This design comes from an exercise in tuning for small area on the open sky130 flow, not from production work.
The RTL was checked by simulation tests, not by an equivalence proof against the original design.
Some runs may be left out. An edit can pass the tests and still lose a function that they never use.
Power is estimated from default activity; no workload was simulated.

==> flow/design.v <==
`timescale 1ns / 1ps
module aomux #(parameter N = 32) (
    input  wire [N*32-1:0] d,
    input  wire [N-1:0]    s,
    output wire [31:0]     q
);
    localparam G = (N + 2) / 3;
    wire [G*3*32-1:0] dd = {{(G*3-N)*32{1'b0}}, d};
    wire [G*3-1:0]    ss = {{(G*3-N){1'b0}}, s};
    genvar b, k;
    generate
        for (b = 0; b < 32; b = b + 1) begin : g_bit
            wire [G-1:0] t;
            for (k = 0; k < G; k = k + 1) begin : g_grp
                if (3*k + 2 < N) begin : g3
                    ao3n u (.a1(dd[(3*k)*32+b]),   .a2(ss[3*k]),
                            .b1(dd[(3*k+1)*32+b]), .b2(ss[3*k+1]),
                            .c1(dd[(3*k+2)*32+b]), .c2(ss[3*k+2]), .y(t[k]));
                end else if (3*k + 1 < N) begin : g2
                    ao3n u (.a1(dd[(3*k)*32+b]),   .a2(ss[3*k]),
                            .b1(dd[(3*k+1)*32+b]), .b2(ss[3*k+1]),
                            .c1(dd[(3*k+1)*32+b]), .c2(ss[3*k+1]), .y(t[k]));
                end else begin : g1
                    assign t[k] = ~(dd[(3*k)*32+b] & ss[3*k]);
                end
            end
            assign q[b] = ~&t;
        end
    endgenerate
endmodule
module ao3n (
    input  wire a1, a2, b1, b2, c1, c2,
    output wire y
);
    assign y = ~((a1 & a2) | (b1 & b2) | (c1 & c2));
endmodule
module sqsum (
    input  wire [15:0] re,
    input  wire [15:0] im,
    output wire [30:0] x
);
    wire w1 = ~(~(re[15] & ~re[0]) ^ ~(re[1] & re[14]));
    wire w2 = ~(re[15] & ~re[0]) | ~(re[1] & re[14]);
    wire w3 = ~(~(re[0] & re[11]) ^ ~(re[1] & re[10]));
    wire w4 = ~(re[0] & re[11]) | ~(re[1] & re[10]);
    wire w5, w6;
    fadd u_w5 (.a(~(re[0] & re[13])), .b(~(re[1] & re[12])), .c(~(re[2] & re[11])), .s(w5), .co(w6));
    wire w7 = ~(~(re[3] & re[10]) ^ ~(re[4] & re[9]));
    wire w8 = ~(re[3] & re[10]) | ~(re[4] & re[9]);
    wire w9, w10;
    fadd u_w9 (.a(~(re[0] & re[14])), .b(~(re[1] & re[13])), .c(~(re[2] & re[12])), .s(w9), .co(w10));
    wire w11 = ~(~(re[3] & re[11]) ^ ~(re[4] & re[10]));
    wire w12 = ~(re[3] & re[11]) | ~(re[4] & re[10]);
    wire w13, w14;
    fadd u_w13 (.a(~(re[2] & re[13])), .b(~(re[3] & re[12])), .c(~(re[4] & re[11])), .s(w13), .co(w14));
    wire w15, w16;
    fadd u_w15 (.a(~(re[5] & re[10])), .b(~(re[6] & re[9])), .c(~(re[7] & re[8])), .s(w15), .co(w16));
    wire w17, w18;
    fadd u_w17 (.a(~re[8]), .b(~re[15]), .c(~(im[15] & ~im[0])), .s(w17), .co(w18));
    wire w19, w20;
    fadd u_w19 (.a(~(im[1] & im[14])), .b(~(im[2] & im[13])), .c(~(im[3] & im[12])), .s(w19), .co(w20));
    wire w21, w22;
    fadd u_w21 (.a(~(re[15] & ~re[1])), .b(~(re[2] & re[14])), .c(~(re[3] & re[13])), .s(w21), .co(w22));
    wire w23, w24;
    fadd u_w23 (.a(~(re[4] & re[12])), .b(~(re[5] & re[11])), .c(~(re[6] & re[10])), .s(w23), .co(w24));
    wire w25, w26;
    fadd u_w25 (.a(~(re[7] & re[9])), .b(~(im[15] & ~im[1])), .c(~(im[2] & im[14])), .s(w25), .co(w26));
    wire w27, w28;
    fadd u_w27 (.a(~(re[15] & ~re[2])), .b(~(re[3] & re[14])), .c(~(re[4] & re[13])), .s(w27), .co(w28));
    wire w29, w30;
    fadd u_w29 (.a(~(re[5] & re[12])), .b(~(re[6] & re[11])), .c(~(re[7] & re[10])), .s(w29), .co(w30));
    wire w31, w32;
    fadd u_w31 (.a(~(re[8] & re[9])), .b(~re[9]), .c(~(im[15] & ~im[2])), .s(w31), .co(w32));
    wire w33, w34;
    fadd u_w33 (.a(~(re[15] & ~re[3])), .b(~(re[4] & re[14])), .c(~(re[5] & re[13])), .s(w33), .co(w34));
    wire w35, w36;
    fadd u_w35 (.a(~(re[15] & ~re[4])), .b(~(re[5] & re[14])), .c(~(re[6] & re[13])), .s(w35), .co(w36));
    wire w37 = ~(~(re[0] & re[7]) ^ ~(re[1] & re[6]));
    wire w38 = ~(re[0] & re[7]) | ~(re[1] & re[6]);
    wire w39, w40;
    fadd u_w39 (.a(~(re[0] & re[9])), .b(~(re[1] & re[8])), .c(~(re[2] & re[7])), .s(w39), .co(w40));
    wire w41 = ~(~(re[3] & re[6]) ^ ~(re[4] & re[5]));
    wire w42 = ~(re[3] & re[6]) | ~(re[4] & re[5]);
    wire w43, w44;
    fadd u_w43 (.a(~(re[0] & re[10])), .b(~(re[1] & re[9])), .c(~(re[2] & re[8])), .s(w43), .co(w44));
    wire w45 = ~(~(re[3] & re[7]) ^ ~(re[4] & re[6]));
    wire w46 = ~(re[3] & re[7]) | ~(re[4] & re[6]);
    wire w47, w48;
    fadd u_w47 (.a(~(re[2] & re[9])), .b(~(re[3] & re[8])), .c(~(re[4] & re[7])), .s(w47), .co(w48));
    wire w49, w50;
    fadd u_w49 (.a(~(re[5] & re[6])), .b(~re[6]), .c(~(im[0] & im[11])), .s(w49), .co(w50));
    wire w51, w52;
    fadd u_w51 (.a(~(im[1] & im[10])), .b(~(im[2] & im[9])), .c(~(im[3] & im[8])), .s(w51), .co(w52));
    wire w53, w54;
    fadd u_w53 (.a(~(re[0] & re[12])), .b(~(re[1] & re[11])), .c(~(re[2] & re[10])), .s(w53), .co(w54));
    wire w55, w56;
    fadd u_w55 (.a(~(re[3] & re[9])), .b(~(re[4] & re[8])), .c(~(re[5] & re[7])), .s(w55), .co(w56));
    wire w57, w58;
    fadd u_w57 (.a(~(im[0] & im[12])), .b(~(im[1] & im[11])), .c(~(im[2] & im[10])), .s(w57), .co(w58));
    wire w59 = ~(~(im[3] & im[9]) ^ ~(im[4] & im[8]));
    wire w60 = ~(im[3] & im[9]) | ~(im[4] & im[8]);
    wire w61, w62;
    fadd u_w61 (.a(~(re[5] & re[8])), .b(~(re[6] & re[7])), .c(~re[7]), .s(w61), .co(w62));
    wire w63, w64;
    fadd u_w63 (.a(~(im[0] & im[13])), .b(~(im[1] & im[12])), .c(~(im[2] & im[11])), .s(w63), .co(w64));
    wire w65, w66;
    fadd u_w65 (.a(~(im[3] & im[10])), .b(~(im[4] & im[9])), .c(~(im[5] & im[8])), .s(w65), .co(w66));
    wire w67, w68;
    fadd u_w67 (.a(~(im[6] & im[7])), .b(~im[7]), .c(w5), .s(w67), .co(w68));
    wire w69, w70;
    fadd u_w69 (.a(~(re[5] & re[9])), .b(~(re[6] & re[8])), .c(~(im[0] & im[14])), .s(w69), .co(w70));
    wire w71, w72;
    fadd u_w71 (.a(~(im[1] & im[13])), .b(~(im[2] & im[12])), .c(~(im[3] & im[11])), .s(w71), .co(w72));
    wire w73, w74;
    fadd u_w73 (.a(~(im[4] & im[10])), .b(~(im[5] & im[9])), .c(~(im[6] & im[8])), .s(w73), .co(w74));
    wire w75, w76;
    fadd u_w75 (.a(w9), .b(w11), .c(w6), .s(w75), .co(w76));
    wire w77, w78;
    fadd u_w77 (.a(~(im[4] & im[11])), .b(~(im[5] & im[10])), .c(~(im[6] & im[9])), .s(w77), .co(w78));
    wire w79, w80;
    fadd u_w79 (.a(~(im[7] & im[8])), .b(~im[8]), .c(~im[15]), .s(w79), .co(w80));
    wire w81, w82;
    fadd u_w81 (.a(w1), .b(w13), .c(w15), .s(w81), .co(w82));
    wire w83, w84;
    fadd u_w83 (.a(w17), .b(w19), .c(w10), .s(w83), .co(w84));
    wire w85, w86;
    fadd u_w85 (.a(~(im[3] & im[13])), .b(~(im[4] & im[12])), .c(~(im[5] & im[11])), .s(w85), .co(w86));
    wire w87, w88;
    fadd u_w87 (.a(~(im[6] & im[10])), .b(~(im[7] & im[9])), .c(w2), .s(w87), .co(w88));
    wire w89, w90;
    fadd u_w89 (.a(w21), .b(w23), .c(w25), .s(w89), .co(w90));
    wire w91, w92;
    fadd u_w91 (.a(w14), .b(w16), .c(w18), .s(w91), .co(w92));
    wire w93, w94;
    fadd u_w93 (.a(~(im[3] & im[14])), .b(~(im[4] & im[13])), .c(~(im[5] & im[12])), .s(w93), .co(w94));
    wire w95, w96;
    fadd u_w95 (.a(~(im[6] & im[11])), .b(~(im[7] & im[10])), .c(~(im[8] & im[9])), .s(w95), .co(w96));
    wire w97, w98;
    fadd u_w97 (.a(~im[9]), .b(w27), .c(w29), .s(w97), .co(w98));
    wire w99, w100;
    fadd u_w99 (.a(w31), .b(w22), .c(w24), .s(w99), .co(w100));
    wire w101, w102;
    fadd u_w101 (.a(~(re[6] & re[12])), .b(~(re[7] & re[11])), .c(~(re[8] & re[10])), .s(w101), .co(w102));
    wire w103, w104;
    fadd u_w103 (.a(~(im[15] & ~im[3])), .b(~(im[4] & im[14])), .c(~(im[5] & im[13])), .s(w103), .co(w104));
    wire w105, w106;
    fadd u_w105 (.a(~(im[6] & im[12])), .b(~(im[7] & im[11])), .c(~(im[8] & im[10])), .s(w105), .co(w106));
    wire w107, w108;
    fadd u_w107 (.a(w33), .b(w28), .c(w30), .s(w107), .co(w108));
    wire w109, w110;
    fadd u_w109 (.a(~(re[7] & re[12])), .b(~(re[8] & re[11])), .c(~(re[9] & re[10])), .s(w109), .co(w110));
    wire w111, w112;
    fadd u_w111 (.a(~re[10]), .b(~(im[15] & ~im[4])), .c(~(im[5] & im[14])), .s(w111), .co(w112));
    wire w113, w114;
    fadd u_w113 (.a(~(im[6] & im[13])), .b(~(im[7] & im[12])), .c(~(im[8] & im[11])), .s(w113), .co(w114));
    wire w115, w116;
    fadd u_w115 (.a(~(im[9] & im[10])), .b(~im[10]), .c(w35), .s(w115), .co(w116));
    wire w117, w118;
    fadd u_w117 (.a(~(re[15] & ~re[5])), .b(~(re[6] & re[14])), .c(~(re[7] & re[13])), .s(w117), .co(w118));
    wire w119, w120;
    fadd u_w119 (.a(~(re[8] & re[12])), .b(~(re[9] & re[11])), .c(~(im[15] & ~im[5])), .s(w119), .co(w120));
    wire w121, w122;
    fadd u_w121 (.a(~(im[6] & im[14])), .b(~(im[7] & im[13])), .c(~(im[8] & im[12])), .s(w121), .co(w122));
    wire w123, w124;
    fadd u_w123 (.a(~(re[15] & ~re[6])), .b(~(re[7] & re[14])), .c(~(re[8] & re[13])), .s(w123), .co(w124));
    wire w125, w126;
    fadd u_w125 (.a(~(re[9] & re[12])), .b(~(re[10] & re[11])), .c(~re[11]), .s(w125), .co(w126));
    wire w127, w128;
    fadd u_w127 (.a(~(im[15] & ~im[6])), .b(~(im[7] & im[14])), .c(~(im[8] & im[13])), .s(w127), .co(w128));
    wire w129, w130;
    fadd u_w129 (.a(~(re[15] & ~re[7])), .b(~(re[8] & re[14])), .c(~(re[9] & re[13])), .s(w129), .co(w130));
    wire w131, w132;
    fadd u_w131 (.a(~(re[15] & ~re[8])), .b(~(re[9] & re[14])), .c(~(re[10] & re[13])), .s(w131), .co(w132));
    wire w133, w134;
    fadd u_w133 (.a(~(re[0] & re[5])), .b(~(re[1] & re[4])), .c(~(re[2] & re[3])), .s(w133), .co(w134));
    wire w135 = ~(~(re[0] & re[6]) ^ ~(re[1] & re[5]));
    wire w136 = ~(re[0] & re[6]) | ~(re[1] & re[5]);
    wire w137, w138;
    fadd u_w137 (.a(~(re[2] & re[5])), .b(~(re[3] & re[4])), .c(~re[4]), .s(w137), .co(w138));
    wire w139, w140;
    fadd u_w139 (.a(~(im[0] & im[7])), .b(~(im[1] & im[6])), .c(~(im[2] & im[5])), .s(w139), .co(w140));
    wire w141, w142;
    fadd u_w141 (.a(~(re[0] & re[8])), .b(~(re[1] & re[7])), .c(~(re[2] & re[6])), .s(w141), .co(w142));
    wire w143, w144;
    fadd u_w143 (.a(~(re[3] & re[5])), .b(~(im[0] & im[8])), .c(~(im[1] & im[7])), .s(w143), .co(w144));
    wire w145 = ~(~(im[2] & im[6]) ^ ~(im[3] & im[5]));
    wire w146 = ~(im[2] & im[6]) | ~(im[3] & im[5]);
    wire w147, w148;
    fadd u_w147 (.a(~re[5]), .b(~(im[0] & im[9])), .c(~(im[1] & im[8])), .s(w147), .co(w148));
    wire w149, w150;
    fadd u_w149 (.a(~(im[2] & im[7])), .b(~(im[3] & im[6])), .c(~(im[4] & im[5])), .s(w149), .co(w150));
    wire w151, w152;
    fadd u_w151 (.a(~im[5]), .b(w39), .c(w41), .s(w151), .co(w152));
    wire w153, w154;
    fadd u_w153 (.a(~(im[0] & im[10])), .b(~(im[1] & im[9])), .c(~(im[2] & im[8])), .s(w153), .co(w154));
    wire w155, w156;
    fadd u_w155 (.a(~(im[3] & im[7])), .b(~(im[4] & im[6])), .c(w43), .s(w155), .co(w156));
    wire w157, w158;
    fadd u_w157 (.a(w45), .b(w40), .c(w42), .s(w157), .co(w158));
    wire w159, w160;
    fadd u_w159 (.a(~(im[4] & im[7])), .b(~(im[5] & im[6])), .c(~im[6]), .s(w159), .co(w160));
    wire w161, w162;
    fadd u_w161 (.a(w3), .b(w47), .c(w49), .s(w161), .co(w162));
    wire w163, w164;
    fadd u_w163 (.a(w51), .b(w44), .c(w46), .s(w163), .co(w164));
    wire w165, w166;
    fadd u_w165 (.a(~(im[5] & im[7])), .b(w4), .c(w53), .s(w165), .co(w166));
    wire w167, w168;
    fadd u_w167 (.a(w55), .b(w57), .c(w59), .s(w167), .co(w168));
    wire w169, w170;
    fadd u_w169 (.a(w48), .b(w50), .c(w52), .s(w169), .co(w170));
    wire w171, w172;
    fadd u_w171 (.a(w7), .b(w61), .c(w63), .s(w171), .co(w172));
    wire w173, w174;
    fadd u_w173 (.a(w65), .b(w67), .c(w54), .s(w173), .co(w174));
    wire w175, w176;
    fadd u_w175 (.a(w56), .b(w58), .c(w60), .s(w175), .co(w176));
    wire w177, w178;
    fadd u_w177 (.a(w8), .b(w69), .c(w71), .s(w177), .co(w178));
    wire w179, w180;
    fadd u_w179 (.a(w73), .b(w75), .c(w62), .s(w179), .co(w180));
    wire w181, w182;
    fadd u_w181 (.a(w64), .b(w66), .c(w68), .s(w181), .co(w182));
    wire w183, w184;
    fadd u_w183 (.a(w12), .b(w77), .c(w79), .s(w183), .co(w184));
    wire w185, w186;
    fadd u_w185 (.a(w81), .b(w83), .c(w70), .s(w185), .co(w186));
    wire w187, w188;
    fadd u_w187 (.a(w72), .b(w74), .c(w76), .s(w187), .co(w188));
    wire w189, w190;
    fadd u_w189 (.a(w20), .b(w85), .c(w87), .s(w189), .co(w190));
    wire w191, w192;
    fadd u_w191 (.a(w89), .b(w91), .c(w78), .s(w191), .co(w192));
    wire w193, w194;
    fadd u_w193 (.a(w80), .b(w82), .c(w84), .s(w193), .co(w194));
    wire w195, w196;
    fadd u_w195 (.a(w26), .b(w93), .c(w95), .s(w195), .co(w196));
    wire w197, w198;
    fadd u_w197 (.a(w97), .b(w99), .c(w86), .s(w197), .co(w198));
    wire w199, w200;
    fadd u_w199 (.a(w88), .b(w90), .c(w92), .s(w199), .co(w200));
    wire w201, w202;
    fadd u_w201 (.a(w32), .b(w101), .c(w103), .s(w201), .co(w202));
    wire w203, w204;
    fadd u_w203 (.a(w105), .b(w107), .c(w94), .s(w203), .co(w204));
    wire w205, w206;
    fadd u_w205 (.a(w96), .b(w98), .c(w100), .s(w205), .co(w206));
    wire w207, w208;
    fadd u_w207 (.a(w34), .b(w109), .c(w111), .s(w207), .co(w208));
    wire w209, w210;
    fadd u_w209 (.a(w113), .b(w115), .c(w102), .s(w209), .co(w210));
    wire w211, w212;
    fadd u_w211 (.a(w104), .b(w106), .c(w108), .s(w211), .co(w212));
    wire w213, w214;
    fadd u_w213 (.a(~(im[9] & im[11])), .b(w36), .c(w117), .s(w213), .co(w214));
    wire w215, w216;
    fadd u_w215 (.a(w119), .b(w121), .c(w110), .s(w215), .co(w216));
    wire w217, w218;
    fadd u_w217 (.a(w112), .b(w114), .c(w116), .s(w217), .co(w218));
    wire w219, w220;
    fadd u_w219 (.a(~(im[9] & im[12])), .b(~(im[10] & im[11])), .c(~im[11]), .s(w219), .co(w220));
    wire w221, w222;
    fadd u_w221 (.a(w123), .b(w125), .c(w127), .s(w221), .co(w222));
    wire w223, w224;
    fadd u_w223 (.a(w118), .b(w120), .c(w122), .s(w223), .co(w224));
    wire w225, w226;
    fadd u_w225 (.a(~(re[10] & re[12])), .b(~(im[15] & ~im[7])), .c(~(im[8] & im[14])), .s(w225), .co(w226));
    wire w227, w228;
    fadd u_w227 (.a(~(im[9] & im[13])), .b(~(im[10] & im[12])), .c(w129), .s(w227), .co(w228));
    wire w229, w230;
    fadd u_w229 (.a(w124), .b(w126), .c(w128), .s(w229), .co(w230));
    wire w231, w232;
    fadd u_w231 (.a(~(re[11] & re[12])), .b(~re[12]), .c(~(im[15] & ~im[8])), .s(w231), .co(w232));
    wire w233, w234;
    fadd u_w233 (.a(~(im[9] & im[14])), .b(~(im[10] & im[13])), .c(~(im[11] & im[12])), .s(w233), .co(w234));
    wire w235, w236;
    fadd u_w235 (.a(~im[12]), .b(w131), .c(w130), .s(w235), .co(w236));
    wire w237, w238;
    fadd u_w237 (.a(~(re[15] & ~re[9])), .b(~(re[10] & re[14])), .c(~(re[11] & re[13])), .s(w237), .co(w238));
    wire w239, w240;
    fadd u_w239 (.a(~(im[15] & ~im[9])), .b(~(im[10] & im[14])), .c(~(im[11] & im[13])), .s(w239), .co(w240));
    wire w241, w242;
    fadd u_w241 (.a(~(re[15] & ~re[10])), .b(~(re[11] & re[14])), .c(~(re[12] & re[13])), .s(w241), .co(w242));
    wire w243, w244;
    fadd u_w243 (.a(~re[13]), .b(~(im[15] & ~im[10])), .c(~(im[11] & im[14])), .s(w243), .co(w244));
    wire w245, w246;
    fadd u_w245 (.a(~(re[0] & re[3])), .b(~(re[1] & re[2])), .c(~re[2]), .s(w245), .co(w246));
    wire w247 = ~(~(re[0] & re[4]) ^ ~(re[1] & re[3]));
    wire w248 = ~(re[0] & re[4]) | ~(re[1] & re[3]);
    wire w249, w250;
    fadd u_w249 (.a(~re[3]), .b(~(im[0] & im[5])), .c(~(im[1] & im[4])), .s(w249), .co(w250));
    wire w251 = ~(~(im[2] & im[3]) ^ ~im[3]);
    wire w252 = ~(im[2] & im[3]) | ~im[3];
    wire w253, w254;
    fadd u_w253 (.a(~(re[2] & re[4])), .b(~(im[0] & im[6])), .c(~(im[1] & im[5])), .s(w253), .co(w254));
    wire w255, w256;
    fadd u_w255 (.a(~(im[2] & im[4])), .b(w135), .c(w134), .s(w255), .co(w256));
    wire w257, w258;
    fadd u_w257 (.a(~(im[3] & im[4])), .b(~im[4]), .c(w37), .s(w257), .co(w258));
    wire w259, w260;
    fadd u_w259 (.a(w137), .b(w139), .c(w136), .s(w259), .co(w260));
    wire w261, w262;
    fadd u_w261 (.a(w38), .b(w141), .c(w143), .s(w261), .co(w262));
    wire w263, w264;
    fadd u_w263 (.a(w145), .b(w138), .c(w140), .s(w263), .co(w264));
    wire w265, w266;
    fadd u_w265 (.a(w147), .b(w149), .c(w151), .s(w265), .co(w266));
    wire w267, w268;
    fadd u_w267 (.a(w142), .b(w144), .c(w146), .s(w267), .co(w268));
    wire w269, w270;
    fadd u_w269 (.a(w153), .b(w155), .c(w157), .s(w269), .co(w270));
    wire w271, w272;
    fadd u_w271 (.a(w148), .b(w150), .c(w152), .s(w271), .co(w272));
    wire w273, w274;
    fadd u_w273 (.a(w159), .b(w161), .c(w163), .s(w273), .co(w274));
    wire w275, w276;
    fadd u_w275 (.a(w154), .b(w156), .c(w158), .s(w275), .co(w276));
    wire w277, w278;
    fadd u_w277 (.a(w165), .b(w167), .c(w169), .s(w277), .co(w278));
    wire w279, w280;
    fadd u_w279 (.a(w160), .b(w162), .c(w164), .s(w279), .co(w280));
    wire w281, w282;
    fadd u_w281 (.a(w171), .b(w173), .c(w175), .s(w281), .co(w282));
    wire w283, w284;
    fadd u_w283 (.a(w166), .b(w168), .c(w170), .s(w283), .co(w284));
    wire w285, w286;
    fadd u_w285 (.a(w177), .b(w179), .c(w181), .s(w285), .co(w286));
    wire w287, w288;
    fadd u_w287 (.a(w172), .b(w174), .c(w176), .s(w287), .co(w288));
    wire w289, w290;
    fadd u_w289 (.a(w183), .b(w185), .c(w187), .s(w289), .co(w290));
    wire w291, w292;
    fadd u_w291 (.a(w178), .b(w180), .c(w182), .s(w291), .co(w292));
    wire w293, w294;
    fadd u_w293 (.a(w189), .b(w191), .c(w193), .s(w293), .co(w294));
    wire w295, w296;
    fadd u_w295 (.a(w184), .b(w186), .c(w188), .s(w295), .co(w296));
    wire w297, w298;
    fadd u_w297 (.a(w195), .b(w197), .c(w199), .s(w297), .co(w298));
    wire w299, w300;
    fadd u_w299 (.a(w190), .b(w192), .c(w194), .s(w299), .co(w300));
    wire w301, w302;
    fadd u_w301 (.a(w201), .b(w203), .c(w205), .s(w301), .co(w302));
    wire w303, w304;
    fadd u_w303 (.a(w196), .b(w198), .c(w200), .s(w303), .co(w304));
    wire w305, w306;
    fadd u_w305 (.a(w207), .b(w209), .c(w211), .s(w305), .co(w306));
    wire w307, w308;
    fadd u_w307 (.a(w202), .b(w204), .c(w206), .s(w307), .co(w308));
    wire w309, w310;
    fadd u_w309 (.a(w213), .b(w215), .c(w217), .s(w309), .co(w310));
    wire w311, w312;
    fadd u_w311 (.a(w208), .b(w210), .c(w212), .s(w311), .co(w312));
    wire w313, w314;
    fadd u_w313 (.a(w219), .b(w221), .c(w223), .s(w313), .co(w314));
    wire w315, w316;
    fadd u_w315 (.a(w214), .b(w216), .c(w218), .s(w315), .co(w316));
    wire w317, w318;
    fadd u_w317 (.a(w225), .b(w227), .c(w229), .s(w317), .co(w318));
    wire w319, w320;
    fadd u_w319 (.a(w220), .b(w222), .c(w224), .s(w319), .co(w320));
    wire w321, w322;
    fadd u_w321 (.a(w231), .b(w233), .c(w235), .s(w321), .co(w322));
    wire w323, w324;
    fadd u_w323 (.a(w226), .b(w228), .c(w230), .s(w323), .co(w324));
    wire w325, w326;
    fadd u_w325 (.a(w132), .b(w237), .c(w239), .s(w325), .co(w326));
    wire w327, w328;
    fadd u_w327 (.a(w232), .b(w234), .c(w236), .s(w327), .co(w328));
    wire w329, w330;
    fadd u_w329 (.a(~(im[12] & im[13])), .b(~im[13]), .c(w241), .s(w329), .co(w330));
    wire w331, w332;
    fadd u_w331 (.a(w243), .b(w238), .c(w240), .s(w331), .co(w332));
    wire w333, w334;
    fadd u_w333 (.a(~(re[15] & ~re[11])), .b(~(re[12] & re[14])), .c(~(im[15] & ~im[11])), .s(w333), .co(w334));
    wire w335, w336;
    fadd u_w335 (.a(~(im[12] & im[14])), .b(w242), .c(w244), .s(w335), .co(w336));
    wire w337, w338;
    fadd u_w337 (.a(~(re[15] & ~re[12])), .b(~(re[13] & re[14])), .c(~re[14]), .s(w337), .co(w338));
    wire w339, w340;
    fadd u_w339 (.a(~(im[15] & ~im[12])), .b(~(im[13] & im[14])), .c(~im[14]), .s(w339), .co(w340));
    wire w341 = ~(~(re[0] & re[1]) ^ ~re[1]);
    wire w342 = ~(re[0] & re[1]) | ~re[1];
    wire w343 = ~(~(im[0] & im[3]) ^ ~(im[1] & im[2]));
    wire w344 = ~(im[0] & im[3]) | ~(im[1] & im[2]);
    wire w345, w346;
    fadd u_w345 (.a(~(im[0] & im[4])), .b(~(im[1] & im[3])), .c(w247), .s(w345), .co(w346));
    wire w347, w348;
    fadd u_w347 (.a(w133), .b(w249), .c(w251), .s(w347), .co(w348));
    wire w349, w350;
    fadd u_w349 (.a(w253), .b(w255), .c(w250), .s(w349), .co(w350));
    wire w351, w352;
    fadd u_w351 (.a(w257), .b(w259), .c(w254), .s(w351), .co(w352));
    wire w353, w354;
    fadd u_w353 (.a(w261), .b(w263), .c(w258), .s(w353), .co(w354));
    wire w355, w356;
    fadd u_w355 (.a(w265), .b(w267), .c(w262), .s(w355), .co(w356));
    wire w357, w358;
    fadd u_w357 (.a(w269), .b(w271), .c(w266), .s(w357), .co(w358));
    wire w359, w360;
    fadd u_w359 (.a(w273), .b(w275), .c(w270), .s(w359), .co(w360));
    wire w361, w362;
    fadd u_w361 (.a(w277), .b(w279), .c(w274), .s(w361), .co(w362));
    wire w363, w364;
    fadd u_w363 (.a(w281), .b(w283), .c(w278), .s(w363), .co(w364));
    wire w365, w366;
    fadd u_w365 (.a(w285), .b(w287), .c(w282), .s(w365), .co(w366));
    wire w367, w368;
    fadd u_w367 (.a(w289), .b(w291), .c(w286), .s(w367), .co(w368));
    wire w369, w370;
    fadd u_w369 (.a(w293), .b(w295), .c(w290), .s(w369), .co(w370));
    wire w371, w372;
    fadd u_w371 (.a(w297), .b(w299), .c(w294), .s(w371), .co(w372));
    wire w373, w374;
    fadd u_w373 (.a(w301), .b(w303), .c(w298), .s(w373), .co(w374));
    wire w375, w376;
    fadd u_w375 (.a(w305), .b(w307), .c(w302), .s(w375), .co(w376));
    wire w377, w378;
    fadd u_w377 (.a(w309), .b(w311), .c(w306), .s(w377), .co(w378));
    wire w379, w380;
    fadd u_w379 (.a(w313), .b(w315), .c(w310), .s(w379), .co(w380));
    wire w381, w382;
    fadd u_w381 (.a(w317), .b(w319), .c(w314), .s(w381), .co(w382));
    wire w383, w384;
    fadd u_w383 (.a(w321), .b(w323), .c(w318), .s(w383), .co(w384));
    wire w385, w386;
    fadd u_w385 (.a(w325), .b(w327), .c(w322), .s(w385), .co(w386));
    wire w387, w388;
    fadd u_w387 (.a(w329), .b(w331), .c(w326), .s(w387), .co(w388));
    wire w389, w390;
    fadd u_w389 (.a(w333), .b(w335), .c(w330), .s(w389), .co(w390));
    wire w391, w392;
    fadd u_w391 (.a(w337), .b(w339), .c(w334), .s(w391), .co(w392));
    wire w393, w394;
    fadd u_w393 (.a(~(re[15] & ~re[13])), .b(~(im[15] & ~im[13])), .c(w338), .s(w393), .co(w394));
    wire w395, w396;
    fadd u_w395 (.a(~(re[15] & ~re[14])), .b(~re[15]), .c(~(im[15] & ~im[14])), .s(w395), .co(w396));
    wire w397 = ~(~(im[0] & im[1]) ^ ~im[1]);
    wire w398 = ~(im[0] & im[1]) | ~im[1];
    wire w399, w400;
    fadd u_w399 (.a(~(re[0] & re[2])), .b(~(im[0] & im[2])), .c(w342), .s(w399), .co(w400));
    wire w401, w402;
    fadd u_w401 (.a(~im[2]), .b(w245), .c(w343), .s(w401), .co(w402));
    wire w403, w404;
    fadd u_w403 (.a(w246), .b(w345), .c(w344), .s(w403), .co(w404));
    wire w405, w406;
    fadd u_w405 (.a(w248), .b(w347), .c(w346), .s(w405), .co(w406));
    wire w407, w408;
    fadd u_w407 (.a(w252), .b(w349), .c(w348), .s(w407), .co(w408));
    wire w409, w410;
    fadd u_w409 (.a(w256), .b(w351), .c(w350), .s(w409), .co(w410));
    wire w411, w412;
    fadd u_w411 (.a(w260), .b(w353), .c(w352), .s(w411), .co(w412));
    wire w413, w414;
    fadd u_w413 (.a(w264), .b(w355), .c(w354), .s(w413), .co(w414));
    wire w415, w416;
    fadd u_w415 (.a(w268), .b(w357), .c(w356), .s(w415), .co(w416));
    wire w417, w418;
    fadd u_w417 (.a(w272), .b(w359), .c(w358), .s(w417), .co(w418));
    wire w419, w420;
    fadd u_w419 (.a(w276), .b(w361), .c(w360), .s(w419), .co(w420));
    wire w421, w422;
    fadd u_w421 (.a(w280), .b(w363), .c(w362), .s(w421), .co(w422));
    wire w423, w424;
    fadd u_w423 (.a(w284), .b(w365), .c(w364), .s(w423), .co(w424));
    wire w425, w426;
    fadd u_w425 (.a(w288), .b(w367), .c(w366), .s(w425), .co(w426));
    wire w427, w428;
    fadd u_w427 (.a(w292), .b(w369), .c(w368), .s(w427), .co(w428));
    wire w429, w430;
    fadd u_w429 (.a(w296), .b(w371), .c(w370), .s(w429), .co(w430));
    wire w431, w432;
    fadd u_w431 (.a(w300), .b(w373), .c(w372), .s(w431), .co(w432));
    wire w433, w434;
    fadd u_w433 (.a(w304), .b(w375), .c(w374), .s(w433), .co(w434));
    wire w435, w436;
    fadd u_w435 (.a(w308), .b(w377), .c(w376), .s(w435), .co(w436));
    wire w437, w438;
    fadd u_w437 (.a(w312), .b(w379), .c(w378), .s(w437), .co(w438));
    wire w439, w440;
    fadd u_w439 (.a(w316), .b(w381), .c(w380), .s(w439), .co(w440));
    wire w441, w442;
    fadd u_w441 (.a(w320), .b(w383), .c(w382), .s(w441), .co(w442));
    wire w443, w444;
    fadd u_w443 (.a(w324), .b(w385), .c(w384), .s(w443), .co(w444));
    wire w445, w446;
    fadd u_w445 (.a(w328), .b(w387), .c(w386), .s(w445), .co(w446));
    wire w447, w448;
    fadd u_w447 (.a(w332), .b(w389), .c(w388), .s(w447), .co(w448));
    wire w449, w450;
    fadd u_w449 (.a(w336), .b(w391), .c(w390), .s(w449), .co(w450));
    wire w451, w452;
    fadd u_w451 (.a(w340), .b(w393), .c(w392), .s(w451), .co(w452));
    wire w453, w454;
    fadd u_w453 (.a(~im[15]), .b(w395), .c(w394), .s(w453), .co(w454));
    wire [30:0] ra = {w453, w451, w449, w447, w445, w443, w441, w439, w437, w435, w433, w431, w429, w427, w425, w423, w421, w419, w417, w415, w413, w411, w409, w407, w405, w403, w401, w399, w341, 1'b1, ~re[0]};
    wire [30:0] rb = {w452, w450, w448, w446, w444, w442, w440, w438, w436, w434, w432, w430, w428, w426, w424, w422, w420, w418, w416, w414, w412, w410, w408, w406, w404, w402, w400, w398, w397, 1'b1, ~im[0]};
    assign x = ra + rb + 31'd1;
endmodule
module fadd (
    input  wire a, b, c,
    output wire s, co
);
    assign s  = a ^ b ^ c;
    assign co = (a & b) | (a & c) | (b & c);
endmodule
`timescale 1ns / 1ps
module pitch_correction(
    input wire clk,
    input wire reset,
    input wire [31:0] S_AXIS_DATA_0_tdata,
    input wire  S_AXIS_DATA_0_tlast,
    output wire S_AXIS_DATA_0_tready,
    input wire  S_AXIS_DATA_0_tvalid,
    output wire [31:0] m_axis_data_tdata,
    output wire        m_axis_data_tlast,
    input  wire        m_axis_data_tready,
    output wire        m_axis_data_tvalid,
    output wire [15:0] m_axis_config_tdata,
    input  wire m_axis_config_tready,
    output wire m_axis_config_tvalid,
    output wire [31:0] monitor_fft_out,
    output wire monitor_fft_vld,
    output wire [31:0] monitor_pitch_out,
    output wire monitor_pitch_vld,
    input wire pitch_enable
    );
    localparam LS = 3;               
    localparam S  = 1 << LS;
    localparam NT = 256 / S;         
    wire        in_v = S_AXIS_DATA_0_tvalid;
    wire [31:0] din  = S_AXIS_DATA_0_tdata;
    reg rst_d, cfg_v;
    always @(posedge clk) begin
        rst_d <= reset;
        cfg_v <= rst_d;
    end
    assign m_axis_config_tvalid = cfg_v;
    assign m_axis_config_tdata  = 16'h0001;
    assign m_axis_data_tlast    = 1'b0;
    assign monitor_fft_out      = din;
    assign monitor_fft_vld      = in_v;
    localparam FILLING = 2'd0, READY = 2'd1, EMPTYING = 2'd2;
    reg  [1:0] state;
    reg  [7:0] wp;        
    reg  [7:0] rp;        
    reg        ovld;
    wire       acc     = ovld & m_axis_data_tready;
    wire       lastacc = acc & (rp == 8'd255);
    always @(posedge clk) begin
        if (reset) begin
            state <= FILLING;
            wp    <= 8'd0;
            rp    <= 8'd0;
            ovld  <= 1'b0;
        end else begin
            if (in_v)
                wp <= wp + 8'd1;
            case (state)
                FILLING:  if (wp == 8'd255) state <= READY;
                READY:    if (acc) state <= EMPTYING;
                EMPTYING: if (lastacc) state <= FILLING;
                default:  state <= state;
            endcase
            if (state == READY)
                ovld <= 1'b1;
            else if (state == FILLING || lastacc)
                ovld <= 1'b0;
            if (acc)
                rp <= rp + 8'd1;
            else if (state == FILLING)
                rp <= 8'd0;
        end
    end
    wire        lower = ~wp[7];
    wire [30:0] xsq;
    sqsum u_sq (.re(din[15:0]), .im(din[31:16]), .x(xsq));
    reg  [30:0] nb;
    reg  [6:0]  peak;
    wire        first = (wp[6:0] == 7'd0);
    wire        gt    = first ? ~&xsq : (xsq < nb);
    wire        upd   = in_v & lower & gt;
    wire        cap_x = in_v & lower & (gt | (wp[6:0] == 7'd10) |
                                        (~first & (&nb) & (wp[6:0] == peak)));
    wire        cap_y = in_v & wp[7] & ((wp[6:0] == 7'd10) | (wp[6:0] == peak));
    always @(posedge clk) begin
        if (in_v & lower & (first | gt))
            nb <= xsq;
        if (reset)
            peak <= 7'd0;
        else if (upd)
            peak <= wp[6:0];
    end
    wire [31:0]   dconj = {(~din[31:16]) + 16'd1, din[15:0]};
    reg  [8191:0] ring;
    always @(posedge clk)
        ring <= {ring[8159:0], in_v ? dconj : ring[8191:8160]};
    wire [NT*32-1:0] taps;
    genvar g;
    generate
        for (g = 0; g < NT; g = g + 1) begin : g_tap
            assign taps[g*32 +: 32] = ring[g*S*32 +: 32];
        end
    endgenerate
    reg  [7:0]      stl;
    reg  [(S-1)*32-1:0] dl;
    wire [NT-1:0]   tsel = {{(NT-1){1'b0}}, 1'b1} << stl[7:LS];
    wire [31:0]     tap;
    aomux #(.N(NT)) u_tap (.d(taps), .s(tsel), .q(tap));
    always @(posedge clk) begin
        stl <= ovld ? stl + {7'd0, ~m_axis_data_tready} : 8'd0;
        dl  <= {dl[(S-2)*32-1:0], tap};
    end
    wire [S-1:0] ssel = {{(S-1){1'b0}}, 1'b1} << stl[LS-1:0];
    wire [31:0]  stream;
    aomux #(.N(S)) u_stream (.d({dl, tap}), .s(ssel), .q(stream));
    reg         cap_xd, cap_yd;
    reg  [31:0] cx, cy;
    wire        swp = (rp[6:0] == 7'd10) | (rp[6:0] == peak);
    always @(posedge clk) begin
        cap_xd <= cap_x;
        cap_yd <= cap_y;
        if (cap_xd | (acc & swp & ~rp[7]))
            cx <= stream;
        if (cap_yd | (acc & swp & rp[7]))
            cy <= stream;
    end
    wire [3:0]  osel = {~pitch_enable,
                        pitch_enable & swp & rp[7],
                        pitch_enable & swp & ~rp[7],
                        pitch_enable & ~swp};
    wire [31:0] rd;
    aomux #(.N(4)) u_out (.d({din, cy, cx, stream}), .s(osel), .q(rd));
    assign m_axis_data_tdata    = rd;
    assign m_axis_data_tvalid   = pitch_enable ? ovld : in_v;
    assign S_AXIS_DATA_0_tready = pitch_enable | m_axis_data_tready;
    assign monitor_pitch_out    = rd;
    assign monitor_pitch_vld    = ovld;
endmodule
==> flow/flow/run.sh <==
#!/bin/bash
# Own layout flow: the standard flow (standard.sh, standard synthesis
# included), with clock tree synthesis run without dummy loads and the port
# buffers made with the smallest buffer (repair_design still resizes them).
# Each tool's full output stays in orfs/logs/; make's output goes to
# flow_make.log.
set -euo pipefail
export CTS_ARGS="-sink_clustering_enable -repair_clock_nets -dont_use_dummy_load -buf_list sky130_fd_sc_hd__clkbuf_16 -root_buf sky130_fd_sc_hd__clkbuf_16 -sink_clustering_size 32 -sink_clustering_max_diameter 45"
export BUFFER_PORTS_ARGS="-buffer_cell sky130_fd_sc_hd__buf_1"
bash standard.sh finish > flow_make.log 2>&1
==> flow/standard.sh <==
#!/bin/bash
# synth_recipe.tcl (not shown) runs the flow's synth.tcl, then flattens the netlist and writes it again
# the make line also repeats each setting of config.mk as NAME=value (left out here)
make -C /OpenROAD-flow-scripts/flow DESIGN_CONFIG=/design/flow/config.mk WORK_HOME=/design/flow/orfs CLKGATE_MAP_FILE= SYNTH_SCRIPT=/design/flow/synth_recipe.tcl "${@:-finish}"
==> flow/config.mk <==
export PLATFORM = sky130hd
export DESIGN_NAME = pitch_correction
export DESIGN_NICKNAME = pitch_correction
export VERILOG_FILES = /design/flow/design.v
export SDC_FILE = /design/flow/constraint.sdc
export NUM_CORES = 8
export LEC_CHECK = 0
export CAP_MARGIN = 20
export CORE_MARGIN = 2
export CORE_UTILIZATION = 70
export SLEW_MARGIN = 20
export SYNTH_HIERARCHICAL = 1
==> flow/constraint.sdc <==
create_clock -name core_clock -period 15.0 [get_ports {clk}]
set_input_delay 3.0000 -clock core_clock [delete_from_list [all_inputs] [get_ports {clk}]]
set_output_delay 3.0000 -clock core_clock [all_outputs]
set_load 0.01 [all_outputs]
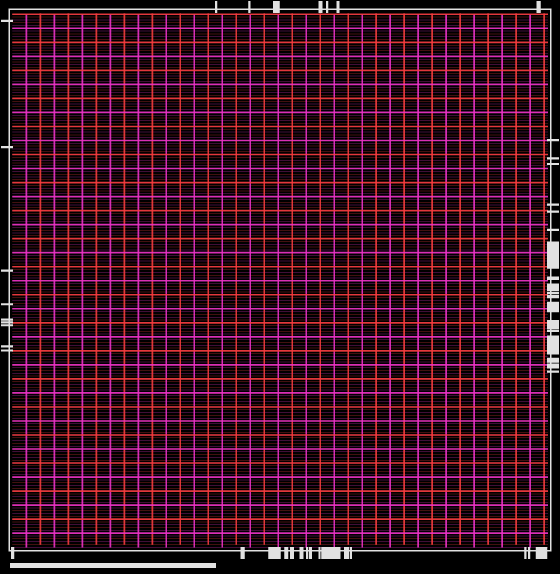
**Above:** run 1 (PDN straps and rails).
The bar under the picture is 200 um long. Pins as bars on the die edge.
Key: VSS = magenta; VDD = red
38 straps on met5. 191 met1 rails follow the rows.
die extent in x: 524 um
Core ar.: 268,000 um^2
DIE HEIGHT: 524 um
VDD IR max: 0.394 mV

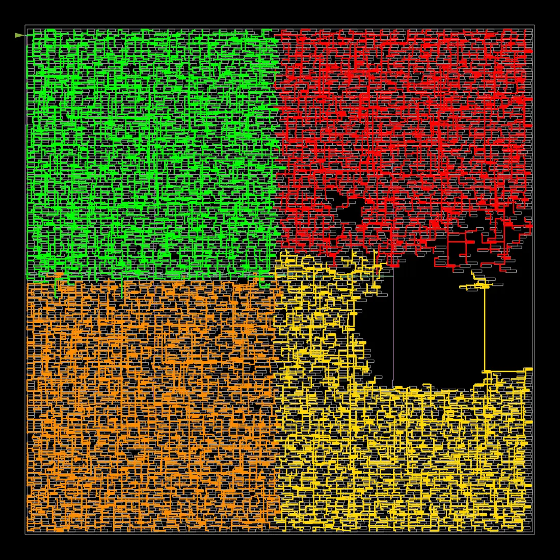
**Above:** run 1 (clock tree branches).
CTS buffer count: 537
sequential cell count: 8,549
clk sinks: 8,549
root buf cell: clkbuf_16
htree depth: 6

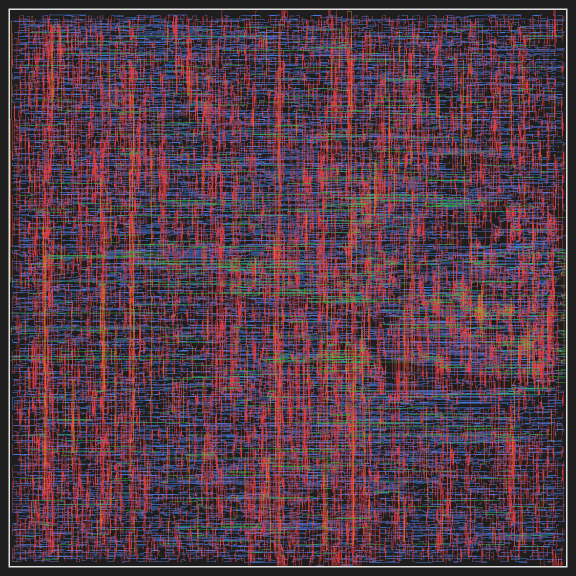
**Above:** run 1 (wiring by layer).
Key: M1 = blue [wire length 163 mm]; M4 = orange [wire length 9,490 um]; M2 = red [wire length 160 mm]; M5 = purple [wire length 8.30 um]; M3 = green [wire length 20.1 mm]
routed length per instance: 23.9 um
total track usage: 0.257
via count: 76,448
Post-Route WL: 353 mm

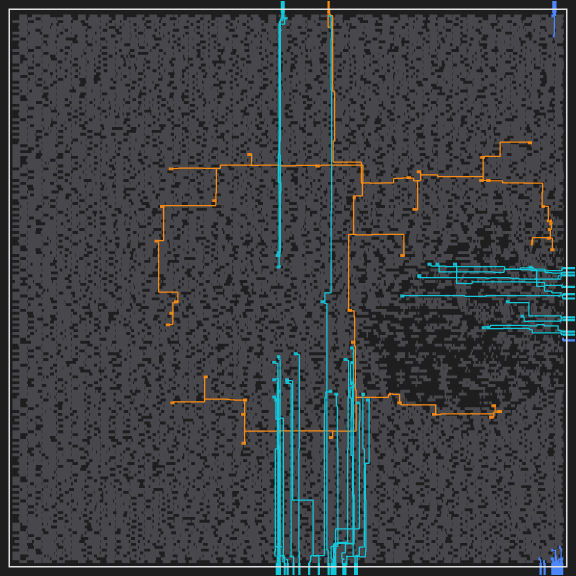
**Above:** run 1 (nets reached from selected ports).
Key: m_axis_config_tdata = blue [bits 16, direction output, edge 12 bottom, 3 top, 1 right, end cells 16, wire 131 um]; m_axis_data_tdata = cyan [bits 32, direction output, edge 19 bottom, 10 right, 3 top, end cells 32, wire 5,710 um]; S_AXIS_DATA_0_tvalid = orange [bits 1, direction input, edge top, end cells 42, wire 1,810 um]
io pins: 157
IO Port Bufs: 137

## run 1: modules after synthesis (local to each module, per instance), a selection
module / area, um^2 / times used / cells / flip-flops and latches
sqsum: 2940 / 1 / 555 / 0
pitch_correction: 176000 / 1 / 9088 / 8549
fadd: 20.0 / 212 / 1 / 0
ao3n: 10.0 / 480 / 1 / 0
## run 1: Yosys cell counts, types with 4 or more instances
cell type / instances / area share
fa_1: 213 / 0.023
dfxtp_1: 8454 / 0.90
a21o_1: 14 / 0.00056
o21a_1: 8 / 0.00032
nor3b_1: 7 / 0.00028
buf_4: 82 / 0.0033
mux2_2: 31 / 0.0018
a21oi_1: 49 / 0.0013
nor2b_1: 6 / 0.00020
a222oi_1: 480 / 0.025
nand2_1: 265 / 0.0053
ha_1: 83 / 0.0055
nand2b_1: 26 / 0.00086
nor3_1: 4 / 0.00011
and2_1: 23 / 0.00076
buf_6: 4 / 0.00024
nand3_1: 82 / 0.0022
o21ai_0: 28 / 0.00074
inv_1: 104 / 0.0021
nor4_1: 11 / 0.00036
a31oi_1: 7 / 0.00023
edfxtp_1: 95 / 0.015
a31o_2: 4 / 0.00019
nor2_1: 95 / 0.0019
a21bo_1: 30 / 0.0016
mux2i_1: 9 / 0.00048
or2_2: 5 / 0.00017
nand4_1: 91 / 0.0030
xor2_1: 24 / 0.0011
clkbuf_1: 52 / 0.0010
or3_1: 38 / 0.0013
xnor2_1: 39 / 0.0018
and3_1: 5 / 0.00017
a211oi_1: 6 / 0.00024
## run 1: worst paths after layout
path | to | slack, ns | cells after the start
min reg2reg | ring[215] | 0.27 | 0
max reg2reg | cy[24] | 10.44 | 8
max | nb[14] | 3.93 | 25
min | ring[215] | 0.27 | 0
## run 1: where the power goes
group	switching [mW]	total, mW	leakage (nW)	internal, mW
clock network	6.68	13.0	6.62	6.34
logic	2.96	4.77	6.30	1.81
registers	0.133	23.4	69.5	23.2
## run 1: layout make-up
type / count / area (um^2) / area share
antenna: 9 / 22.5 / 0.000108
multi-input combinational: 1750 / 16000 / 0.0771
inverter: 105 / 394 / 0.00190
clock buffer: 537 / 13400 / 0.0647
sequential: 8549 / 172000 / 0.829
tap: 3552 / 4440 / 0.0214
timing repair buffer: 227 / 1200 / 0.00579
## run 1: routing by layer
metal	part of all wire	up-vias	GRT usage
met4	0.027	2	0.0748
met1	0.46	38161	0.379
met5	0.000023	-	0
met3	0.057	568	0.0389
li1	-	35639	-
met2	0.45	2078	0.402
## run 1: worst reg2reg max path, delay by kind of cell, from the launching register on
family,cells,cell delay (ns)
and+or+nand+nor,5,2.33
AOI/OAI and AO/OA,2,1.05
DFF,1,0.46
buffers and inverters,1,0.38
## run 1: flip-flops by register name, summed over array words and instances, names as in the netlist, 2 cells and up
register  flops
cx           32
peak          7
stl           8
cy           32
dl          224
nb           31
ring       8192
state         2
rp            8
wp            8
## run 1: kinds of logic (layout without fill, tap and decap cells)
family / count (synthesis) / count (layout) / synth area share
flops: 8549 / 8549 / 0.910
mux: 42 / 42 / 0.00246
buf+inv: 246 / 869 / 0.00674
xor+xnor: 63 / 63 / 0.00292
compound gates: 655 / 655 / 0.0320
simple gates: 677 / 677 / 0.0174
fa+ha+maj: 296 / 296 / 0.0281
other cells: 2 / 26 / 0.0000397
## run 1: cells in the final DEF (no fill, tap or decap), types with 4 or more instances in the layout
| cell | n |
|---|---|
| a31oi_1 | 7 |
| a21bo_1 | 30 |
| inv_1 | 103 |
| nor2_4 | 33 |
| a211oi_1 | 6 |
| dfxtp_1 | 8454 |
| buf_1 | 128 |
| xor2_1 | 24 |
| mux2_2 | 31 |
| a31o_2 | 4 |
| clkbuf_16 | 537 |
| a222oi_1 | 480 |
| buf_4 | 90 |
| mux2i_1 | 9 |
| nor2b_1 | 6 |
| diode_2 | 9 |
| nand2_1 | 265 |
| o21a_1 | 8 |
| a21oi_1 | 49 |
| nand4_1 | 91 |
| o21ai_0 | 28 |
| edfxtp_1 | 95 |
| or2_2 | 5 |
| or3_1 | 38 |
| nor2_1 | 60 |
| nor3b_2 | 5 |
| ha_1 | 83 |
| conb_1 | 17 |
| a21o_1 | 14 |
| nor4_1 | 11 |
| nor3_2 | 4 |
| clkbuf_2 | 8 |
| nand2b_1 | 26 |
| xnor2_1 | 39 |
| fa_1 | 213 |
| nand3_1 | 82 |
| and2_1 | 23 |
| and3_1 | 4 |
==> run notes, run 1 <==
* Setup crit start: S_AXIS_DATA_0_tdata[4]
* Vias in the first global route at 79,287
* Post-Syn Area per Cell at 18.0 um^2
* Max clock buf depth at 4
* DIE AREA at 274,000 um^2
* Max cap viols at 0
* Vias per inst at 5.19
* Post-CTS Setup Inserts at 0
* PnR worst setup slack at 3.93 ns
* Antenna violations before repair at 41
* Critical path type: input port to flop
* CTS tree: yes
* Tcrit/Tclk final at 0.738
* Clock transition at path regs at 0.11 ns
* First-pass GRT wire length at 516 mm
* DRT iter0 DRCs at 7,017
* Final non-filler cell total at 14,729
* # fillers at 14,460
* Sequential fraction of the synthesis area at 0.910
* PwrDens at 198 nW/um^2
* GPL Wtd Cong at 0.849
* First drt pass iteration count at 9
* Async set-reset flop share out of synthesis at 0
* Finished Cell Area at 208,000 um^2
* Final clock skew at 0.0919 ns
* Largest net degree at the start of global routing at 49
* Crit-path leading delay family: adder cells
* Final Hold Viols at 0
* CP max FO at 31
* Latest clock arrival within the worst-skew pair at 0.99 ns
* Synthesized flop and latch total at 8,549
* Critical path's most frequent cell: fa_1
* Worst setup SP type: input port
* Crit-path max cell delay at 0.70 ns
* Row count at 190
* Status: timing/DRC/antenna clean
* Dpl cell area at 194,000 um^2
* Final HPWL DP at 195 mm
* Post-layout total power at 41.2 mW
* CTS Hold Buffers Added at 0
* Initial core utilization at 0.704
* Reg2reg start: stl[3]
* Final TNS setup at 0 ns
* Area grow syn2layout at 9.82%
* Share of post-route cells with drive strength above 1 at 0.0660
* Worst Path Buf+Inv at 2
* FMAX at 90.3 MHz
* Slew Limit Fails at 0
* Post-synth EDFFs at 95
* Worst path slowest cell: nor2_4
* Hold slack at 0.268 ns
* Worst hold start: ring[183]
* Post-cts sizing count at 0
* Worst min-delay path class: flop to flop
* Detail Route Antenna Nets at 0
* Worst Path Arrival at 11.59 ns
* Pleak at 82.4 nW
* Post-Syn Instances at 10,530
* Req. time, crit path at 15.52 ns
* Final core occ at 0.774
* Placed cells at 14,183
* RSZ-0062 raised after global routing: false
* Slew Limit Headroom at 0.245
* Final Setup Violations at 0
* Syn Std Cell Area at 189,000 um^2
* Final Critical Period at 11.07 ns
* Remaining DRCs at 0
* Critical Path Sink Type: flop
* Synth unique cells at 72
* Dpl ws at 3.07 ns
* Post-synth top flop: dfxtp_1
* Layout net count at 11,505
* Total grt overflow at 0
* Measured slew at the worst slew-check pin at 1.13 ns
* Ys Warns at 7
--- run 2 (diff from run 1) ---
--- a/flow/flow/run.sh
+++ b/flow/flow/run.sh
@@ -6,5 +6,5 @@
 # flow_make.log.
 set -euo pipefail
-export CTS_ARGS="-sink_clustering_enable -repair_clock_nets -dont_use_dummy_load -buf_list sky130_fd_sc_hd__clkbuf_16 -root_buf sky130_fd_sc_hd__clkbuf_16 -sink_clustering_size 32 -sink_clustering_max_diameter 45"
+export CTS_ARGS="-sink_clustering_enable -repair_clock_nets -dont_use_dummy_load -buf_list sky130_fd_sc_hd__clkbuf_4 -root_buf sky130_fd_sc_hd__clkbuf_16 -sink_clustering_size 11 -sink_clustering_max_diameter 32"
 export BUFFER_PORTS_ARGS="-buffer_cell sky130_fd_sc_hd__buf_1"
 bash standard.sh finish > flow_make.log 2>&1
--- a/flow/config.mk
+++ b/flow/config.mk
@@ -9,4 +9,6 @@
 export CORE_MARGIN = 2
 export CORE_UTILIZATION = 70
+export GPL_ROUTABILITY_DRIVEN = 0
+export GPL_TIMING_DRIVEN = 0
 export SLEW_MARGIN = 20
 export SYNTH_HIERARCHICAL = 1
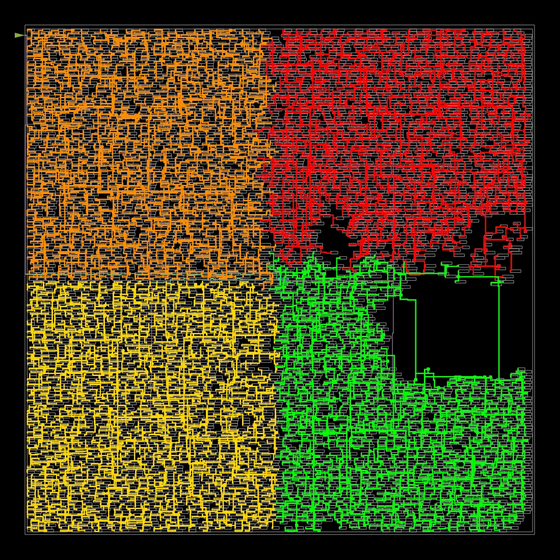
**Above:** run 2 (clock tree branches).
CTS buffer count: 880

==> run 2 against run 1 <==
Net effect: still clean; total power down 10%; cell count up 3.8%; clock power down 32%; largest power group unchanged.
==> run notes, run 2 <==
* Status: timing/DRC/antenna clean (unchanged)
* Async set-reset flop share out of synthesis at 0 (unchanged)
* Post-synth top flop: dfxtp_1 (unchanged)
* Area grow syn2layout at 7.90% (was 9.82%)
* Via count at 77,985 (was 76,448)
* Commonest non-fill, non-tap cell in the layout: dfxtp_1 (unchanged)
* Max cap viols at 0 (unchanged)
* Post-layout total power at 37.0 mW (was 41.2 mW)
* RSZ-0062 raised after global routing: false (unchanged)
* Vias in the first global route at 79,828 (was 79,287)
* Critical path depth at 26 (was 25)
* Row count at 190 (unchanged)
* Commonest non-fill, non-tap cells in the layout: 8,454 x dfxtp_1, 879 x clkbuf_4, 480 x a222oi_1 (was 8,454 x dfxtp_1, 537 x clkbuf_16, 480 x a222oi_1)
* # fillers at 15,810 (was 14,460)
* Ys Warns at 7 (unchanged)
* Dpl ws at 2.76 ns (was 3.07 ns)
* Worst Path Arrival at 11.98 ns (was 11.59 ns)
* Syn Std Cell Area at 189,000 um^2 (unchanged)
* Max clock buf depth at 4 (unchanged)
* CTS tree: yes (unchanged)
* Post-cts sizing count at 0 (unchanged)
* Tcrit/Tclk final at 0.739 (was 0.738)
* Vias per inst at 5.10 (was 5.19)
* Critical path type: input port to flop (unchanged)
* Critical Path Sink Type: flop (unchanged)
* Placed cells at 14,382 (was 14,183)
* Total grt overflow at 0 (unchanged)
* CTS Hold Buffers Added at 0 (unchanged)
* Finished Cell Area at 204,000 um^2 (was 208,000 um^2)
* Final Critical Period at 11.09 ns (was 11.07 ns)
* Most common library cells after synthesis: 8,454 x dfxtp_1, 480 x a222oi_1, 265 x nand2_1, 213 x fa_1, 104 x inv_1 (unchanged)
* DIE HEIGHT at 524 um (unchanged)
* R2R depth at 11 (was 8)
* Remaining DRCs at 0 (unchanged)
* Largest net degree at the start of global routing at 34 (was 49)
* Layout net count at 12,047 (was 11,505)
* Crit-path max cell delay at 0.80 ns (was 0.70 ns)
* DRT iter0 DRCs at 6,219 (was 7,017)
* FMAX at 90.2 MHz (was 90.3 MHz)
* Measured slew at the worst slew-check pin at 1.21 ns (was 1.13 ns)
* CP max FO at 20 (was 31)
* Total track usage at 0.244 (was 0.257)
* Largest register by flop count: ring (unchanged)
* Routed length per instance at 21.9 um (was 23.9 um)
* Final non-filler cell total at 15,289 (was 14,729)
* Clock transition at path regs at 0.10 ns (was 0.11 ns)
* Detail Route Antenna Nets at 0 (unchanged)
* Synth top area share at 0.895 (unchanged)
* Final HPWL DP at 218 mm (was 195 mm)
* First drt pass iteration count at 7 (was 9)
* Setup crit start: S_AXIS_DATA_0_tdata[29] (was S_AXIS_DATA_0_tdata[4])
* Worst setup SP type: input port (unchanged)
* Worst path slowest cell: buf_1 (was nor2_4)
* Synthesized flop and latch total at 8,549 (unchanged)
* Initial core utilization at 0.704 (unchanged)
* Biggest regs: ring: 8192 flops, dl: 224 flops (unchanged)
* Crit Reg-Reg Endpoint: cy[17] (was cy[24])
* First-pass GRT wire length at 493 mm (was 516 mm)
* Worst min-delay path class: flop to flop (unchanged)
* Slew Limit Fails at 0 (unchanged)
* Final Setup Violations at 0 (unchanged)
* Post-Syn Area per Cell at 18.0 um^2 (unchanged)
* Reg2reg start: stl[4] (was stl[3])
* Dpl cell area at 197,000 um^2 (was 194,000 um^2)
* Reg-to-reg slack, setup at 10.46 ns (was 10.44 ns)
* Critical path's most frequent cell: fa_1 (unchanged)
* Synth unique cells at 72 (unchanged)
* Critical path endpoint: nb[23] (was nb[14])
* Core ar. at 268,000 um^2 (unchanged)
* Antenna violations before repair at 28 (was 41)
* PwrDens at 181 nW/um^2 (was 198 nW/um^2)
* Share of post-route cells with drive strength above 1 at 0.106 (was 0.0660)
* Req. time, crit path at 15.90 ns (was 15.52 ns)
* Root buf cell: clkbuf_16 (unchanged)
* Area leader, netlist: dfxtp_1 (unchanged)
* Sequential fraction of the synthesis area at 0.910 (unchanged)
* Max reg flops at 8,192 (unchanged)
* DIE AREA at 274,000 um^2 (unchanged)
* Die extent in x at 524 um (unchanged)
* Area contributors post-synth: dfxtp_1 90%, a222oi_1 2.5%, fa_1 2.3%, edfxtp_1 1.5%, ha_1 0.55% (unchanged)
* Crit-path leading delay family: adder cells (unchanged)
* Final Hold Viols at 0 (unchanged)
* Worst Path Buf+Inv at 3 (was 2)
* Pleak at 81.2 nW (was 82.4 nW)
* Clk sinks at 8,549 (unchanged)
* Post-Syn Instances at 10,530 (unchanged)
* Io pins at 157 (unchanged)
* Post-Route WL at 335 mm (was 353 mm)
* VDD IR max at 0.481 mV (was 0.394 mV)
* Latest clock arrival within the worst-skew pair at 1.36 ns (was 0.99 ns)
* PnR worst setup slack at 3.91 ns (was 3.93 ns)
* Final TNS setup at 0 ns (unchanged)
* Final clock skew at 0.160 ns (was 0.0919 ns)
* Slew Limit Headroom at 0.196 (was 0.245)
* Count leader, synth: dfxtp_1 (unchanged)
* Post-synth EDFFs at 95 (unchanged)
* Htree depth at 6 (unchanged)
* Post-CTS Setup Inserts at 0 (unchanged)
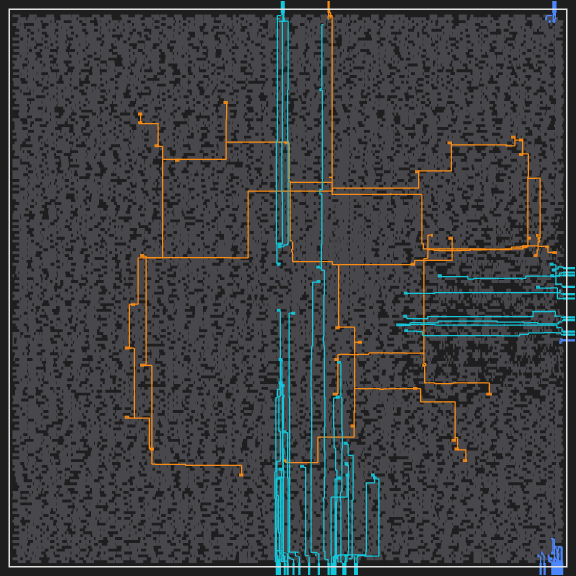
**Above:** run 2 (nets reached from selected ports).
Key: S_AXIS_DATA_0_tvalid = orange [bits 1, direction input, edge top, end cells 42, wire 3,240 um]; m_axis_data_tdata = cyan [bits 32, direction output, edge 19 bottom, 10 right, 3 top, end cells 32, wire 5,080 um]; m_axis_config_tdata = blue [bits 16, direction output, edge 12 bottom, 3 top, 1 right, end cells 16, wire 222 um]
IO Port Bufs: 136

## run 2: where the power goes
part	total (mW)	switching (mW)	internal [mW]	leakage (nW)
Sequential	23.4	0.125	23.2	69.5
Clock	8.87	6.17	2.70	4.06
Combinational	4.76	2.93	1.83	7.69
Total	37.0	9.22	27.8	81.2
## run 2: kinds of logic (layout without fill, tap and decap cells)
family	after synthesis	in the layout	share of synthesized area
buf+inv	246	1411	0.00674
flops	8549	8549	0.910
compound gates	655	655	0.0320
simple gates	677	677	0.0174
other cells	2	44	0.0000397
fa+ha+maj	296	296	0.0281
xor+xnor	63	63	0.00292
mux	42	42	0.00246
## run 2: area by class of cell
cell class / count / area [um^2] / share of cell area
sequential: 8549 / 172000 / 0.844
antenna: 27 / 67.6 / 0.000331
buffer: 141 / 883 / 0.00433
clock buffer: 880 / 6620 / 0.0325
tap: 3552 / 4440 / 0.0218
multi-input combinational: 1750 / 16000 / 0.0787
timing repair buffer: 285 / 3420 / 0.0168
inverter: 105 / 394 / 0.00193
## run 2: routing by layer
layer	global-route usage	vias up	wire length [um]
li1	-	36993	-
met1	0.353	38077	156000
met2	0.372	2282	150000
met3	0.0506	615	20200
met4	0.0862	18	9200
met5	0	-	119
## run 2: worst min-delay path by stage
| stage | startpoint | to | slack (ns) | cells after the start |
|---|---|---|---|---|
| 6_report | ring[2874] | ring[2906] | 0.23 | 0 |
| 5_1_grt | ring[2422] | ring[2454] | 0.21 | 0 |
| 4_1_cts | ring[2422] | ring[2454] | 0.19 | 0 |
| 3_5_place_dp | ring[2536] | ring[2568] | 0.31 | 0 |
| 3_3_place_gp | ring[5375] | ring[5407] | 0.31 | 0 |
| 2_1_floorplan | rst_d | cfg_v | 0.31 | 0 |
## run 2: worst reg2reg max path, delay by kind of cell, from the launching register on
family	cells	cell delay, ns
buf+inv	4	1.36
simple gates	5	1.40
compound gates	2	0.93
flops	1	0.47
## run 2: modules after synthesis (local to each module, per instance), excerpt
| module | cell area [um^2] | times used |
|---|---|---|
| pitch_correction | 176000 | 1 |
| fadd | 20.0 | 212 |
| sqsum | 2940 | 1 |
| ao3n | 10.0 | 480 |
## run 2: through the flow
| step | util | hold slack, ns |
|---|---|---|
| final | 0.760 | 0.231 |
| after global routing | 0.760 | 0.206 |
| after CTS | 0.760 | 0.195 |
| after detailed placement | 0.735 | 0.312 |
| after global placement | 0.723 | 0.310 |
| after floorplan | - | 0.310 |
**Run 2: wiring by layer**

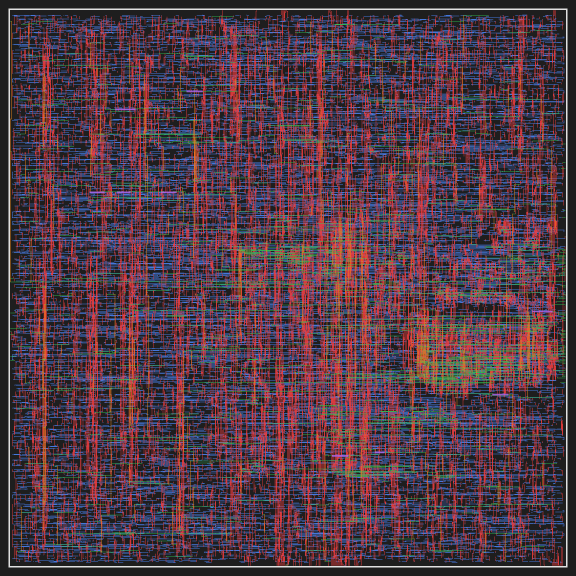

--- run 3 (diff from run 2) ---
--- a/flow/config.mk
+++ b/flow/config.mk
@@ -9,6 +9,4 @@
 export CORE_MARGIN = 2
 export CORE_UTILIZATION = 70
-export GPL_ROUTABILITY_DRIVEN = 0
-export GPL_TIMING_DRIVEN = 0
 export SLEW_MARGIN = 20
 export SYNTH_HIERARCHICAL = 1
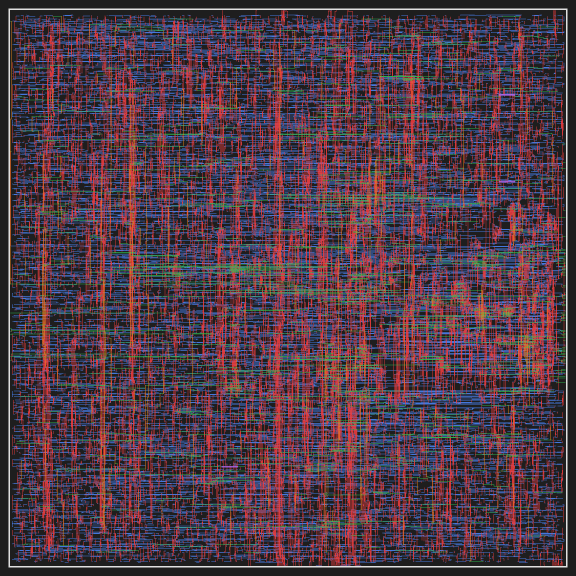
**Above:** run 3 (wiring by layer).
Key: M4 = orange [wire length 8,160 um]; M5 = purple [wire length 41.4 um]; M3 = green [wire length 21.3 mm]; M1 = blue [wire length 158 mm]; M2 = red [wire length 144 mm]
Post-Route WL: 331 mm
total track usage: 0.242
routed length per instance: 22.0 um
via count: 76,996

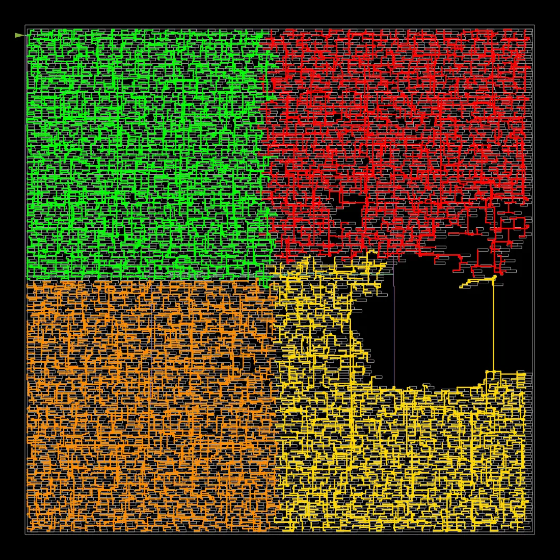
**Above:** run 3 (clock tree branches).
CTS buffer count: 886

==> run 3 against run 2 <==
Net effect: highest routed layer unchanged; still clean on timing, DRC and antenna; largest cell class unchanged; routed wire length is 1.2% lower; total power hardly changed; sequential power hardly changed; clock-buffer cell count is 6 higher.
==> run notes, run 3 <==
* Final HPWL DP at 195 mm (was 218 mm)
* VDD IR max at 0.399 mV (was 0.481 mV)
* Sequential fraction of the synthesis area at 0.910 (unchanged)
* Syn Std Cell Area at 189,000 um^2 (unchanged)
* FMAX at 92.6 MHz (was 90.2 MHz)
* Placed cells at 14,183 (was 14,382)
* Int Power at 27.8 mW (about the same)
* Most common library cells after synthesis: 8,454 x dfxtp_1, 480 x a222oi_1, 265 x nand2_1, 213 x fa_1, 104 x inv_1 (unchanged)
* Clock network power share at 0.240 (about the same)
* Sw Pwr at 9.24 mW (was 9.22 mW)
* PwrDens at 184 nW/um^2 (was 181 nW/um^2)
* Status: timing/DRC/antenna clean (unchanged)
* Max reg flops at 8,192 (unchanged)
* Max clock buf depth at 4 (unchanged)
* DRT iter0 DRCs at 6,782 (was 6,219)
* Async set-reset flop share out of synthesis at 0 (unchanged)
* DIE AREA at 274,000 um^2 (unchanged)
* Post-Syn Instances at 10,530 (unchanged)
* Synthesized flop and latch total at 8,549 (unchanged)
* Final clock skew at 0.174 ns (was 0.160 ns)
* CTS Hold Buffers Added at 0 (unchanged)
* Final non-filler cell total at 15,071 (was 15,289)
* Remaining DRCs at 0 (unchanged)
* Root buf cell: clkbuf_16 (unchanged)
* DIE HEIGHT at 524 um (unchanged)
* Largest net degree at the start of global routing at 49 (was 34)
* Core ar. at 268,000 um^2 (unchanged)
* Post-synth top flop: dfxtp_1 (unchanged)
* Reg2reg start: stl[3] (was stl[4])
* Hold slack at 0.198 ns (was 0.231 ns)
* RSZ-0062 raised after global routing: false (unchanged)
* Area leader, netlist: dfxtp_1 (unchanged)
* Critical path endpoint: nb[11] (was nb[23])
* Clk sinks at 8,549 (unchanged)
* Layout net count at 11,854 (was 12,047)
* Tcrit/Tclk final at 0.720 (was 0.739)
* Dpl ws at 3.07 ns (was 2.76 ns)
* IO Port Bufs at 137 (was 136)
* Slew Limit Headroom at 0.273 (was 0.196)
* Switching Fraction at 0.250 (was 0.249)
* Final Critical Period at 10.80 ns (was 11.09 ns)
* Area contributors post-synth: dfxtp_1 90%, a222oi_1 2.5%, fa_1 2.3%, edfxtp_1 1.5%, ha_1 0.55% (unchanged)
* Measured slew at the worst slew-check pin at 1.09 ns (was 1.21 ns)
* Slew Limit Fails at 0 (unchanged)
* Commonest non-fill, non-tap cell in the layout: dfxtp_1 (unchanged)
* Req. time, crit path at 15.82 ns (was 15.90 ns)
* Worst Path Arrival at 11.62 ns (was 11.98 ns)
* Post-cts sizing count at 0 (unchanged)
* CP max FO at 31 (was 20)
* Final Hold Viols at 0 (unchanged)
* Max cap viols at 0 (unchanged)
* Area of the multi-input gates at 16,000 um^2 (about the same)
* Crit Reg-Reg Endpoint: cy[3] (was cy[17])
* Worst setup SP type: input port (unchanged)
* Final Setup Violations at 0 (unchanged)
* PnR worst setup slack at 4.20 ns (was 3.91 ns)
* Row count at 190 (unchanged)
* Post-CTS Setup Inserts at 0 (unchanged)
* Worst path slowest cell: nor2_4 (was buf_1)
* Worst min-delay path class: flop to flop (unchanged)
* CTS tree: yes (unchanged)
* Area grow syn2layout at 6.23% (was 7.90%)
* Sequential share of power at 0.632 (about the same)
* Post-synth EDFFs at 95 (unchanged)
* Synth unique cells at 72 (unchanged)
* Post-layout total power at 37.0 mW (about the same)
* First-pass GRT wire length at 489 mm (was 493 mm)
* Reg-to-reg slack, setup at 10.28 ns (was 10.46 ns)
* Biggest regs: ring: 8192 flops, dl: 224 flops (unchanged)
* Detail Route Antenna Nets at 0 (unchanged)
* Finished Cell Area at 201,000 um^2 (was 204,000 um^2)
* Dpl cell area at 194,000 um^2 (was 197,000 um^2)
* Vias in the first global route at 78,791 (was 79,828)
* Setup crit start: S_AXIS_DATA_0_tdata[4] (was S_AXIS_DATA_0_tdata[29])
* First drt pass iteration count at 10 (was 7)
* Commonest non-fill, non-tap cells in the layout: 8,454 x dfxtp_1, 885 x clkbuf_4, 480 x a222oi_1 (was 8,454 x dfxtp_1, 879 x clkbuf_4, 480 x a222oi_1)
==> run 3: area by class of cell <==
cell class,count,share of cell area
Sequential cell,8549,0.857
Multi-Input combinational cell,1750,0.0797
Clock buffer,886,0.0332
Tap cell,3552,0.0221
Timing Repair Buffer,227,0.00598
Inverter,105,0.00196
Antenna cell,2,0.0000249
==> run 3: routing by layer <==
metal  track usage  wire length, um  part of all wire  vias to the layer above
met5             0               41           0.00012                        -
met2         0.360           144000              0.43                     2297
met4        0.0776             8160             0.025                        6
li1              -                -                 -                    36554
met1         0.365           158000              0.48                    37591
met3        0.0457            21300             0.064                      548
==> run 3: cells by family (layout without fill, tap and decap cells) <==
kind of cell	count (synthesis)	in the layout	share of synthesized area
DFF	8549	8549	0.910
and+or+nand+nor	677	677	0.0174
AOI/OAI and AO/OA	655	655	0.0320
adders and majority gates	296	296	0.0281
buffers and inverters	246	1218	0.00674
xor gates and xnor gates	63	63	0.00292
muxes	42	42	0.00246
other	2	19	0.0000397
==> run 3: power by group through the flow <==
stage	Combinational [mW]	Sequential, mW	Clock (mW)
after floorplan	3.40	23.8	0
after global placement	4.65	23.9	0
after detailed placement	4.69	23.9	0
after CTS	4.72	23.4	9.15
after global routing	5.31	23.4	10.0
final	4.76	23.4	8.87
==> run 3: critical path: cells and delay by family <==
kind,cells,cell delay (ns)
adders and majority gates,8,3.80
and+or+nand+nor,9,2.34
AOI/OAI and AO/OA,5,1.09
buffers and inverters,2,0.86
xor gates and xnor gates,1,0.49
==> run 3: how the worst min path moves through the flow <==
stage | slack, ns | depth (start not counted) | start | to
6_report | 0.20 | 0 | ring[439] | ring[471]
5_1_grt | 0.19 | 0 | ring[439] | ring[471]
4_1_cts | 0.19 | 0 | ring[439] | ring[471]
3_5_place_dp | 0.31 | 0 | ring[992] | ring[1024]
3_3_place_gp | 0.31 | 0 | ring[2109] | ring[2141]
2_1_floorplan | 0.31 | 0 | rst_d | cfg_v
==> run 3: Yosys stat by module, one instance, submodules excluded, excerpt <==
| module | flops+latches | area, um^2 |
|---|---|---|
| ao3n | 0 | 10.0 |
| fadd | 0 | 20.0 |
| sqsum | 0 | 2940 |
| pitch_correction | 8549 | 176000 |
**Run 3: nets reached from selected ports**

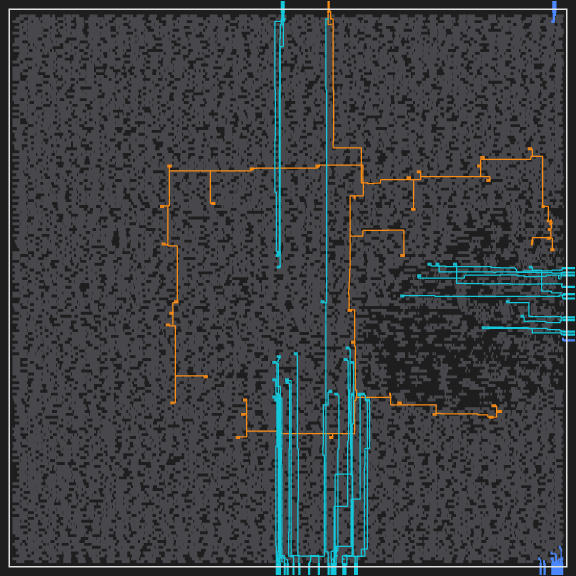

--- run 4 (diff from run 3) ---
--- a/flow/config.mk
+++ b/flow/config.mk
@@ -8,5 +8,5 @@
 export CAP_MARGIN = 20
 export CORE_MARGIN = 2
-export CORE_UTILIZATION = 70
+export CORE_UTILIZATION = 74
 export SLEW_MARGIN = 20
 export SYNTH_HIERARCHICAL = 1
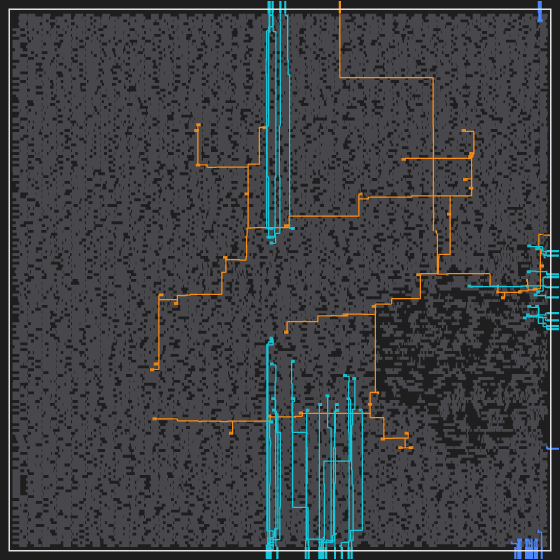
**Above:** run 4 (nets reached from selected ports).
Key: S_AXIS_DATA_0_tvalid = orange [bits 1, direction input, edge top, end cells 42, wire 2,070 um]; m_axis_config_tdata = blue [bits 16, direction output, edge 12 bottom, 3 top, 1 right, end cells 16, wire 156 um]; m_axis_data_tdata = cyan [bits 32, direction output, edge 17 bottom, 10 right, 5 top, end cells 32, wire 4,240 um]
IO Port Bufs: 137

==> run 4 against run 3 <==
Net effect: setup slack gained 0.19 ns; cell count shrank 1.2%; clock power is essentially flat; sequential share of layout area grew 0.12 points; cell area shrank 0.14%; non-clock buffer count shrank 6; sequential cell count is the same; hold slack gained 0.018 ns; global-route usage grew 1.1 points; critical path depth is the same.
==> run notes, run 4 <==
* Placed cells at 13,990 (was 14,183)
* Commonest non-fill, non-tap cells in the layout: 8,454 x dfxtp_1, 877 x clkbuf_4, 480 x a222oi_1 (was 8,454 x dfxtp_1, 885 x clkbuf_4, 480 x a222oi_1)
* Total grt overflow at 0 (unchanged)
* FMAX at 94.3 MHz (was 92.6 MHz)
* Remaining DRCs at 0 (unchanged)
* CP max FO at 31 (unchanged)
* VDD IR max at 0.360 mV (was 0.399 mV)
* Count leader, synth: dfxtp_1 (unchanged)
* Slew Limit Fails at 0 (unchanged)
* Synth unique cells at 72 (unchanged)
* Layout net count at 11,839 (was 11,854)
* Root buf cell: clkbuf_16 (unchanged)
* Core ar. at 254,000 um^2 (was 268,000 um^2)
* Worst setup SP type: input port (unchanged)
* Area leader, netlist: dfxtp_1 (unchanged)
* # fillers at 13,428 (was 16,035)
* Routed length on met1 at 154 mm (was 158 mm)
* Worst Path Arrival at 11.40 ns (was 11.62 ns)
* Pleak at 79.8 nW (was 79.9 nW)
* Synth top area share at 0.895 (unchanged)
* Synthesized flop and latch total at 8,549 (unchanged)
* Met3 WL post-DR at 18.7 mm (was 21.3 mm)
* CTS tree: yes (unchanged)
* Initial core utilization at 0.744 (was 0.704)
* GPL Wtd Cong at 0.872 (was 0.849)
* Final HPWL DP at 198 mm (was 195 mm)
* Highest routed layer: met5 (unchanged)
* Area grow syn2layout at 6.09% (was 6.23%)
* DRT iter0 DRCs at 6,730 (was 6,782)
* Final non-filler cell total at 14,889 (was 15,071)
* Met2 Wirelength at 147 mm (was 144 mm)
* Syn Std Cell Area at 189,000 um^2 (unchanged)
* Final TNS setup at 0 ns (unchanged)
* Post-cts sizing count at 0 (unchanged)
* Critical Path Sink Type: flop (unchanged)
* Sequential fraction of the synthesis area at 0.910 (unchanged)
* Worst Path Buf+Inv at 2 (unchanged)
* Io pins at 157 (unchanged)
* Crit-path leading delay family: adder cells (unchanged)
* Detail Route Antenna Nets at 0 (unchanged)
* Worst min-delay path class: flop to flop (unchanged)
* First-pass GRT wire length at 486 mm (was 489 mm)
* DIE HEIGHT at 509 um (was 524 um)
* Latest clock arrival within the worst-skew pair at 1.33 ns (was 1.31 ns)
* Largest net degree at the start of global routing at 65 (was 49)
* CTS buffer count at 877 (was 886)
* Tcrit/Tclk final at 0.707 (was 0.720)
* Critical path's most frequent cell: fa_1 (unchanged)
* Critical path type: input port to flop (unchanged)
* Max clock buf depth at 4 (unchanged)
* Ys Warns at 7 (unchanged)
* RSZ-0062 raised after global routing: false (unchanged)
* Largest register by flop count: ring (unchanged)
* DIE AREA at 260,000 um^2 (was 274,000 um^2)
* Clk sinks at 8,549 (unchanged)
* Post-synth top flop: dfxtp_1 (unchanged)
* Status: timing/DRC/antenna clean (unchanged)
* Most common library cells after synthesis: 8,454 x dfxtp_1, 480 x a222oi_1, 265 x nand2_1, 213 x fa_1, 104 x inv_1 (unchanged)
* Worst path slowest cell: fa_1 (was nor2_4)
* PwrDens at 184 nW/um^2 (about the same)
* Share of post-route cells with drive strength above 1 at 0.0929 (was 0.0943)
* Vias in the first global route at 79,128 (was 78,791)
* Final Critical Period at 10.61 ns (was 10.80 ns)
* Slew Limit Headroom at 0.140 (was 0.273)
* Crit-path max cell delay at 0.67 ns (was 0.71 ns)
* Post-Syn Instances at 10,530 (unchanged)
* Final Hold Viols at 0 (unchanged)
* Async set-reset flop share out of synthesis at 0 (unchanged)
* Post-synth EDFFs at 95 (unchanged)
* Max cap viols at 0 (unchanged)
* Req. time, crit path at 15.80 ns (was 15.82 ns)
* Post-CTS Setup Inserts at 0 (unchanged)
* Post-Syn Area per Cell at 18.0 um^2 (unchanged)
* Commonest non-fill, non-tap cell in the layout: dfxtp_1 (unchanged)
* Final Setup Violations at 0 (unchanged)
* Die extent in x at 509 um (was 524 um)
* Vias per inst at 5.17 (was 5.11)
* Clock transition at path regs at 0.11 ns (was 0.10 ns)
* Max reg flops at 8,192 (unchanged)
* Antenna violations before repair at 30 (was 38)
* Biggest regs: ring: 8192 flops, dl: 224 flops (unchanged)
* Final clock skew at 0.161 ns (was 0.174 ns)
* CTS Hold Buffers Added at 0 (unchanged)
* First drt pass iteration count at 10 (unchanged)
* Htree depth at 6 (unchanged)
* Measured slew at the worst slew-check pin at 1.29 ns (was 1.09 ns)
* Area contributors post-synth: dfxtp_1 90%, a222oi_1 2.5%, fa_1 2.3%, edfxtp_1 1.5%, ha_1 0.55% (unchanged)
* Row count at 185 (was 190)
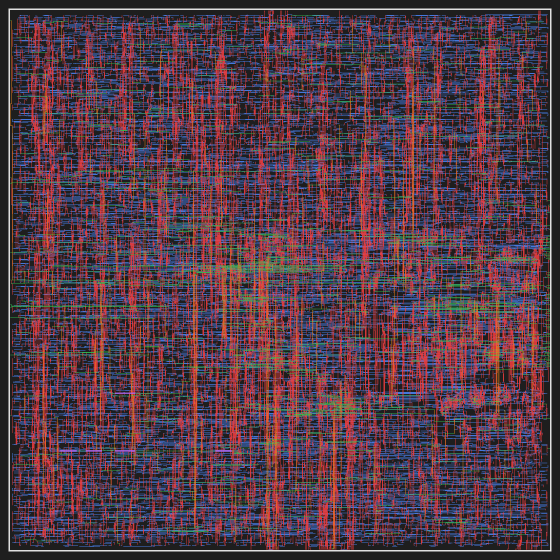
**Above:** run 4 (wiring by layer).
Key: M3 = green [wire length 18,700 um]; M4 = orange [wire length 9,570 um]; M2 = red [wire length 147 mm]; M5 = purple [wire length 76.4 um]; M1 = blue [wire length 154 mm]
Post-Route WL: 329 mm
total track usage: 0.254
routed length per instance: 22.1 um
via count: 76,992

[run 4: worst paths after layout]
path                                         startpoint          to  slack [ns]  cells past startpoint
worst min register to register               ring[1597]  ring[1629]        0.22                      0
worst max-delay path            S_AXIS_DATA_0_tdata[15]      nb[27]        4.39                     25
worst max register to register                   stl[4]      cx[22]       10.28                      8
worst min-delay path                         ring[1597]  ring[1629]        0.22                      0
[run 4: area by class of cell]
class                           instances  area [um^2]  share of cell area
Sequential cell                      8549       172000               0.858
Multi-Input combinational cell       1750        16000              0.0798
Clock buffer                          877         6600              0.0329
Tap cell                             3366         4210              0.0210
Timing Repair Buffer                  221         1180             0.00589
Inverter                              105          394             0.00197
Antenna cell                           21         52.6            0.000262
[run 4: modules after synthesis (local to each module, per instance), a selection]
| module | area, um^2 | flops+latches | times used |
|---|---|---|---|
| pitch_correction | 176000 | 8549 | 1 |
| sqsum | 2940 | 0 | 1 |
| ao3n | 10.0 | 0 | 480 |
| fadd | 20.0 | 0 | 212 |
[run 4: cells by family after synthesis]
kind of cell | Yosys count | share of synthesized area
multiplexers | 42 | 0.00246
XOR/XNOR | 63 | 0.00292
AND/OR/NAND/NOR | 677 | 0.0174
other | 2 | 0.0000397
AO/OA/AOI/OAI | 655 | 0.0320
adder cells (fa/ha/maj) | 296 | 0.0281
flip-flops | 8549 | 0.910
buffers and inverters | 246 | 0.00674
[run 4: worst register-to-register path: cells and delay by family, from the launching register on]
kind	cells	cell delay (ns)
flip-flops	1	0.42
AND/OR/NAND/NOR	5	1.97
buffers and inverters	1	0.45
AO/OA/AOI/OAI	2	1.49
[run 4: report_power, final]
group          internal (mW)  switching (mW)  total, mW
Combinational           1.81            2.89       4.70
Clock                   2.69            6.17       8.87
Sequential              23.2           0.130       23.4
[run 4: per-stage QoR]
stage          area [um^2]  utilization  hold slack (ns)  power (mW)  worst slack [ns]
2_1_floorplan       189000            -            0.310        27.2              3.73
3_3_place_gp        194000        0.763            0.309        28.5              3.42
3_5_place_dp        194000        0.763            0.312        28.5              3.33
4_1_cts             200000        0.789            0.179        37.2              4.60
5_1_grt             200000        0.789            0.168        38.6              4.12
6_report            201000        0.789            0.216        36.9              4.39
[run 4: layer usage]
metal	GRT usage	vias to the layer above
met1	0.371	37679
met3	0.0474	563
met4	0.0905	10
met5	0	-
li1	-	36513
met2	0.385	2227
**Run 4: clock tree branches**

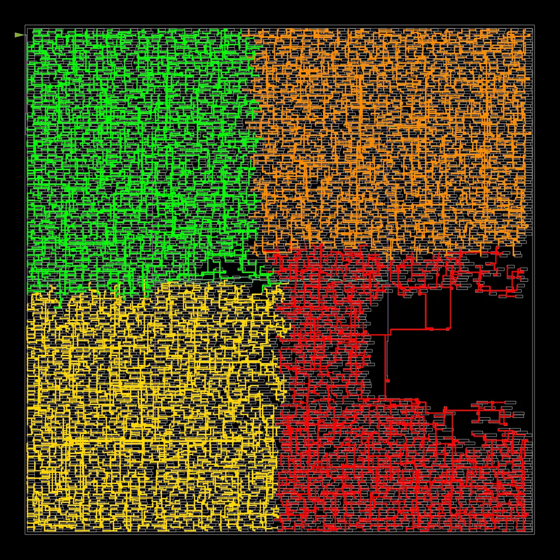

--- run 5 (diff from run 4) ---
--- a/flow/flow/run.sh
+++ b/flow/flow/run.sh
@@ -6,5 +6,5 @@
 # flow_make.log.
 set -euo pipefail
-export CTS_ARGS="-sink_clustering_enable -repair_clock_nets -dont_use_dummy_load -buf_list sky130_fd_sc_hd__clkbuf_4 -root_buf sky130_fd_sc_hd__clkbuf_16 -sink_clustering_size 11 -sink_clustering_max_diameter 32"
+export CTS_ARGS="-sink_clustering_enable -repair_clock_nets -dont_use_dummy_load -buf_list sky130_fd_sc_hd__clkbuf_4 -root_buf sky130_fd_sc_hd__clkbuf_16 -sink_clustering_size 12 -sink_clustering_max_diameter 26"
 export BUFFER_PORTS_ARGS="-buffer_cell sky130_fd_sc_hd__buf_1"
 bash standard.sh finish > flow_make.log 2>&1
--- a/flow/config.mk
+++ b/flow/config.mk
@@ -8,5 +8,5 @@
 export CAP_MARGIN = 20
 export CORE_MARGIN = 2
-export CORE_UTILIZATION = 74
+export CORE_UTILIZATION = 70
 export SLEW_MARGIN = 20
 export SYNTH_HIERARCHICAL = 1
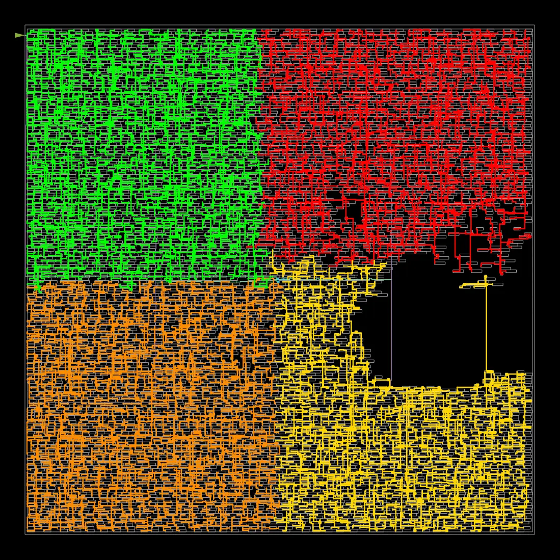
**Above:** run 5 (clock tree branches).
CTS buffer count: 1,202
htree depth: 7

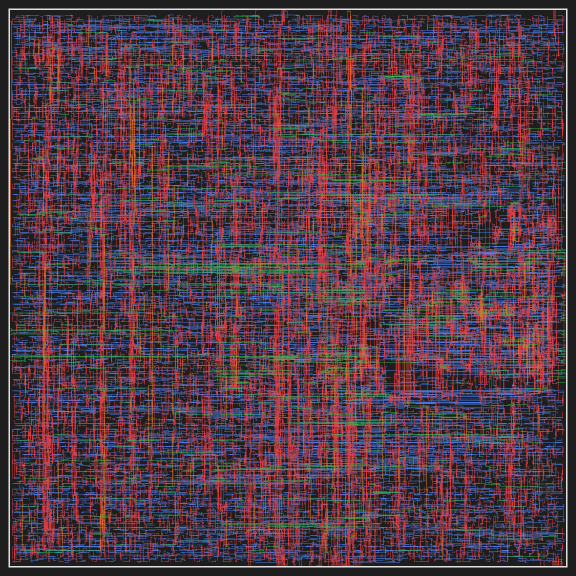
**Above:** run 5 (wiring by layer).
Key: M2 = red [wire length 152 mm]; M1 = blue [wire length 159 mm]; M3 = green [wire length 22.1 mm]; M4 = orange [wire length 7,840 um]; M5 = purple [wire length 8.30 um]
Post-Route WL: 341 mm
via count: 78,891

==> run 5 against run 4 <==
Net effect: still clean on timing, DRC and antenna; total power is 7.2% higher; non-clock buffer count grew 6; critical path depth did not move; global-route usage about the same; synthesized cell count is the same; hold slack improved by 0.034 ns; area after synthesis stayed put; critical path type unchanged; largest power group unchanged; highest routed layer unchanged.
==> run notes, run 5 <==
* Status: timing/DRC/antenna clean (unchanged)
* Routed length per instance at 22.1 um (about the same)
* GPL Wtd Cong at 0.849 (was 0.872)
* Most common library cells after synthesis: 8,454 x dfxtp_1, 480 x a222oi_1, 265 x nand2_1, 213 x fa_1, 104 x inv_1 (unchanged)
* Final Critical Period at 10.80 ns (was 10.61 ns)
* R2R depth at 8 (unchanged)
* Vias per inst at 5.12 (was 5.17)
* Total grt overflow at 0 (unchanged)
* Async set-reset flop share out of synthesis at 0 (unchanged)
* Setup crit start: S_AXIS_DATA_0_tdata[4] (was S_AXIS_DATA_0_tdata[15])
* Antenna violations before repair at 37 (was 30)
* Sequential fraction of the synthesis area at 0.910 (unchanged)
* Crit-path max cell delay at 0.71 ns (was 0.67 ns)
* Worst setup SP type: input port (unchanged)
* Total track usage at 0.253 (was 0.254)
* Post-CTS Setup Inserts at 0 (unchanged)
* Root buf cell: clkbuf_16 (unchanged)
* DIE AREA at 274,000 um^2 (was 260,000 um^2)
* Slew Limit Fails at 0 (unchanged)
* Area leader, netlist: dfxtp_1 (unchanged)
* Post-layout total power at 39.6 mW (was 36.9 mW)
* Measured slew at the worst slew-check pin at 1.11 ns (was 1.29 ns)
* IO Port Bufs at 137 (unchanged)
* Ys Warns at 7 (unchanged)
* PnR worst setup slack at 4.20 ns (was 4.39 ns)
* Largest net degree at the start of global routing at 49 (was 65)
* Tcrit/Tclk final at 0.720 (was 0.707)
* Pleak at 82.3 nW (was 79.8 nW)
* Worst path slowest cell: nor2_4 (was fa_1)
* Final core occ at 0.766 (was 0.789)
* FMAX at 92.6 MHz (was 94.3 MHz)
* # fillers at 15,359 (was 13,428)
* First-pass GRT wire length at 503 mm (was 486 mm)
* Reg area at 172,000 um^2 (unchanged)
* Req. time, crit path at 15.80 ns (about the same)
* PwrDens at 193 nW/um^2 (was 184 nW/um^2)
* Hold slack at 0.250 ns (was 0.216 ns)
* Critical path type: input port to flop (unchanged)
* Initial core utilization at 0.704 (was 0.744)
* Die extent in x at 524 um (was 509 um)
* Slew Limit Headroom at 0.262 (was 0.140)
* CTS tree: yes (unchanged)
* Worst hold start: ring[5935] (was ring[1597])
* Synth top area share at 0.895 (unchanged)
* Synthesized flop and latch total at 8,549 (unchanged)
* Final TNS setup at 0 ns (unchanged)
* Core ar. at 268,000 um^2 (was 254,000 um^2)
* Commonest non-fill, non-tap cell in the layout: dfxtp_1 (unchanged)
* Post-synth top flop: dfxtp_1 (unchanged)
* Count leader, synth: dfxtp_1 (unchanged)
* Critical Path Sink Type: flop (unchanged)
* Post-Syn Instances at 10,530 (unchanged)
* Detail Route Antenna Nets at 0 (unchanged)
* Critical path's most frequent cell: fa_1 (unchanged)
* Area grow syn2layout at 8.70% (was 6.09%)
* CTS Hold Buffers Added at 0 (unchanged)
* Worst min-delay path class: flop to flop (unchanged)
* Worst Path Arrival at 11.60 ns (was 11.40 ns)
* Worst hold path depth at 0 (unchanged)
* First drt pass iteration count at 9 (was 10)
* Synth unique cells at 72 (unchanged)
* Dpl ws at 3.07 ns (was 3.33 ns)
* Post-cts sizing count at 0 (unchanged)
* Remaining DRCs at 0 (unchanged)
* Row count at 190 (was 185)
* Final Setup Violations at 0 (unchanged)
* Syn Std Cell Area at 189,000 um^2 (unchanged)
* Io pins at 157 (unchanged)
* RSZ-0062 raised after global routing: false (unchanged)
* Layout net count at 12,170 (was 11,839)
* DIE HEIGHT at 524 um (was 509 um)
* Vias in the first global route at 81,997 (was 79,128)
* Biggest regs: ring: 8192 flops, dl: 224 flops (unchanged)
## run 5: worst paths after layout
kind / endpoint / slack, ns
worst max-delay path: nb[19] / 4.20
worst min-delay path: ring[5967] / 0.25
worst max register to register: cx[3] / 10.47
worst min register to register: ring[5967] / 0.25
## run 5: Yosys stat by module, one instance, submodules excluded, a selection
module            area [um^2]  copies in the design
sqsum                    2940                     1
fadd                     20.0                   212
pitch_correction       176000                     1
ao3n                     10.0                   480
## run 5: final cells by class
type,instances,share of cell area
Antenna cell,22,0.000268
Clock buffer,1202,0.0549
Inverter,105,0.00192
Multi-Input combinational cell,1750,0.0779
Sequential cell,8549,0.838
Tap cell,3552,0.0216
Timing Repair Buffer,227,0.00585
## run 5: cells by family after synthesis
| kind of cell | after synthesis | synth area share |
|---|---|---|
| other | 2 | 0.0000397 |
| AND/OR/NAND/NOR | 677 | 0.0174 |
| AO/OA/AOI/OAI | 655 | 0.0320 |
| multiplexers | 42 | 0.00246 |
| adder cells (fa/ha/maj) | 296 | 0.0281 |
| buffers and inverters | 246 | 0.00674 |
| XOR/XNOR | 63 | 0.00292 |
| flip-flops | 8549 | 0.910 |
## run 5: worst max-delay path: cells and delay by family
family / cells / cell delay, ns
AOI/OAI and AO/OA: 5 / 1.11
xor gates and xnor gates: 1 / 0.49
adders and majority gates: 8 / 3.81
buffers and inverters: 2 / 0.84
and+or+nand+nor: 9 / 2.32
## run 5: layer usage
layer	vias up	GRT usage	wire length, um
li1	37279	-	-
met1	38527	0.364	159000
met2	2511	0.373	152000
met3	572	0.0620	22100
met4	2	0.104	7840
met5	-	0	8
## run 5: metrics by stage
step / instance area, um^2 / instances
floorplan: 189000 / 10545
global placement: 194000 / 14183
detailed placement: 194000 / 14183
CTS: 205000 / 15385
global route: 205000 / 15398
finish: 205000 / 15407
## run 5: power breakdown
part	internal (mW)	switching, mW
clock	4.84	6.62
combinational	1.81	2.95
sequential	23.2	0.129
**Run 5: nets reached from selected ports**

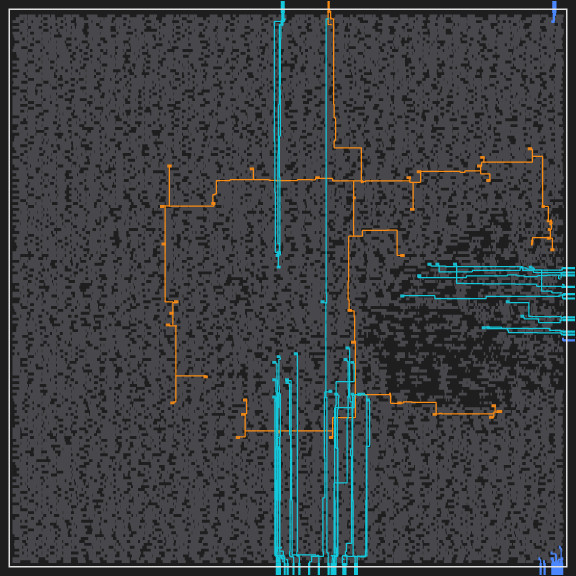

--- run 6 (diff from run 5) ---
--- a/flow/flow/run.sh
+++ b/flow/flow/run.sh
@@ -6,5 +6,5 @@
 # flow_make.log.
 set -euo pipefail
-export CTS_ARGS="-sink_clustering_enable -repair_clock_nets -dont_use_dummy_load -buf_list sky130_fd_sc_hd__clkbuf_4 -root_buf sky130_fd_sc_hd__clkbuf_16 -sink_clustering_size 12 -sink_clustering_max_diameter 26"
+export CTS_ARGS="-sink_clustering_enable -repair_clock_nets -dont_use_dummy_load -buf_list sky130_fd_sc_hd__clkbuf_4 -root_buf sky130_fd_sc_hd__clkbuf_16 -sink_clustering_size 12 -sink_clustering_max_diameter 32 -apply_ndr full"
 export BUFFER_PORTS_ARGS="-buffer_cell sky130_fd_sc_hd__buf_1"
 bash standard.sh finish > flow_make.log 2>&1
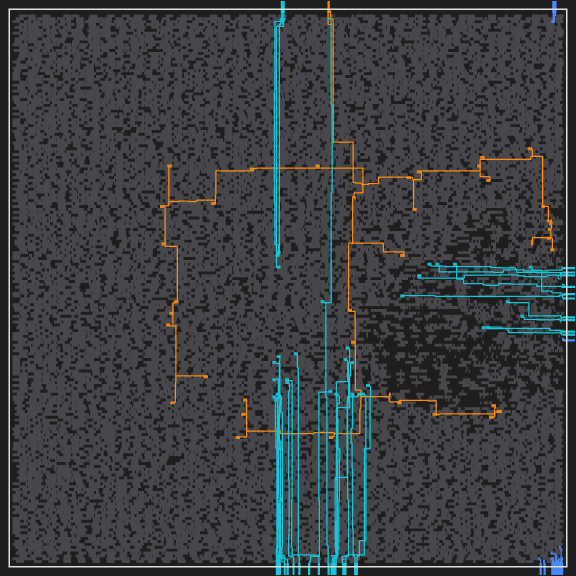
**Above:** run 6 (nets reached from selected ports).
Key: m_axis_data_tdata = cyan [bits 32, direction output, edge 19 bottom, 10 right, 3 top, end cells 32, wire 5,730 um]; S_AXIS_DATA_0_tvalid = orange [bits 1, direction input, edge top, end cells 42, wire 1,770 um]; m_axis_config_tdata = blue [bits 16, direction output, edge 12 bottom, 3 top, 1 right, end cells 16, wire 121 um]

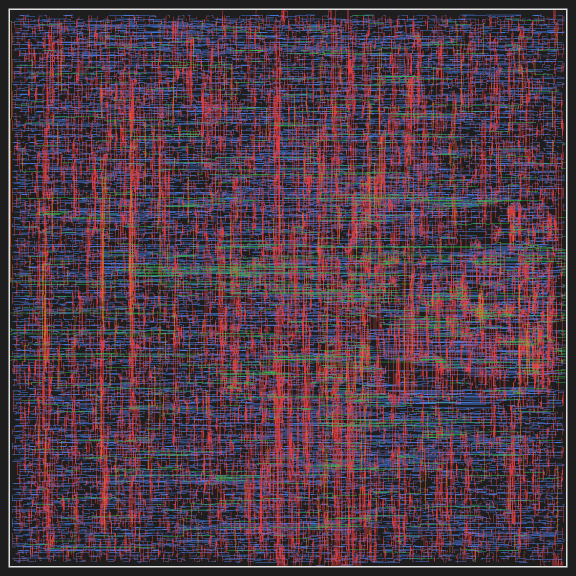
**Above:** run 6 (wiring by layer).
Key: M4 = orange [wire length 7,130 um]; M2 = red [wire length 144 mm]; M3 = green [wire length 22.1 mm]; M1 = blue [wire length 157 mm]
via count: 76,769
Post-Route WL: 331 mm
total track usage: 0.246
routed length per instance: 22.0 um

==> run 6 against run 5 <==
Net effect: critical path depth is 1 lower; clock skew grew 0.050 ns; clock power is 25% lower; hold slack worse by 0.049 ns; total power fell by 7.0%; cell count down 2.4%; global-route usage decreased by 0.69 points; sequential share of layout area is 2.1 points higher; largest power group unchanged; highest routed layer is now met4.
==> run notes, run 6 <==
* Share of post-route cells with drive strength above 1 at 0.0903 (was 0.118)
* Commonest non-fill, non-tap cell in the layout: dfxtp_1 (unchanged)
* IO Port Bufs at 137 (unchanged)
* Worst hold start: ring[1754] (was ring[5935])
* Largest net degree at the start of global routing at 49 (unchanged)
* Biggest regs: ring: 8192 flops, dl: 224 flops (unchanged)
* CTS tree: yes (unchanged)
* Synthesized flop and latch total at 8,549 (unchanged)
* Reg2reg start: stl[3] (unchanged)
* Vias per inst at 5.11 (was 5.12)
* Worst setup SP type: input port (unchanged)
* Final Hold Viols at 0 (unchanged)
* Post-Syn Area per Cell at 18.0 um^2 (unchanged)
* DIE AREA at 274,000 um^2 (unchanged)
* VDD IR max at 0.398 mV (was 0.399 mV)
* Antenna violations before repair at 42 (was 37)
* Status: timing/DRC/antenna clean (unchanged)
* Vias in the first global route at 78,148 (was 81,997)
* FMAX at 92.5 MHz (was 92.6 MHz)
* Worst hold path depth at 0 (unchanged)
* DRT iter0 DRCs at 6,819 (was 6,771)
* Post-synth EDFFs at 95 (unchanged)
* Layout net count at 11,803 (was 12,170)
* Slew Limit Headroom at 0.257 (was 0.262)
* Final Setup Violations at 0 (unchanged)
* GPL Wtd Cong at 0.849 (unchanged)
* Post-synth top flop: dfxtp_1 (unchanged)
* First drt pass iteration count at 10 (was 9)
* Post-CTS Setup Inserts at 0 (unchanged)
* Final non-filler cell total at 15,032 (was 15,407)
* Area of the multi-input gates at 16,000 um^2 (unchanged)
* Htree depth at 6 (was 7)
* # fillers at 16,043 (was 15,359)
* Critical path type: input port to flop (unchanged)
* Area grow syn2layout at 6.05% (was 8.70%)
* Max cap viols at 0 (unchanged)
* Post-layout total power at 36.8 mW (was 39.6 mW)
* DIE HEIGHT at 524 um (unchanged)
* Remaining DRCs at 0 (unchanged)
* CTS Hold Buffers Added at 0 (unchanged)
* Io pins at 157 (unchanged)
* Core ar. at 268,000 um^2 (unchanged)
* Sequential fraction of the synthesis area at 0.910 (unchanged)
* Total grt overflow at 0 (unchanged)
* CTS buffer count at 835 (was 1,202)
* Clock transition at path regs at 0.11 ns (was 0.12 ns)
* R2R depth at 8 (unchanged)
* Tcrit/Tclk final at 0.721 (was 0.720)
* Most common library cells after synthesis: 8,454 x dfxtp_1, 480 x a222oi_1, 265 x nand2_1, 213 x fa_1, 104 x inv_1 (unchanged)
* Reg area at 172,000 um^2 (unchanged)
* Ys Warns at 7 (unchanged)
* Setup crit start: S_AXIS_DATA_0_tdata[8] (was S_AXIS_DATA_0_tdata[4])
* Largest register by flop count: ring (unchanged)
* Area contributors post-synth: dfxtp_1 90%, a222oi_1 2.5%, fa_1 2.3%, edfxtp_1 1.5%, ha_1 0.55% (unchanged)
* RSZ-0062 raised after global routing: false (unchanged)
* Pleak at 79.6 nW (was 82.3 nW)
* Clk sinks at 8,549 (unchanged)
* Synth unique cells at 72 (unchanged)
* Root buf cell: clkbuf_16 (unchanged)
* Dpl ws at 3.07 ns (unchanged)
* PwrDens at 184 nW/um^2 (was 193 nW/um^2)
* Post-Syn Instances at 10,530 (unchanged)
* Reg-to-reg slack, setup at 10.36 ns (was 10.47 ns)
* Count leader, synth: dfxtp_1 (unchanged)
* First-pass GRT wire length at 488 mm (was 503 mm)
* Commonest non-fill, non-tap cells in the layout: 8,454 x dfxtp_1, 834 x clkbuf_4, 480 x a222oi_1 (was 8,454 x dfxtp_1, 1,073 x clkbuf_4, 480 x a222oi_1)
* Syn Std Cell Area at 189,000 um^2 (unchanged)
* Post-cts sizing count at 0 (unchanged)
* Measured slew at the worst slew-check pin at 1.11 ns (about the same)
* Req. time, crit path at 15.79 ns (was 15.80 ns)
* Async set-reset flop share out of synthesis at 0 (unchanged)
* Area leader, netlist: dfxtp_1 (unchanged)
* Worst Path Arrival at 11.60 ns (about the same)
* CP max FO at 31 (unchanged)
* Latest clock arrival within the worst-skew pair at 1.32 ns (was 1.31 ns)
* Final core occ at 0.747 (was 0.766)
* Synth top area share at 0.895 (unchanged)
* Placed cells at 14,183 (unchanged)
* Critical Path Sink Type: flop (unchanged)
* Max clock buf depth at 4 (was 5)
* Slew Limit Fails at 0 (unchanged)
* Final TNS setup at 0 ns (unchanged)
* Die extent in x at 524 um (unchanged)
* Final HPWL DP at 195 mm (unchanged)
* PnR worst setup slack at 4.19 ns (was 4.20 ns)
* Initial core utilization at 0.704 (unchanged)
* Final clock skew at 0.173 ns (was 0.123 ns)
* Detail Route Antenna Nets at 0 (unchanged)
* Hold Path End: ring[1786] (was ring[5967])
* Max reg flops at 8,192 (unchanged)
* Crit Reg-Reg Endpoint: cy[3] (was cx[3])
* Worst min-delay path class: flop to flop (unchanged)
* Row count at 190 (unchanged)
* Final Critical Period at 10.81 ns (was 10.80 ns)
run 6: worst max-delay path by stage:
stage,endpoint,slack [ns],depth (start not counted)
after floorplan,nb[0],3.73,24
after global placement,nb[28],3.14,24
after detailed placement,nb[28],3.07,25
after CTS,nb[11],4.39,24
after global routing,nb[11],3.84,25
final,nb[11],4.19,24
run 6: final cells by class:
type                    instances  share of cell area
multi-input cells            1750              0.0799
inverters                     105             0.00197
flip-flops and latches       8549               0.858
repair buffers                227             0.00599
well taps                    3552              0.0222
diodes                         14            0.000175
clock buffers                 835              0.0314
run 6: per-module statistics from Yosys (local to each module, per instance), excerpt:
module	flip-flops and latches	times used	area, um^2	cells
sqsum	0	1	2940	555
ao3n	0	480	10.0	1
fadd	0	212	20.0	1
pitch_correction	8549	1	176000	9088
run 6: metal layers:
layer  share of wire  track usage
met5               0            0
met4           0.022       0.0885
met1            0.48        0.364
met2            0.44        0.362
met3           0.067       0.0551
run 6: worst max-delay path, stage by stage:
cell      delay [ns]
buf_1           0.73
inv_1           0.21
fa_1            0.58
fa_1            0.58
fa_1            0.45
fa_1            0.51
fa_1            0.58
fa_1            0.42
ha_1            0.39
a21oi_1         0.27
o21ai_0         0.17
inv_1           0.09
o311ai_1        0.12
a221o_1         0.43
a211oi_1        0.33
xnor2_1         0.28
ha_1            0.33
nand4_1         0.11
nor4_1          0.09
a221oi_1        0.27
or4b_1          0.46
a31o_2          0.28
nor2b_1         0.17
nor2_4          0.70
run 6: kinds of logic after synthesis:
| kind of cell | count (synthesis) | synth area share |
|---|---|---|
| DFF | 8549 | 0.910 |
| and+or+nand+nor | 677 | 0.0174 |
| AOI/OAI and AO/OA | 655 | 0.0320 |
| adders and majority gates | 296 | 0.0281 |
| buffers and inverters | 246 | 0.00674 |
| xor gates and xnor gates | 63 | 0.00292 |
| muxes | 42 | 0.00246 |
| other | 2 | 0.0000397 |
run 6: where the power goes:
part	internal (mW)	switching (mW)
clock network	2.57	6.10
logic	1.81	2.97
registers	23.2	0.128
total	27.6	9.20
run 6: through the flow:
stage / area (um^2) / hold WS, ns
after floorplan: 189000 / 0.310
after global placement: 194000 / 0.309
after detailed placement: 194000 / 0.312
after CTS: 200000 / 0.166
after global routing: 200000 / 0.170
final: 200000 / 0.201
--- run 7 (diff from run 6) ---
--- a/flow/flow/run.sh
+++ b/flow/flow/run.sh
@@ -2,5 +2,6 @@
 # Own layout flow: the standard flow (standard.sh, standard synthesis
 # included), with clock tree synthesis run without dummy loads and the port
-# buffers made with the smallest buffer (repair_design still resizes them).
+# buffers made with the smallest buffer (repair_design still resizes them);
+# clock nets get the non-default (wider) routing rule.
 # Each tool's full output stays in orfs/logs/; make's output goes to
 # flow_make.log.
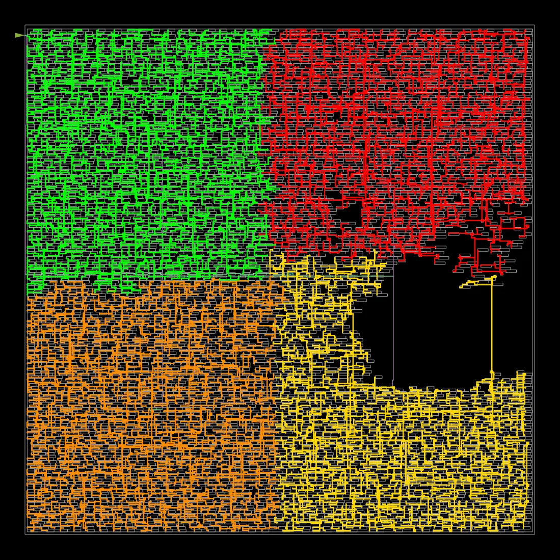
**Above:** run 7 (clock tree branches).
htree depth: 6
CTS buffer count: 835

==> run 7 against run 6 <==
Net effect: cell area unchanged; maximum frequency did not move; non-clock buffer count stayed put; combinational power is essentially flat; via count is the same; setup slack is the same.
==> run notes, run 7 <==
* Status: timing/DRC/antenna clean (unchanged)
* Commonest non-fill, non-tap cells in the layout: 8,454 x dfxtp_1, 834 x clkbuf_4, 480 x a222oi_1 (unchanged)
* DIE AREA at 274,000 um^2 (unchanged)
* Largest net degree at the start of global routing at 49 (unchanged)
* DRT iter0 DRCs at 6,819 (unchanged)
* FMAX at 92.5 MHz (unchanged)
* Post-cts sizing count at 0 (unchanged)
* Synth unique cells at 72 (unchanged)
* Biggest regs: ring: 8192 flops, dl: 224 flops (unchanged)
* M2 GR Usage at 0.362 (unchanged)
* Clock transition at path regs at 0.11 ns (about the same)
* Post-Route WL at 331 mm (unchanged)
* Combinational share of power at 0.130 (about the same)
* Die extent in x at 524 um (unchanged)
* Switching Fraction at 0.250 (unchanged)
* Routed length per instance at 22.0 um (unchanged)
* CP Cell Sequence: buf_1 > inv_1 > fa_1 > fa_1 > fa_1 > fa_1 > fa_1 > fa_1 > ha_1 > a21oi_1 > o21ai_0 > inv_1 > o311ai_1 > a221o_1 > a211oi_1 > xnor2_1 > ha_1 > nand4_1 > nor4_1 > a221oi_1 > or4b_1 > a31o_2 > nor2b_1 > nor2_4 (unchanged)
* Post-CTS Setup Inserts at 0 (unchanged)
* Max reg flops at 8,192 (unchanged)
* Met3 usage at 0.0551 (unchanged)
* Finished Cell Area at 200,000 um^2 (unchanged)
* Area grow syn2layout at 6.05% (unchanged)
* Root buf cell: clkbuf_16 (unchanged)
* Final core occ at 0.747 (unchanged)
* Slew Limit Headroom at 0.257 (unchanged)
* IO Port Bufs at 137 (unchanged)
* Clk sinks at 8,549 (unchanged)
* Synthesized flop and latch total at 8,549 (unchanged)
* Slew Limit Fails at 0 (unchanged)
* Crit-path leading delay family: adder cells (unchanged)
* Sequential fraction of the synthesis area at 0.910 (unchanged)
* Largest register by flop count: ring (unchanged)
* Dpl cell area at 194,000 um^2 (unchanged)
* Antenna violations before repair at 42 (unchanged)
* First drt pass iteration count at 10 (unchanged)
* Measured slew at the worst slew-check pin at 1.11 ns (unchanged)
* Setup crit start: S_AXIS_DATA_0_tdata[8] (unchanged)
* Vias per inst at 5.11 (unchanged)
* CP max FO at 31 (unchanged)
* Area contributors post-synth: dfxtp_1 90%, a222oi_1 2.5%, fa_1 2.3%, edfxtp_1 1.5%, ha_1 0.55% (unchanged)
* Max clock buf depth at 4 (unchanged)
* Post-layout total power at 36.8 mW (unchanged)
* Worst min-delay path class: flop to flop (unchanged)
* Count leader, synth: dfxtp_1 (unchanged)
* Most common library cells after synthesis: 8,454 x dfxtp_1, 480 x a222oi_1, 265 x nand2_1, 213 x fa_1, 104 x inv_1 (unchanged)
* VDD IR max at 0.398 mV (unchanged)
* Final TNS setup at 0 ns (unchanged)
* Row count at 190 (unchanged)
* Worst hold start: ring[1754] (unchanged)
* RSZ-0062 raised after global routing: false (unchanged)
* DIE HEIGHT at 524 um (unchanged)
* Critical path's most frequent cell: fa_1 (unchanged)
* Post-synth top flop: dfxtp_1 (unchanged)
* PwrDens at 184 nW/um^2 (unchanged)
* Worst Path Buf+Inv at 3 (unchanged)
* Post-Syn Instances at 10,530 (unchanged)
* CTS Hold Buffers Added at 0 (unchanged)
* Initial core utilization at 0.704 (unchanged)
* Reg2reg start: stl[3] (unchanged)
* Max cap viols at 0 (unchanged)
* Ys Warns at 7 (unchanged)
* Total track usage at 0.246 (unchanged)
* Area leader, netlist: dfxtp_1 (unchanged)
* Latest clock arrival within the worst-skew pair at 1.32 ns (about the same)
* Final Setup Violations at 0 (unchanged)
* Vias in the first global route at 78,148 (unchanged)
* Grt peak-use layer: met1 (unchanged)
* Final clock skew at 0.173 ns (unchanged)
* First-pass GRT wire length at 488 mm (unchanged)
* Tcrit/Tclk final at 0.721 (unchanged)
* Via count at 76,769 (unchanged)
* CTS tree: yes (unchanged)
* Sequential share of power at 0.635 (about the same)
* Hold slack at 0.201 ns (unchanged)
* Synth top area share at 0.895 (unchanged)
* Share of post-route cells with drive strength above 1 at 0.0903 (unchanged)
* Req. time, crit path at 15.79 ns (about the same)
* GPL Wtd Cong at 0.849 (unchanged)
* Remaining DRCs at 0 (unchanged)
* Worst path slowest cell: buf_1 (unchanged)
* Critical path type: input port to flop (unchanged)
* Pleak at 79.6 nW (unchanged)
* Final Hold Viols at 0 (unchanged)
* Syn Std Cell Area at 189,000 um^2 (unchanged)
* Final Critical Period at 10.81 ns (unchanged)
* Sw Pwr at 9.20 mW (unchanged)
* Core ar. at 268,000 um^2 (unchanged)
* Worst setup SP type: input port (unchanged)
* Clock network power share at 0.236 (about the same)
* Worst Path Arrival at 11.60 ns (about the same)
* Routing usage on met1 at 0.364 (unchanged)
* Final HPWL DP at 195 mm (unchanged)
* # fillers at 16,043 (unchanged)
* Async set-reset flop share out of synthesis at 0 (unchanged)
* Post-Syn Area per Cell at 18.0 um^2 (unchanged)
* Critical Path Sink Type: flop (unchanged)
* Int Power at 27.6 mW (unchanged)
* Crit-path max cell delay at 0.73 ns (about the same)
* Io pins at 157 (unchanged)
* Total grt overflow at 0 (unchanged)
* Detail Route Antenna Nets at 0 (unchanged)
* Post-synth EDFFs at 95 (unchanged)
* Layout net count at 11,803 (unchanged)
* Commonest non-fill, non-tap cell in the layout: dfxtp_1 (unchanged)
==> run 7: cell counts in the layout (fill, tap and decap cells not counted) <==
Identical to the previous run, type by type.
==> run 7: layer usage <==
metal	up-vias	routed length, um
li1	36460	-
met1	37504	157000
met2	2275	144000
met3	530	22100
met4	0	7130
met5	-	0
==> run 7: metrics by stage <==
stage | worst slack, ns | std cells
5_1_grt | 3.84 | 15023
2_1_floorplan | 3.73 | 10545
3_3_place_gp | 3.14 | 14183
4_1_cts | 4.39 | 15018
3_5_place_dp | 3.07 | 14183
6_report | 4.19 | 15032
==> run 7: area by class of cell <==
type / count / area (um^2) / share of cell area
multi-input combinational: 1750 / 16000 / 0.0799
timing repair buffer: 227 / 1200 / 0.00599
antenna: 14 / 35.0 / 0.000175
clock buffer: 835 / 6290 / 0.0314
tap: 3552 / 4440 / 0.0222
sequential: 8549 / 172000 / 0.858
inverter: 105 / 394 / 0.00197
==> run 7: modules after synthesis, one instance, submodules excluded, a selection <==
module	flops+latches	times used	cells	area [um^2]
ao3n	0	480	1	10.0
pitch_correction	8549	1	9088	176000
sqsum	0	1	555	2940
fadd	0	212	1	20.0
==> run 7: cells by family (layout without fill, tap and decap cells) <==
group,after synthesis,count (layout),share of synthesized area
other,2,31,0.0000397
xor gates and xnor gates,63,63,0.00292
AOI/OAI and AO/OA,655,655,0.0320
adders and majority gates,296,296,0.0281
muxes,42,42,0.00246
buffers and inverters,246,1167,0.00674
DFF,8549,8549,0.910
and+or+nand+nor,677,677,0.0174
==> run 7: worst paths after layout <==
path	to	slack (ns)	cells past startpoint
hold / removal	ring[1786]	0.20	0
hold reg to reg	ring[1786]	0.20	0
setup / recovery	nb[11]	4.19	24
setup reg to reg	cy[3]	10.36	8
==> run 7: power by group through the flow <==
stage               registers [mW]  logic, mW  clock network, mW
floorplan                     23.8       3.40                  0
global placement              23.9       4.65                  0
detailed placement            23.9       4.69                  0
CTS                           23.4       4.72               8.95
global route                  23.4       5.31               9.81
finish                        23.4       4.78               8.67
--- run 8 (diff from run 7) ---
--- a/flow/flow/run.sh
+++ b/flow/flow/run.sh
@@ -7,5 +7,5 @@
 # flow_make.log.
 set -euo pipefail
-export CTS_ARGS="-sink_clustering_enable -repair_clock_nets -dont_use_dummy_load -buf_list sky130_fd_sc_hd__clkbuf_4 -root_buf sky130_fd_sc_hd__clkbuf_16 -sink_clustering_size 12 -sink_clustering_max_diameter 32 -apply_ndr full"
+export CTS_ARGS="-sink_clustering_enable -repair_clock_nets -dont_use_dummy_load -buf_list sky130_fd_sc_hd__clkbuf_4 -root_buf sky130_fd_sc_hd__clkbuf_16 -sink_clustering_size 12 -sink_clustering_max_diameter 40 -apply_ndr full"
 export BUFFER_PORTS_ARGS="-buffer_cell sky130_fd_sc_hd__buf_1"
 bash standard.sh finish > flow_make.log 2>&1
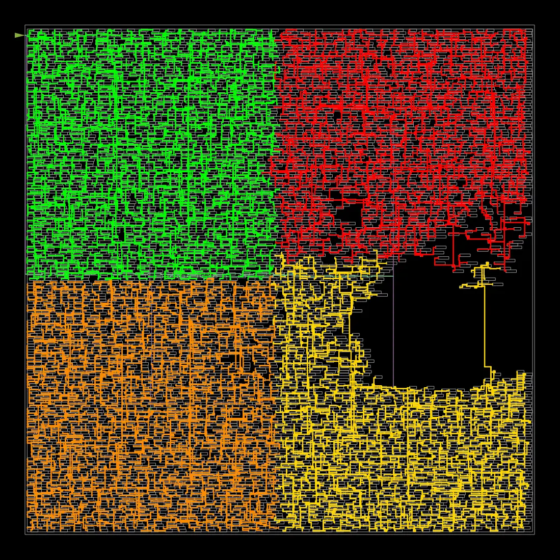
**Above:** run 8 (clock tree branches).
CTS buffer count: 794

==> run 8 against run 7 <==
Net effect: via count decreased by 0.29%; sequential share of layout area increased by 0.14 points; combinational power about the same; hold slack improved by 0.017 ns; critical path depth unchanged; utilization decreased by 0.12 points; global-route usage is 0.075 points lower; setup slack worse by 0.030 ns; synthesized cell count unchanged; total power fell by 0.46%; sequential cell count unchanged; clock-buffer cell count down 41.
==> run notes, run 8 <==
* Status: timing/DRC/antenna clean (unchanged)
* DIE AREA at 274,000 um^2 (unchanged)
* DRT iter0 DRCs at 6,733 (was 6,819)
* Max cap viols at 0 (unchanged)
* Post-CTS Setup Inserts at 0 (unchanged)
* Via count at 76,544 (was 76,769)
* Final Setup Violations at 0 (unchanged)
* Reg2reg start: stl[3] (unchanged)
* Final TNS setup at 0 ns (unchanged)
* Crit Reg-Reg Endpoint: cy[3] (unchanged)
* Routed length per instance at 22.0 um (about the same)
* Final clock skew at 0.178 ns (was 0.173 ns)
* Int Power at 27.5 mW (was 27.6 mW)
* Htree depth at 6 (unchanged)
* CP max FO at 31 (unchanged)
* Max clock buf depth at 4 (unchanged)
* First-pass GRT wire length at 486 mm (was 488 mm)
* Finished Cell Area at 200,000 um^2 (about the same)
* Layout net count at 11,762 (was 11,803)
* Commonest non-fill, non-tap cell in the layout: dfxtp_1 (unchanged)
* Crit-path leading delay family: adder cells (unchanged)
* Crit-path max cell delay at 0.75 ns (was 0.73 ns)
* Dpl cell area at 194,000 um^2 (unchanged)
* Measured slew at the worst slew-check pin at 1.10 ns (was 1.11 ns)
* Post-Route WL at 330 mm (was 331 mm)
* Row count at 190 (unchanged)
* Largest register by flop count: ring (unchanged)
* Worst setup SP type: input port (unchanged)
* Worst min-delay path class: flop to flop (unchanged)
* Worst Path Buf+Inv at 3 (unchanged)
* Vias per inst at 5.11 (about the same)
* Sw Pwr at 9.15 mW (was 9.20 mW)
* Synth top area share at 0.895 (unchanged)
* Count leader, synth: dfxtp_1 (unchanged)
* RSZ-0062 raised after global routing: false (unchanged)
* Final Critical Period at 10.84 ns (was 10.81 ns)
* Clock transition at path regs at 0.11 ns (about the same)
* Biggest regs: ring: 8192 flops, dl: 224 flops (unchanged)
* Max reg flops at 8,192 (unchanged)
* Commonest non-fill, non-tap cells in the layout: 8,454 x dfxtp_1, 793 x clkbuf_4, 480 x a222oi_1 (was 8,454 x dfxtp_1, 834 x clkbuf_4, 480 x a222oi_1)
* DIE HEIGHT at 524 um (unchanged)
* Die extent in x at 524 um (unchanged)
* CP Cell Sequence: buf_1 > inv_1 > fa_1 > fa_1 > fa_1 > fa_1 > fa_1 > fa_1 > ha_1 > a21oi_1 > o21ai_0 > inv_1 > o311ai_1 > a221o_1 > a311oi_2 > xnor2_1 > ha_1 > nand4_1 > nor4_1 > a221oi_1 > or4b_1 > a31o_2 > nor2b_1 > nor2_4 (was buf_1 > inv_1 > fa_1 > fa_1 > fa_1 > fa_1 > fa_1 > fa_1 > ha_1 > a21oi_1 > o21ai_0 > inv_1 > o311ai_1 > a221o_1 > a211oi_1 > xnor2_1 > ha_1 > nand4_1 > nor4_1 > a221oi_1 > or4b_1 > a31o_2 > nor2b_1 > nor2_4)
* GPL Wtd Cong at 0.849 (unchanged)
* Synth unique cells at 72 (unchanged)
* R2R depth at 8 (unchanged)
* Area grow syn2layout at 5.88% (was 6.05%)
* Switching Fraction at 0.250 (about the same)
* Core ar. at 268,000 um^2 (unchanged)
* Critical Path Sink Type: flop (unchanged)
* Combinational share of power at 0.130 (about the same)
* Most common library cells after synthesis: 8,454 x dfxtp_1, 480 x a222oi_1, 265 x nand2_1, 213 x fa_1, 104 x inv_1 (unchanged)
* First drt pass iteration count at 9 (was 10)
* Slew Limit Fails at 0 (unchanged)
* Sequential fraction of the synthesis area at 0.910 (unchanged)
* Pleak at 79.5 nW (was 79.6 nW)
* Post-cts sizing count at 0 (unchanged)
* Detail Route Antenna Nets at 0 (unchanged)
* Area leader, netlist: dfxtp_1 (unchanged)
* Io pins at 157 (unchanged)
* Sequential share of power at 0.638 (was 0.635)
* # fillers at 16,109 (was 16,043)
* Vias in the first global route at 77,646 (was 78,148)
* Critical path type: input port to flop (unchanged)
* Post-Syn Instances at 10,530 (unchanged)
* CTS Hold Buffers Added at 0 (unchanged)
* PwrDens at 183 nW/um^2 (was 184 nW/um^2)
* VDD IR max at 0.393 mV (was 0.398 mV)
* Tcrit/Tclk final at 0.723 (was 0.721)
* Latest clock arrival within the worst-skew pair at 1.28 ns (was 1.32 ns)
* Worst hold path depth at 0 (unchanged)
* Hold Path End: ring[1623] (was ring[1786])
* Synthesized flop and latch total at 8,549 (unchanged)
* Critical path's most frequent cell: fa_1 (unchanged)
* Clock network power share at 0.233 (was 0.236)
* Total grt overflow at 0 (unchanged)
* Share of post-route cells with drive strength above 1 at 0.0870 (was 0.0903)
* Root buf cell: clkbuf_16 (unchanged)
* Remaining DRCs at 0 (unchanged)
* Post-synth EDFFs at 95 (unchanged)
* Req. time, crit path at 15.79 ns (about the same)
* Largest net degree at the start of global routing at 49 (unchanged)
* Ys Warns at 7 (unchanged)
* CTS tree: yes (unchanged)
* Final HPWL DP at 195 mm (unchanged)
* Post-Syn Area per Cell at 18.0 um^2 (unchanged)
* Antenna violations before repair at 43 (was 42)
* Worst path slowest cell: buf_1 (unchanged)
* Post-synth top flop: dfxtp_1 (unchanged)
* Initial core utilization at 0.704 (unchanged)
* Reg-to-reg slack, setup at 10.39 ns (was 10.36 ns)
* Async set-reset flop share out of synthesis at 0 (unchanged)
* Syn Std Cell Area at 189,000 um^2 (unchanged)
* Slew Limit Headroom at 0.266 (was 0.257)
* IO Port Bufs at 137 (unchanged)
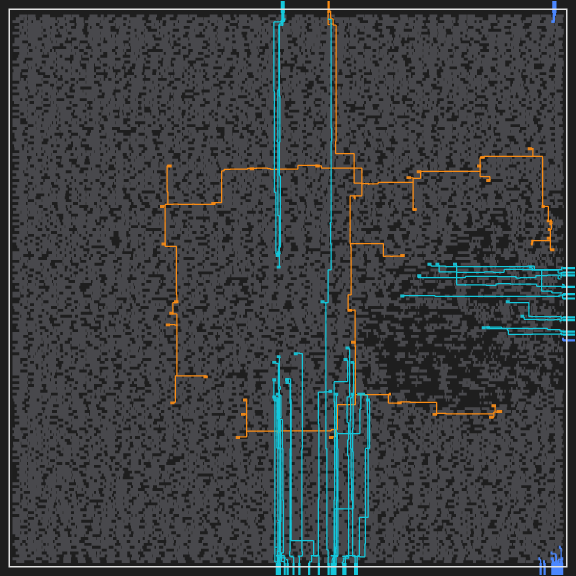
**Above:** run 8 (nets reached from selected ports).
Key: m_axis_data_tdata = cyan [bits 32, direction output, edge 19 bottom, 10 right, 3 top, end cells 32, wire 5,740 um]; m_axis_config_tdata = blue [bits 16, direction output, edge 12 bottom, 3 top, 1 right, end cells 16, wire 121 um]; S_AXIS_DATA_0_tvalid = orange [bits 1, direction input, edge top, end cells 42, wire 1,770 um]

## run 8: cell counts after synthesis
Identical to the previous run, type by type.
## run 8: cell families after synthesis
kind of cell	synth area share
AOI/OAI and AO/OA	0.0320
xor gates and xnor gates	0.00292
adders and majority gates	0.0281
buffers and inverters	0.00674
DFF	0.910
muxes	0.00246
other	0.0000397
and+or+nand+nor	0.0174
## run 8: power by group through the flow
stage | clock, mW | combinational [mW] | sequential [mW]
floorplan | 0 | 3.40 | 23.8
global placement | 0 | 4.65 | 23.9
detailed placement | 0 | 4.69 | 23.9
CTS | 8.80 | 4.72 | 23.4
global route | 9.64 | 5.31 | 23.4
finish | 8.53 | 4.75 | 23.4
## run 8: area by class of cell
type                            count  area, um^2  share of cell area
Sequential cell                  8549      172000               0.860
Multi-Input combinational cell   1750       16000              0.0800
Clock buffer                      794        5980              0.0299
Tap cell                         3552        4440              0.0222
Timing Repair Buffer              227        1200             0.00600
Inverter                          105         394             0.00197
Antenna cell                       11        27.5            0.000138
## run 8: layer usage
layer	wire (um)	vias to the layer above	GRT usage
met5	8	-	0
met4	7650	2	0.0898
met3	20800	545	0.0525
met2	144000	2270	0.361
met1	158000	37390	0.364
li1	-	36337	-
## run 8: worst max path at each step
stage	end	slack, ns	cells past startpoint
after global placement	nb[28]	3.14	24
after floorplan	nb[0]	3.73	24
after detailed placement	nb[28]	3.07	25
after global routing	nb[18]	3.84	25
final	nb[18]	4.16	24
after CTS	nb[18]	4.38	24
## run 8: through the flow
step | util | cells | setup WS (ns) | power [mW]
detailed placement | 0.723 | 14183 | 3.07 | 28.6
floorplan | - | 10545 | 3.73 | 27.2
global route | 0.746 | 14983 | 3.84 | 38.4
finish | 0.746 | 14988 | 4.16 | 36.7
global placement | 0.723 | 14183 | 3.14 | 28.5
CTS | 0.746 | 14977 | 4.38 | 36.9
## run 8: per-module statistics from Yosys, one instance, submodules excluded, excerpt
module            times used  cells inside
fadd                     212             1
sqsum                      1           555
ao3n                     480             1
pitch_correction           1          9088

## port drivers added, routing unchanged
How much do the figures lean on ideal ports? The routed layouts below were timed once more, with nothing changed but the port constraints. Step 1 sets driving cells, clkbuf_16 on the clock port and buf_2 on the other inputs (assumed; they add their load-dependent delay and slew). Step 2, shift: input delay + t, output delay - t, t = (earliest + latest rising clock arrival at the registers) / 2. This alone moves slack from input paths to output paths. Slacks: ideal ports / drivers / drivers and shift; pairs: ideal ports / drivers.
run	shift t [ns]	setup WS [ns]	pins driven straight from the clock port
run 1	1.047	3.928 / 3.994 / 2.947	1
run 2	1.360	3.915 / 3.875 / 2.515	1
run 3	1.320	4.201 / 4.274 / 2.954	1
run 4	1.332	4.392 / 4.463 / 3.131	1
run 5	1.348	4.205 / 4.283 / 2.935	1
run 6	1.323	4.192 / 4.249 / 2.926	1
run 7	1.323	4.192 / 4.249 / 2.926	1
run 8	1.298	4.162 / 4.219 / 2.920	1
After both steps every run listed still meets setup and hold. For run 2, which loses most, drivers alone change the setup slack by -0.040 ns; drivers and shift together by -1.400 ns.
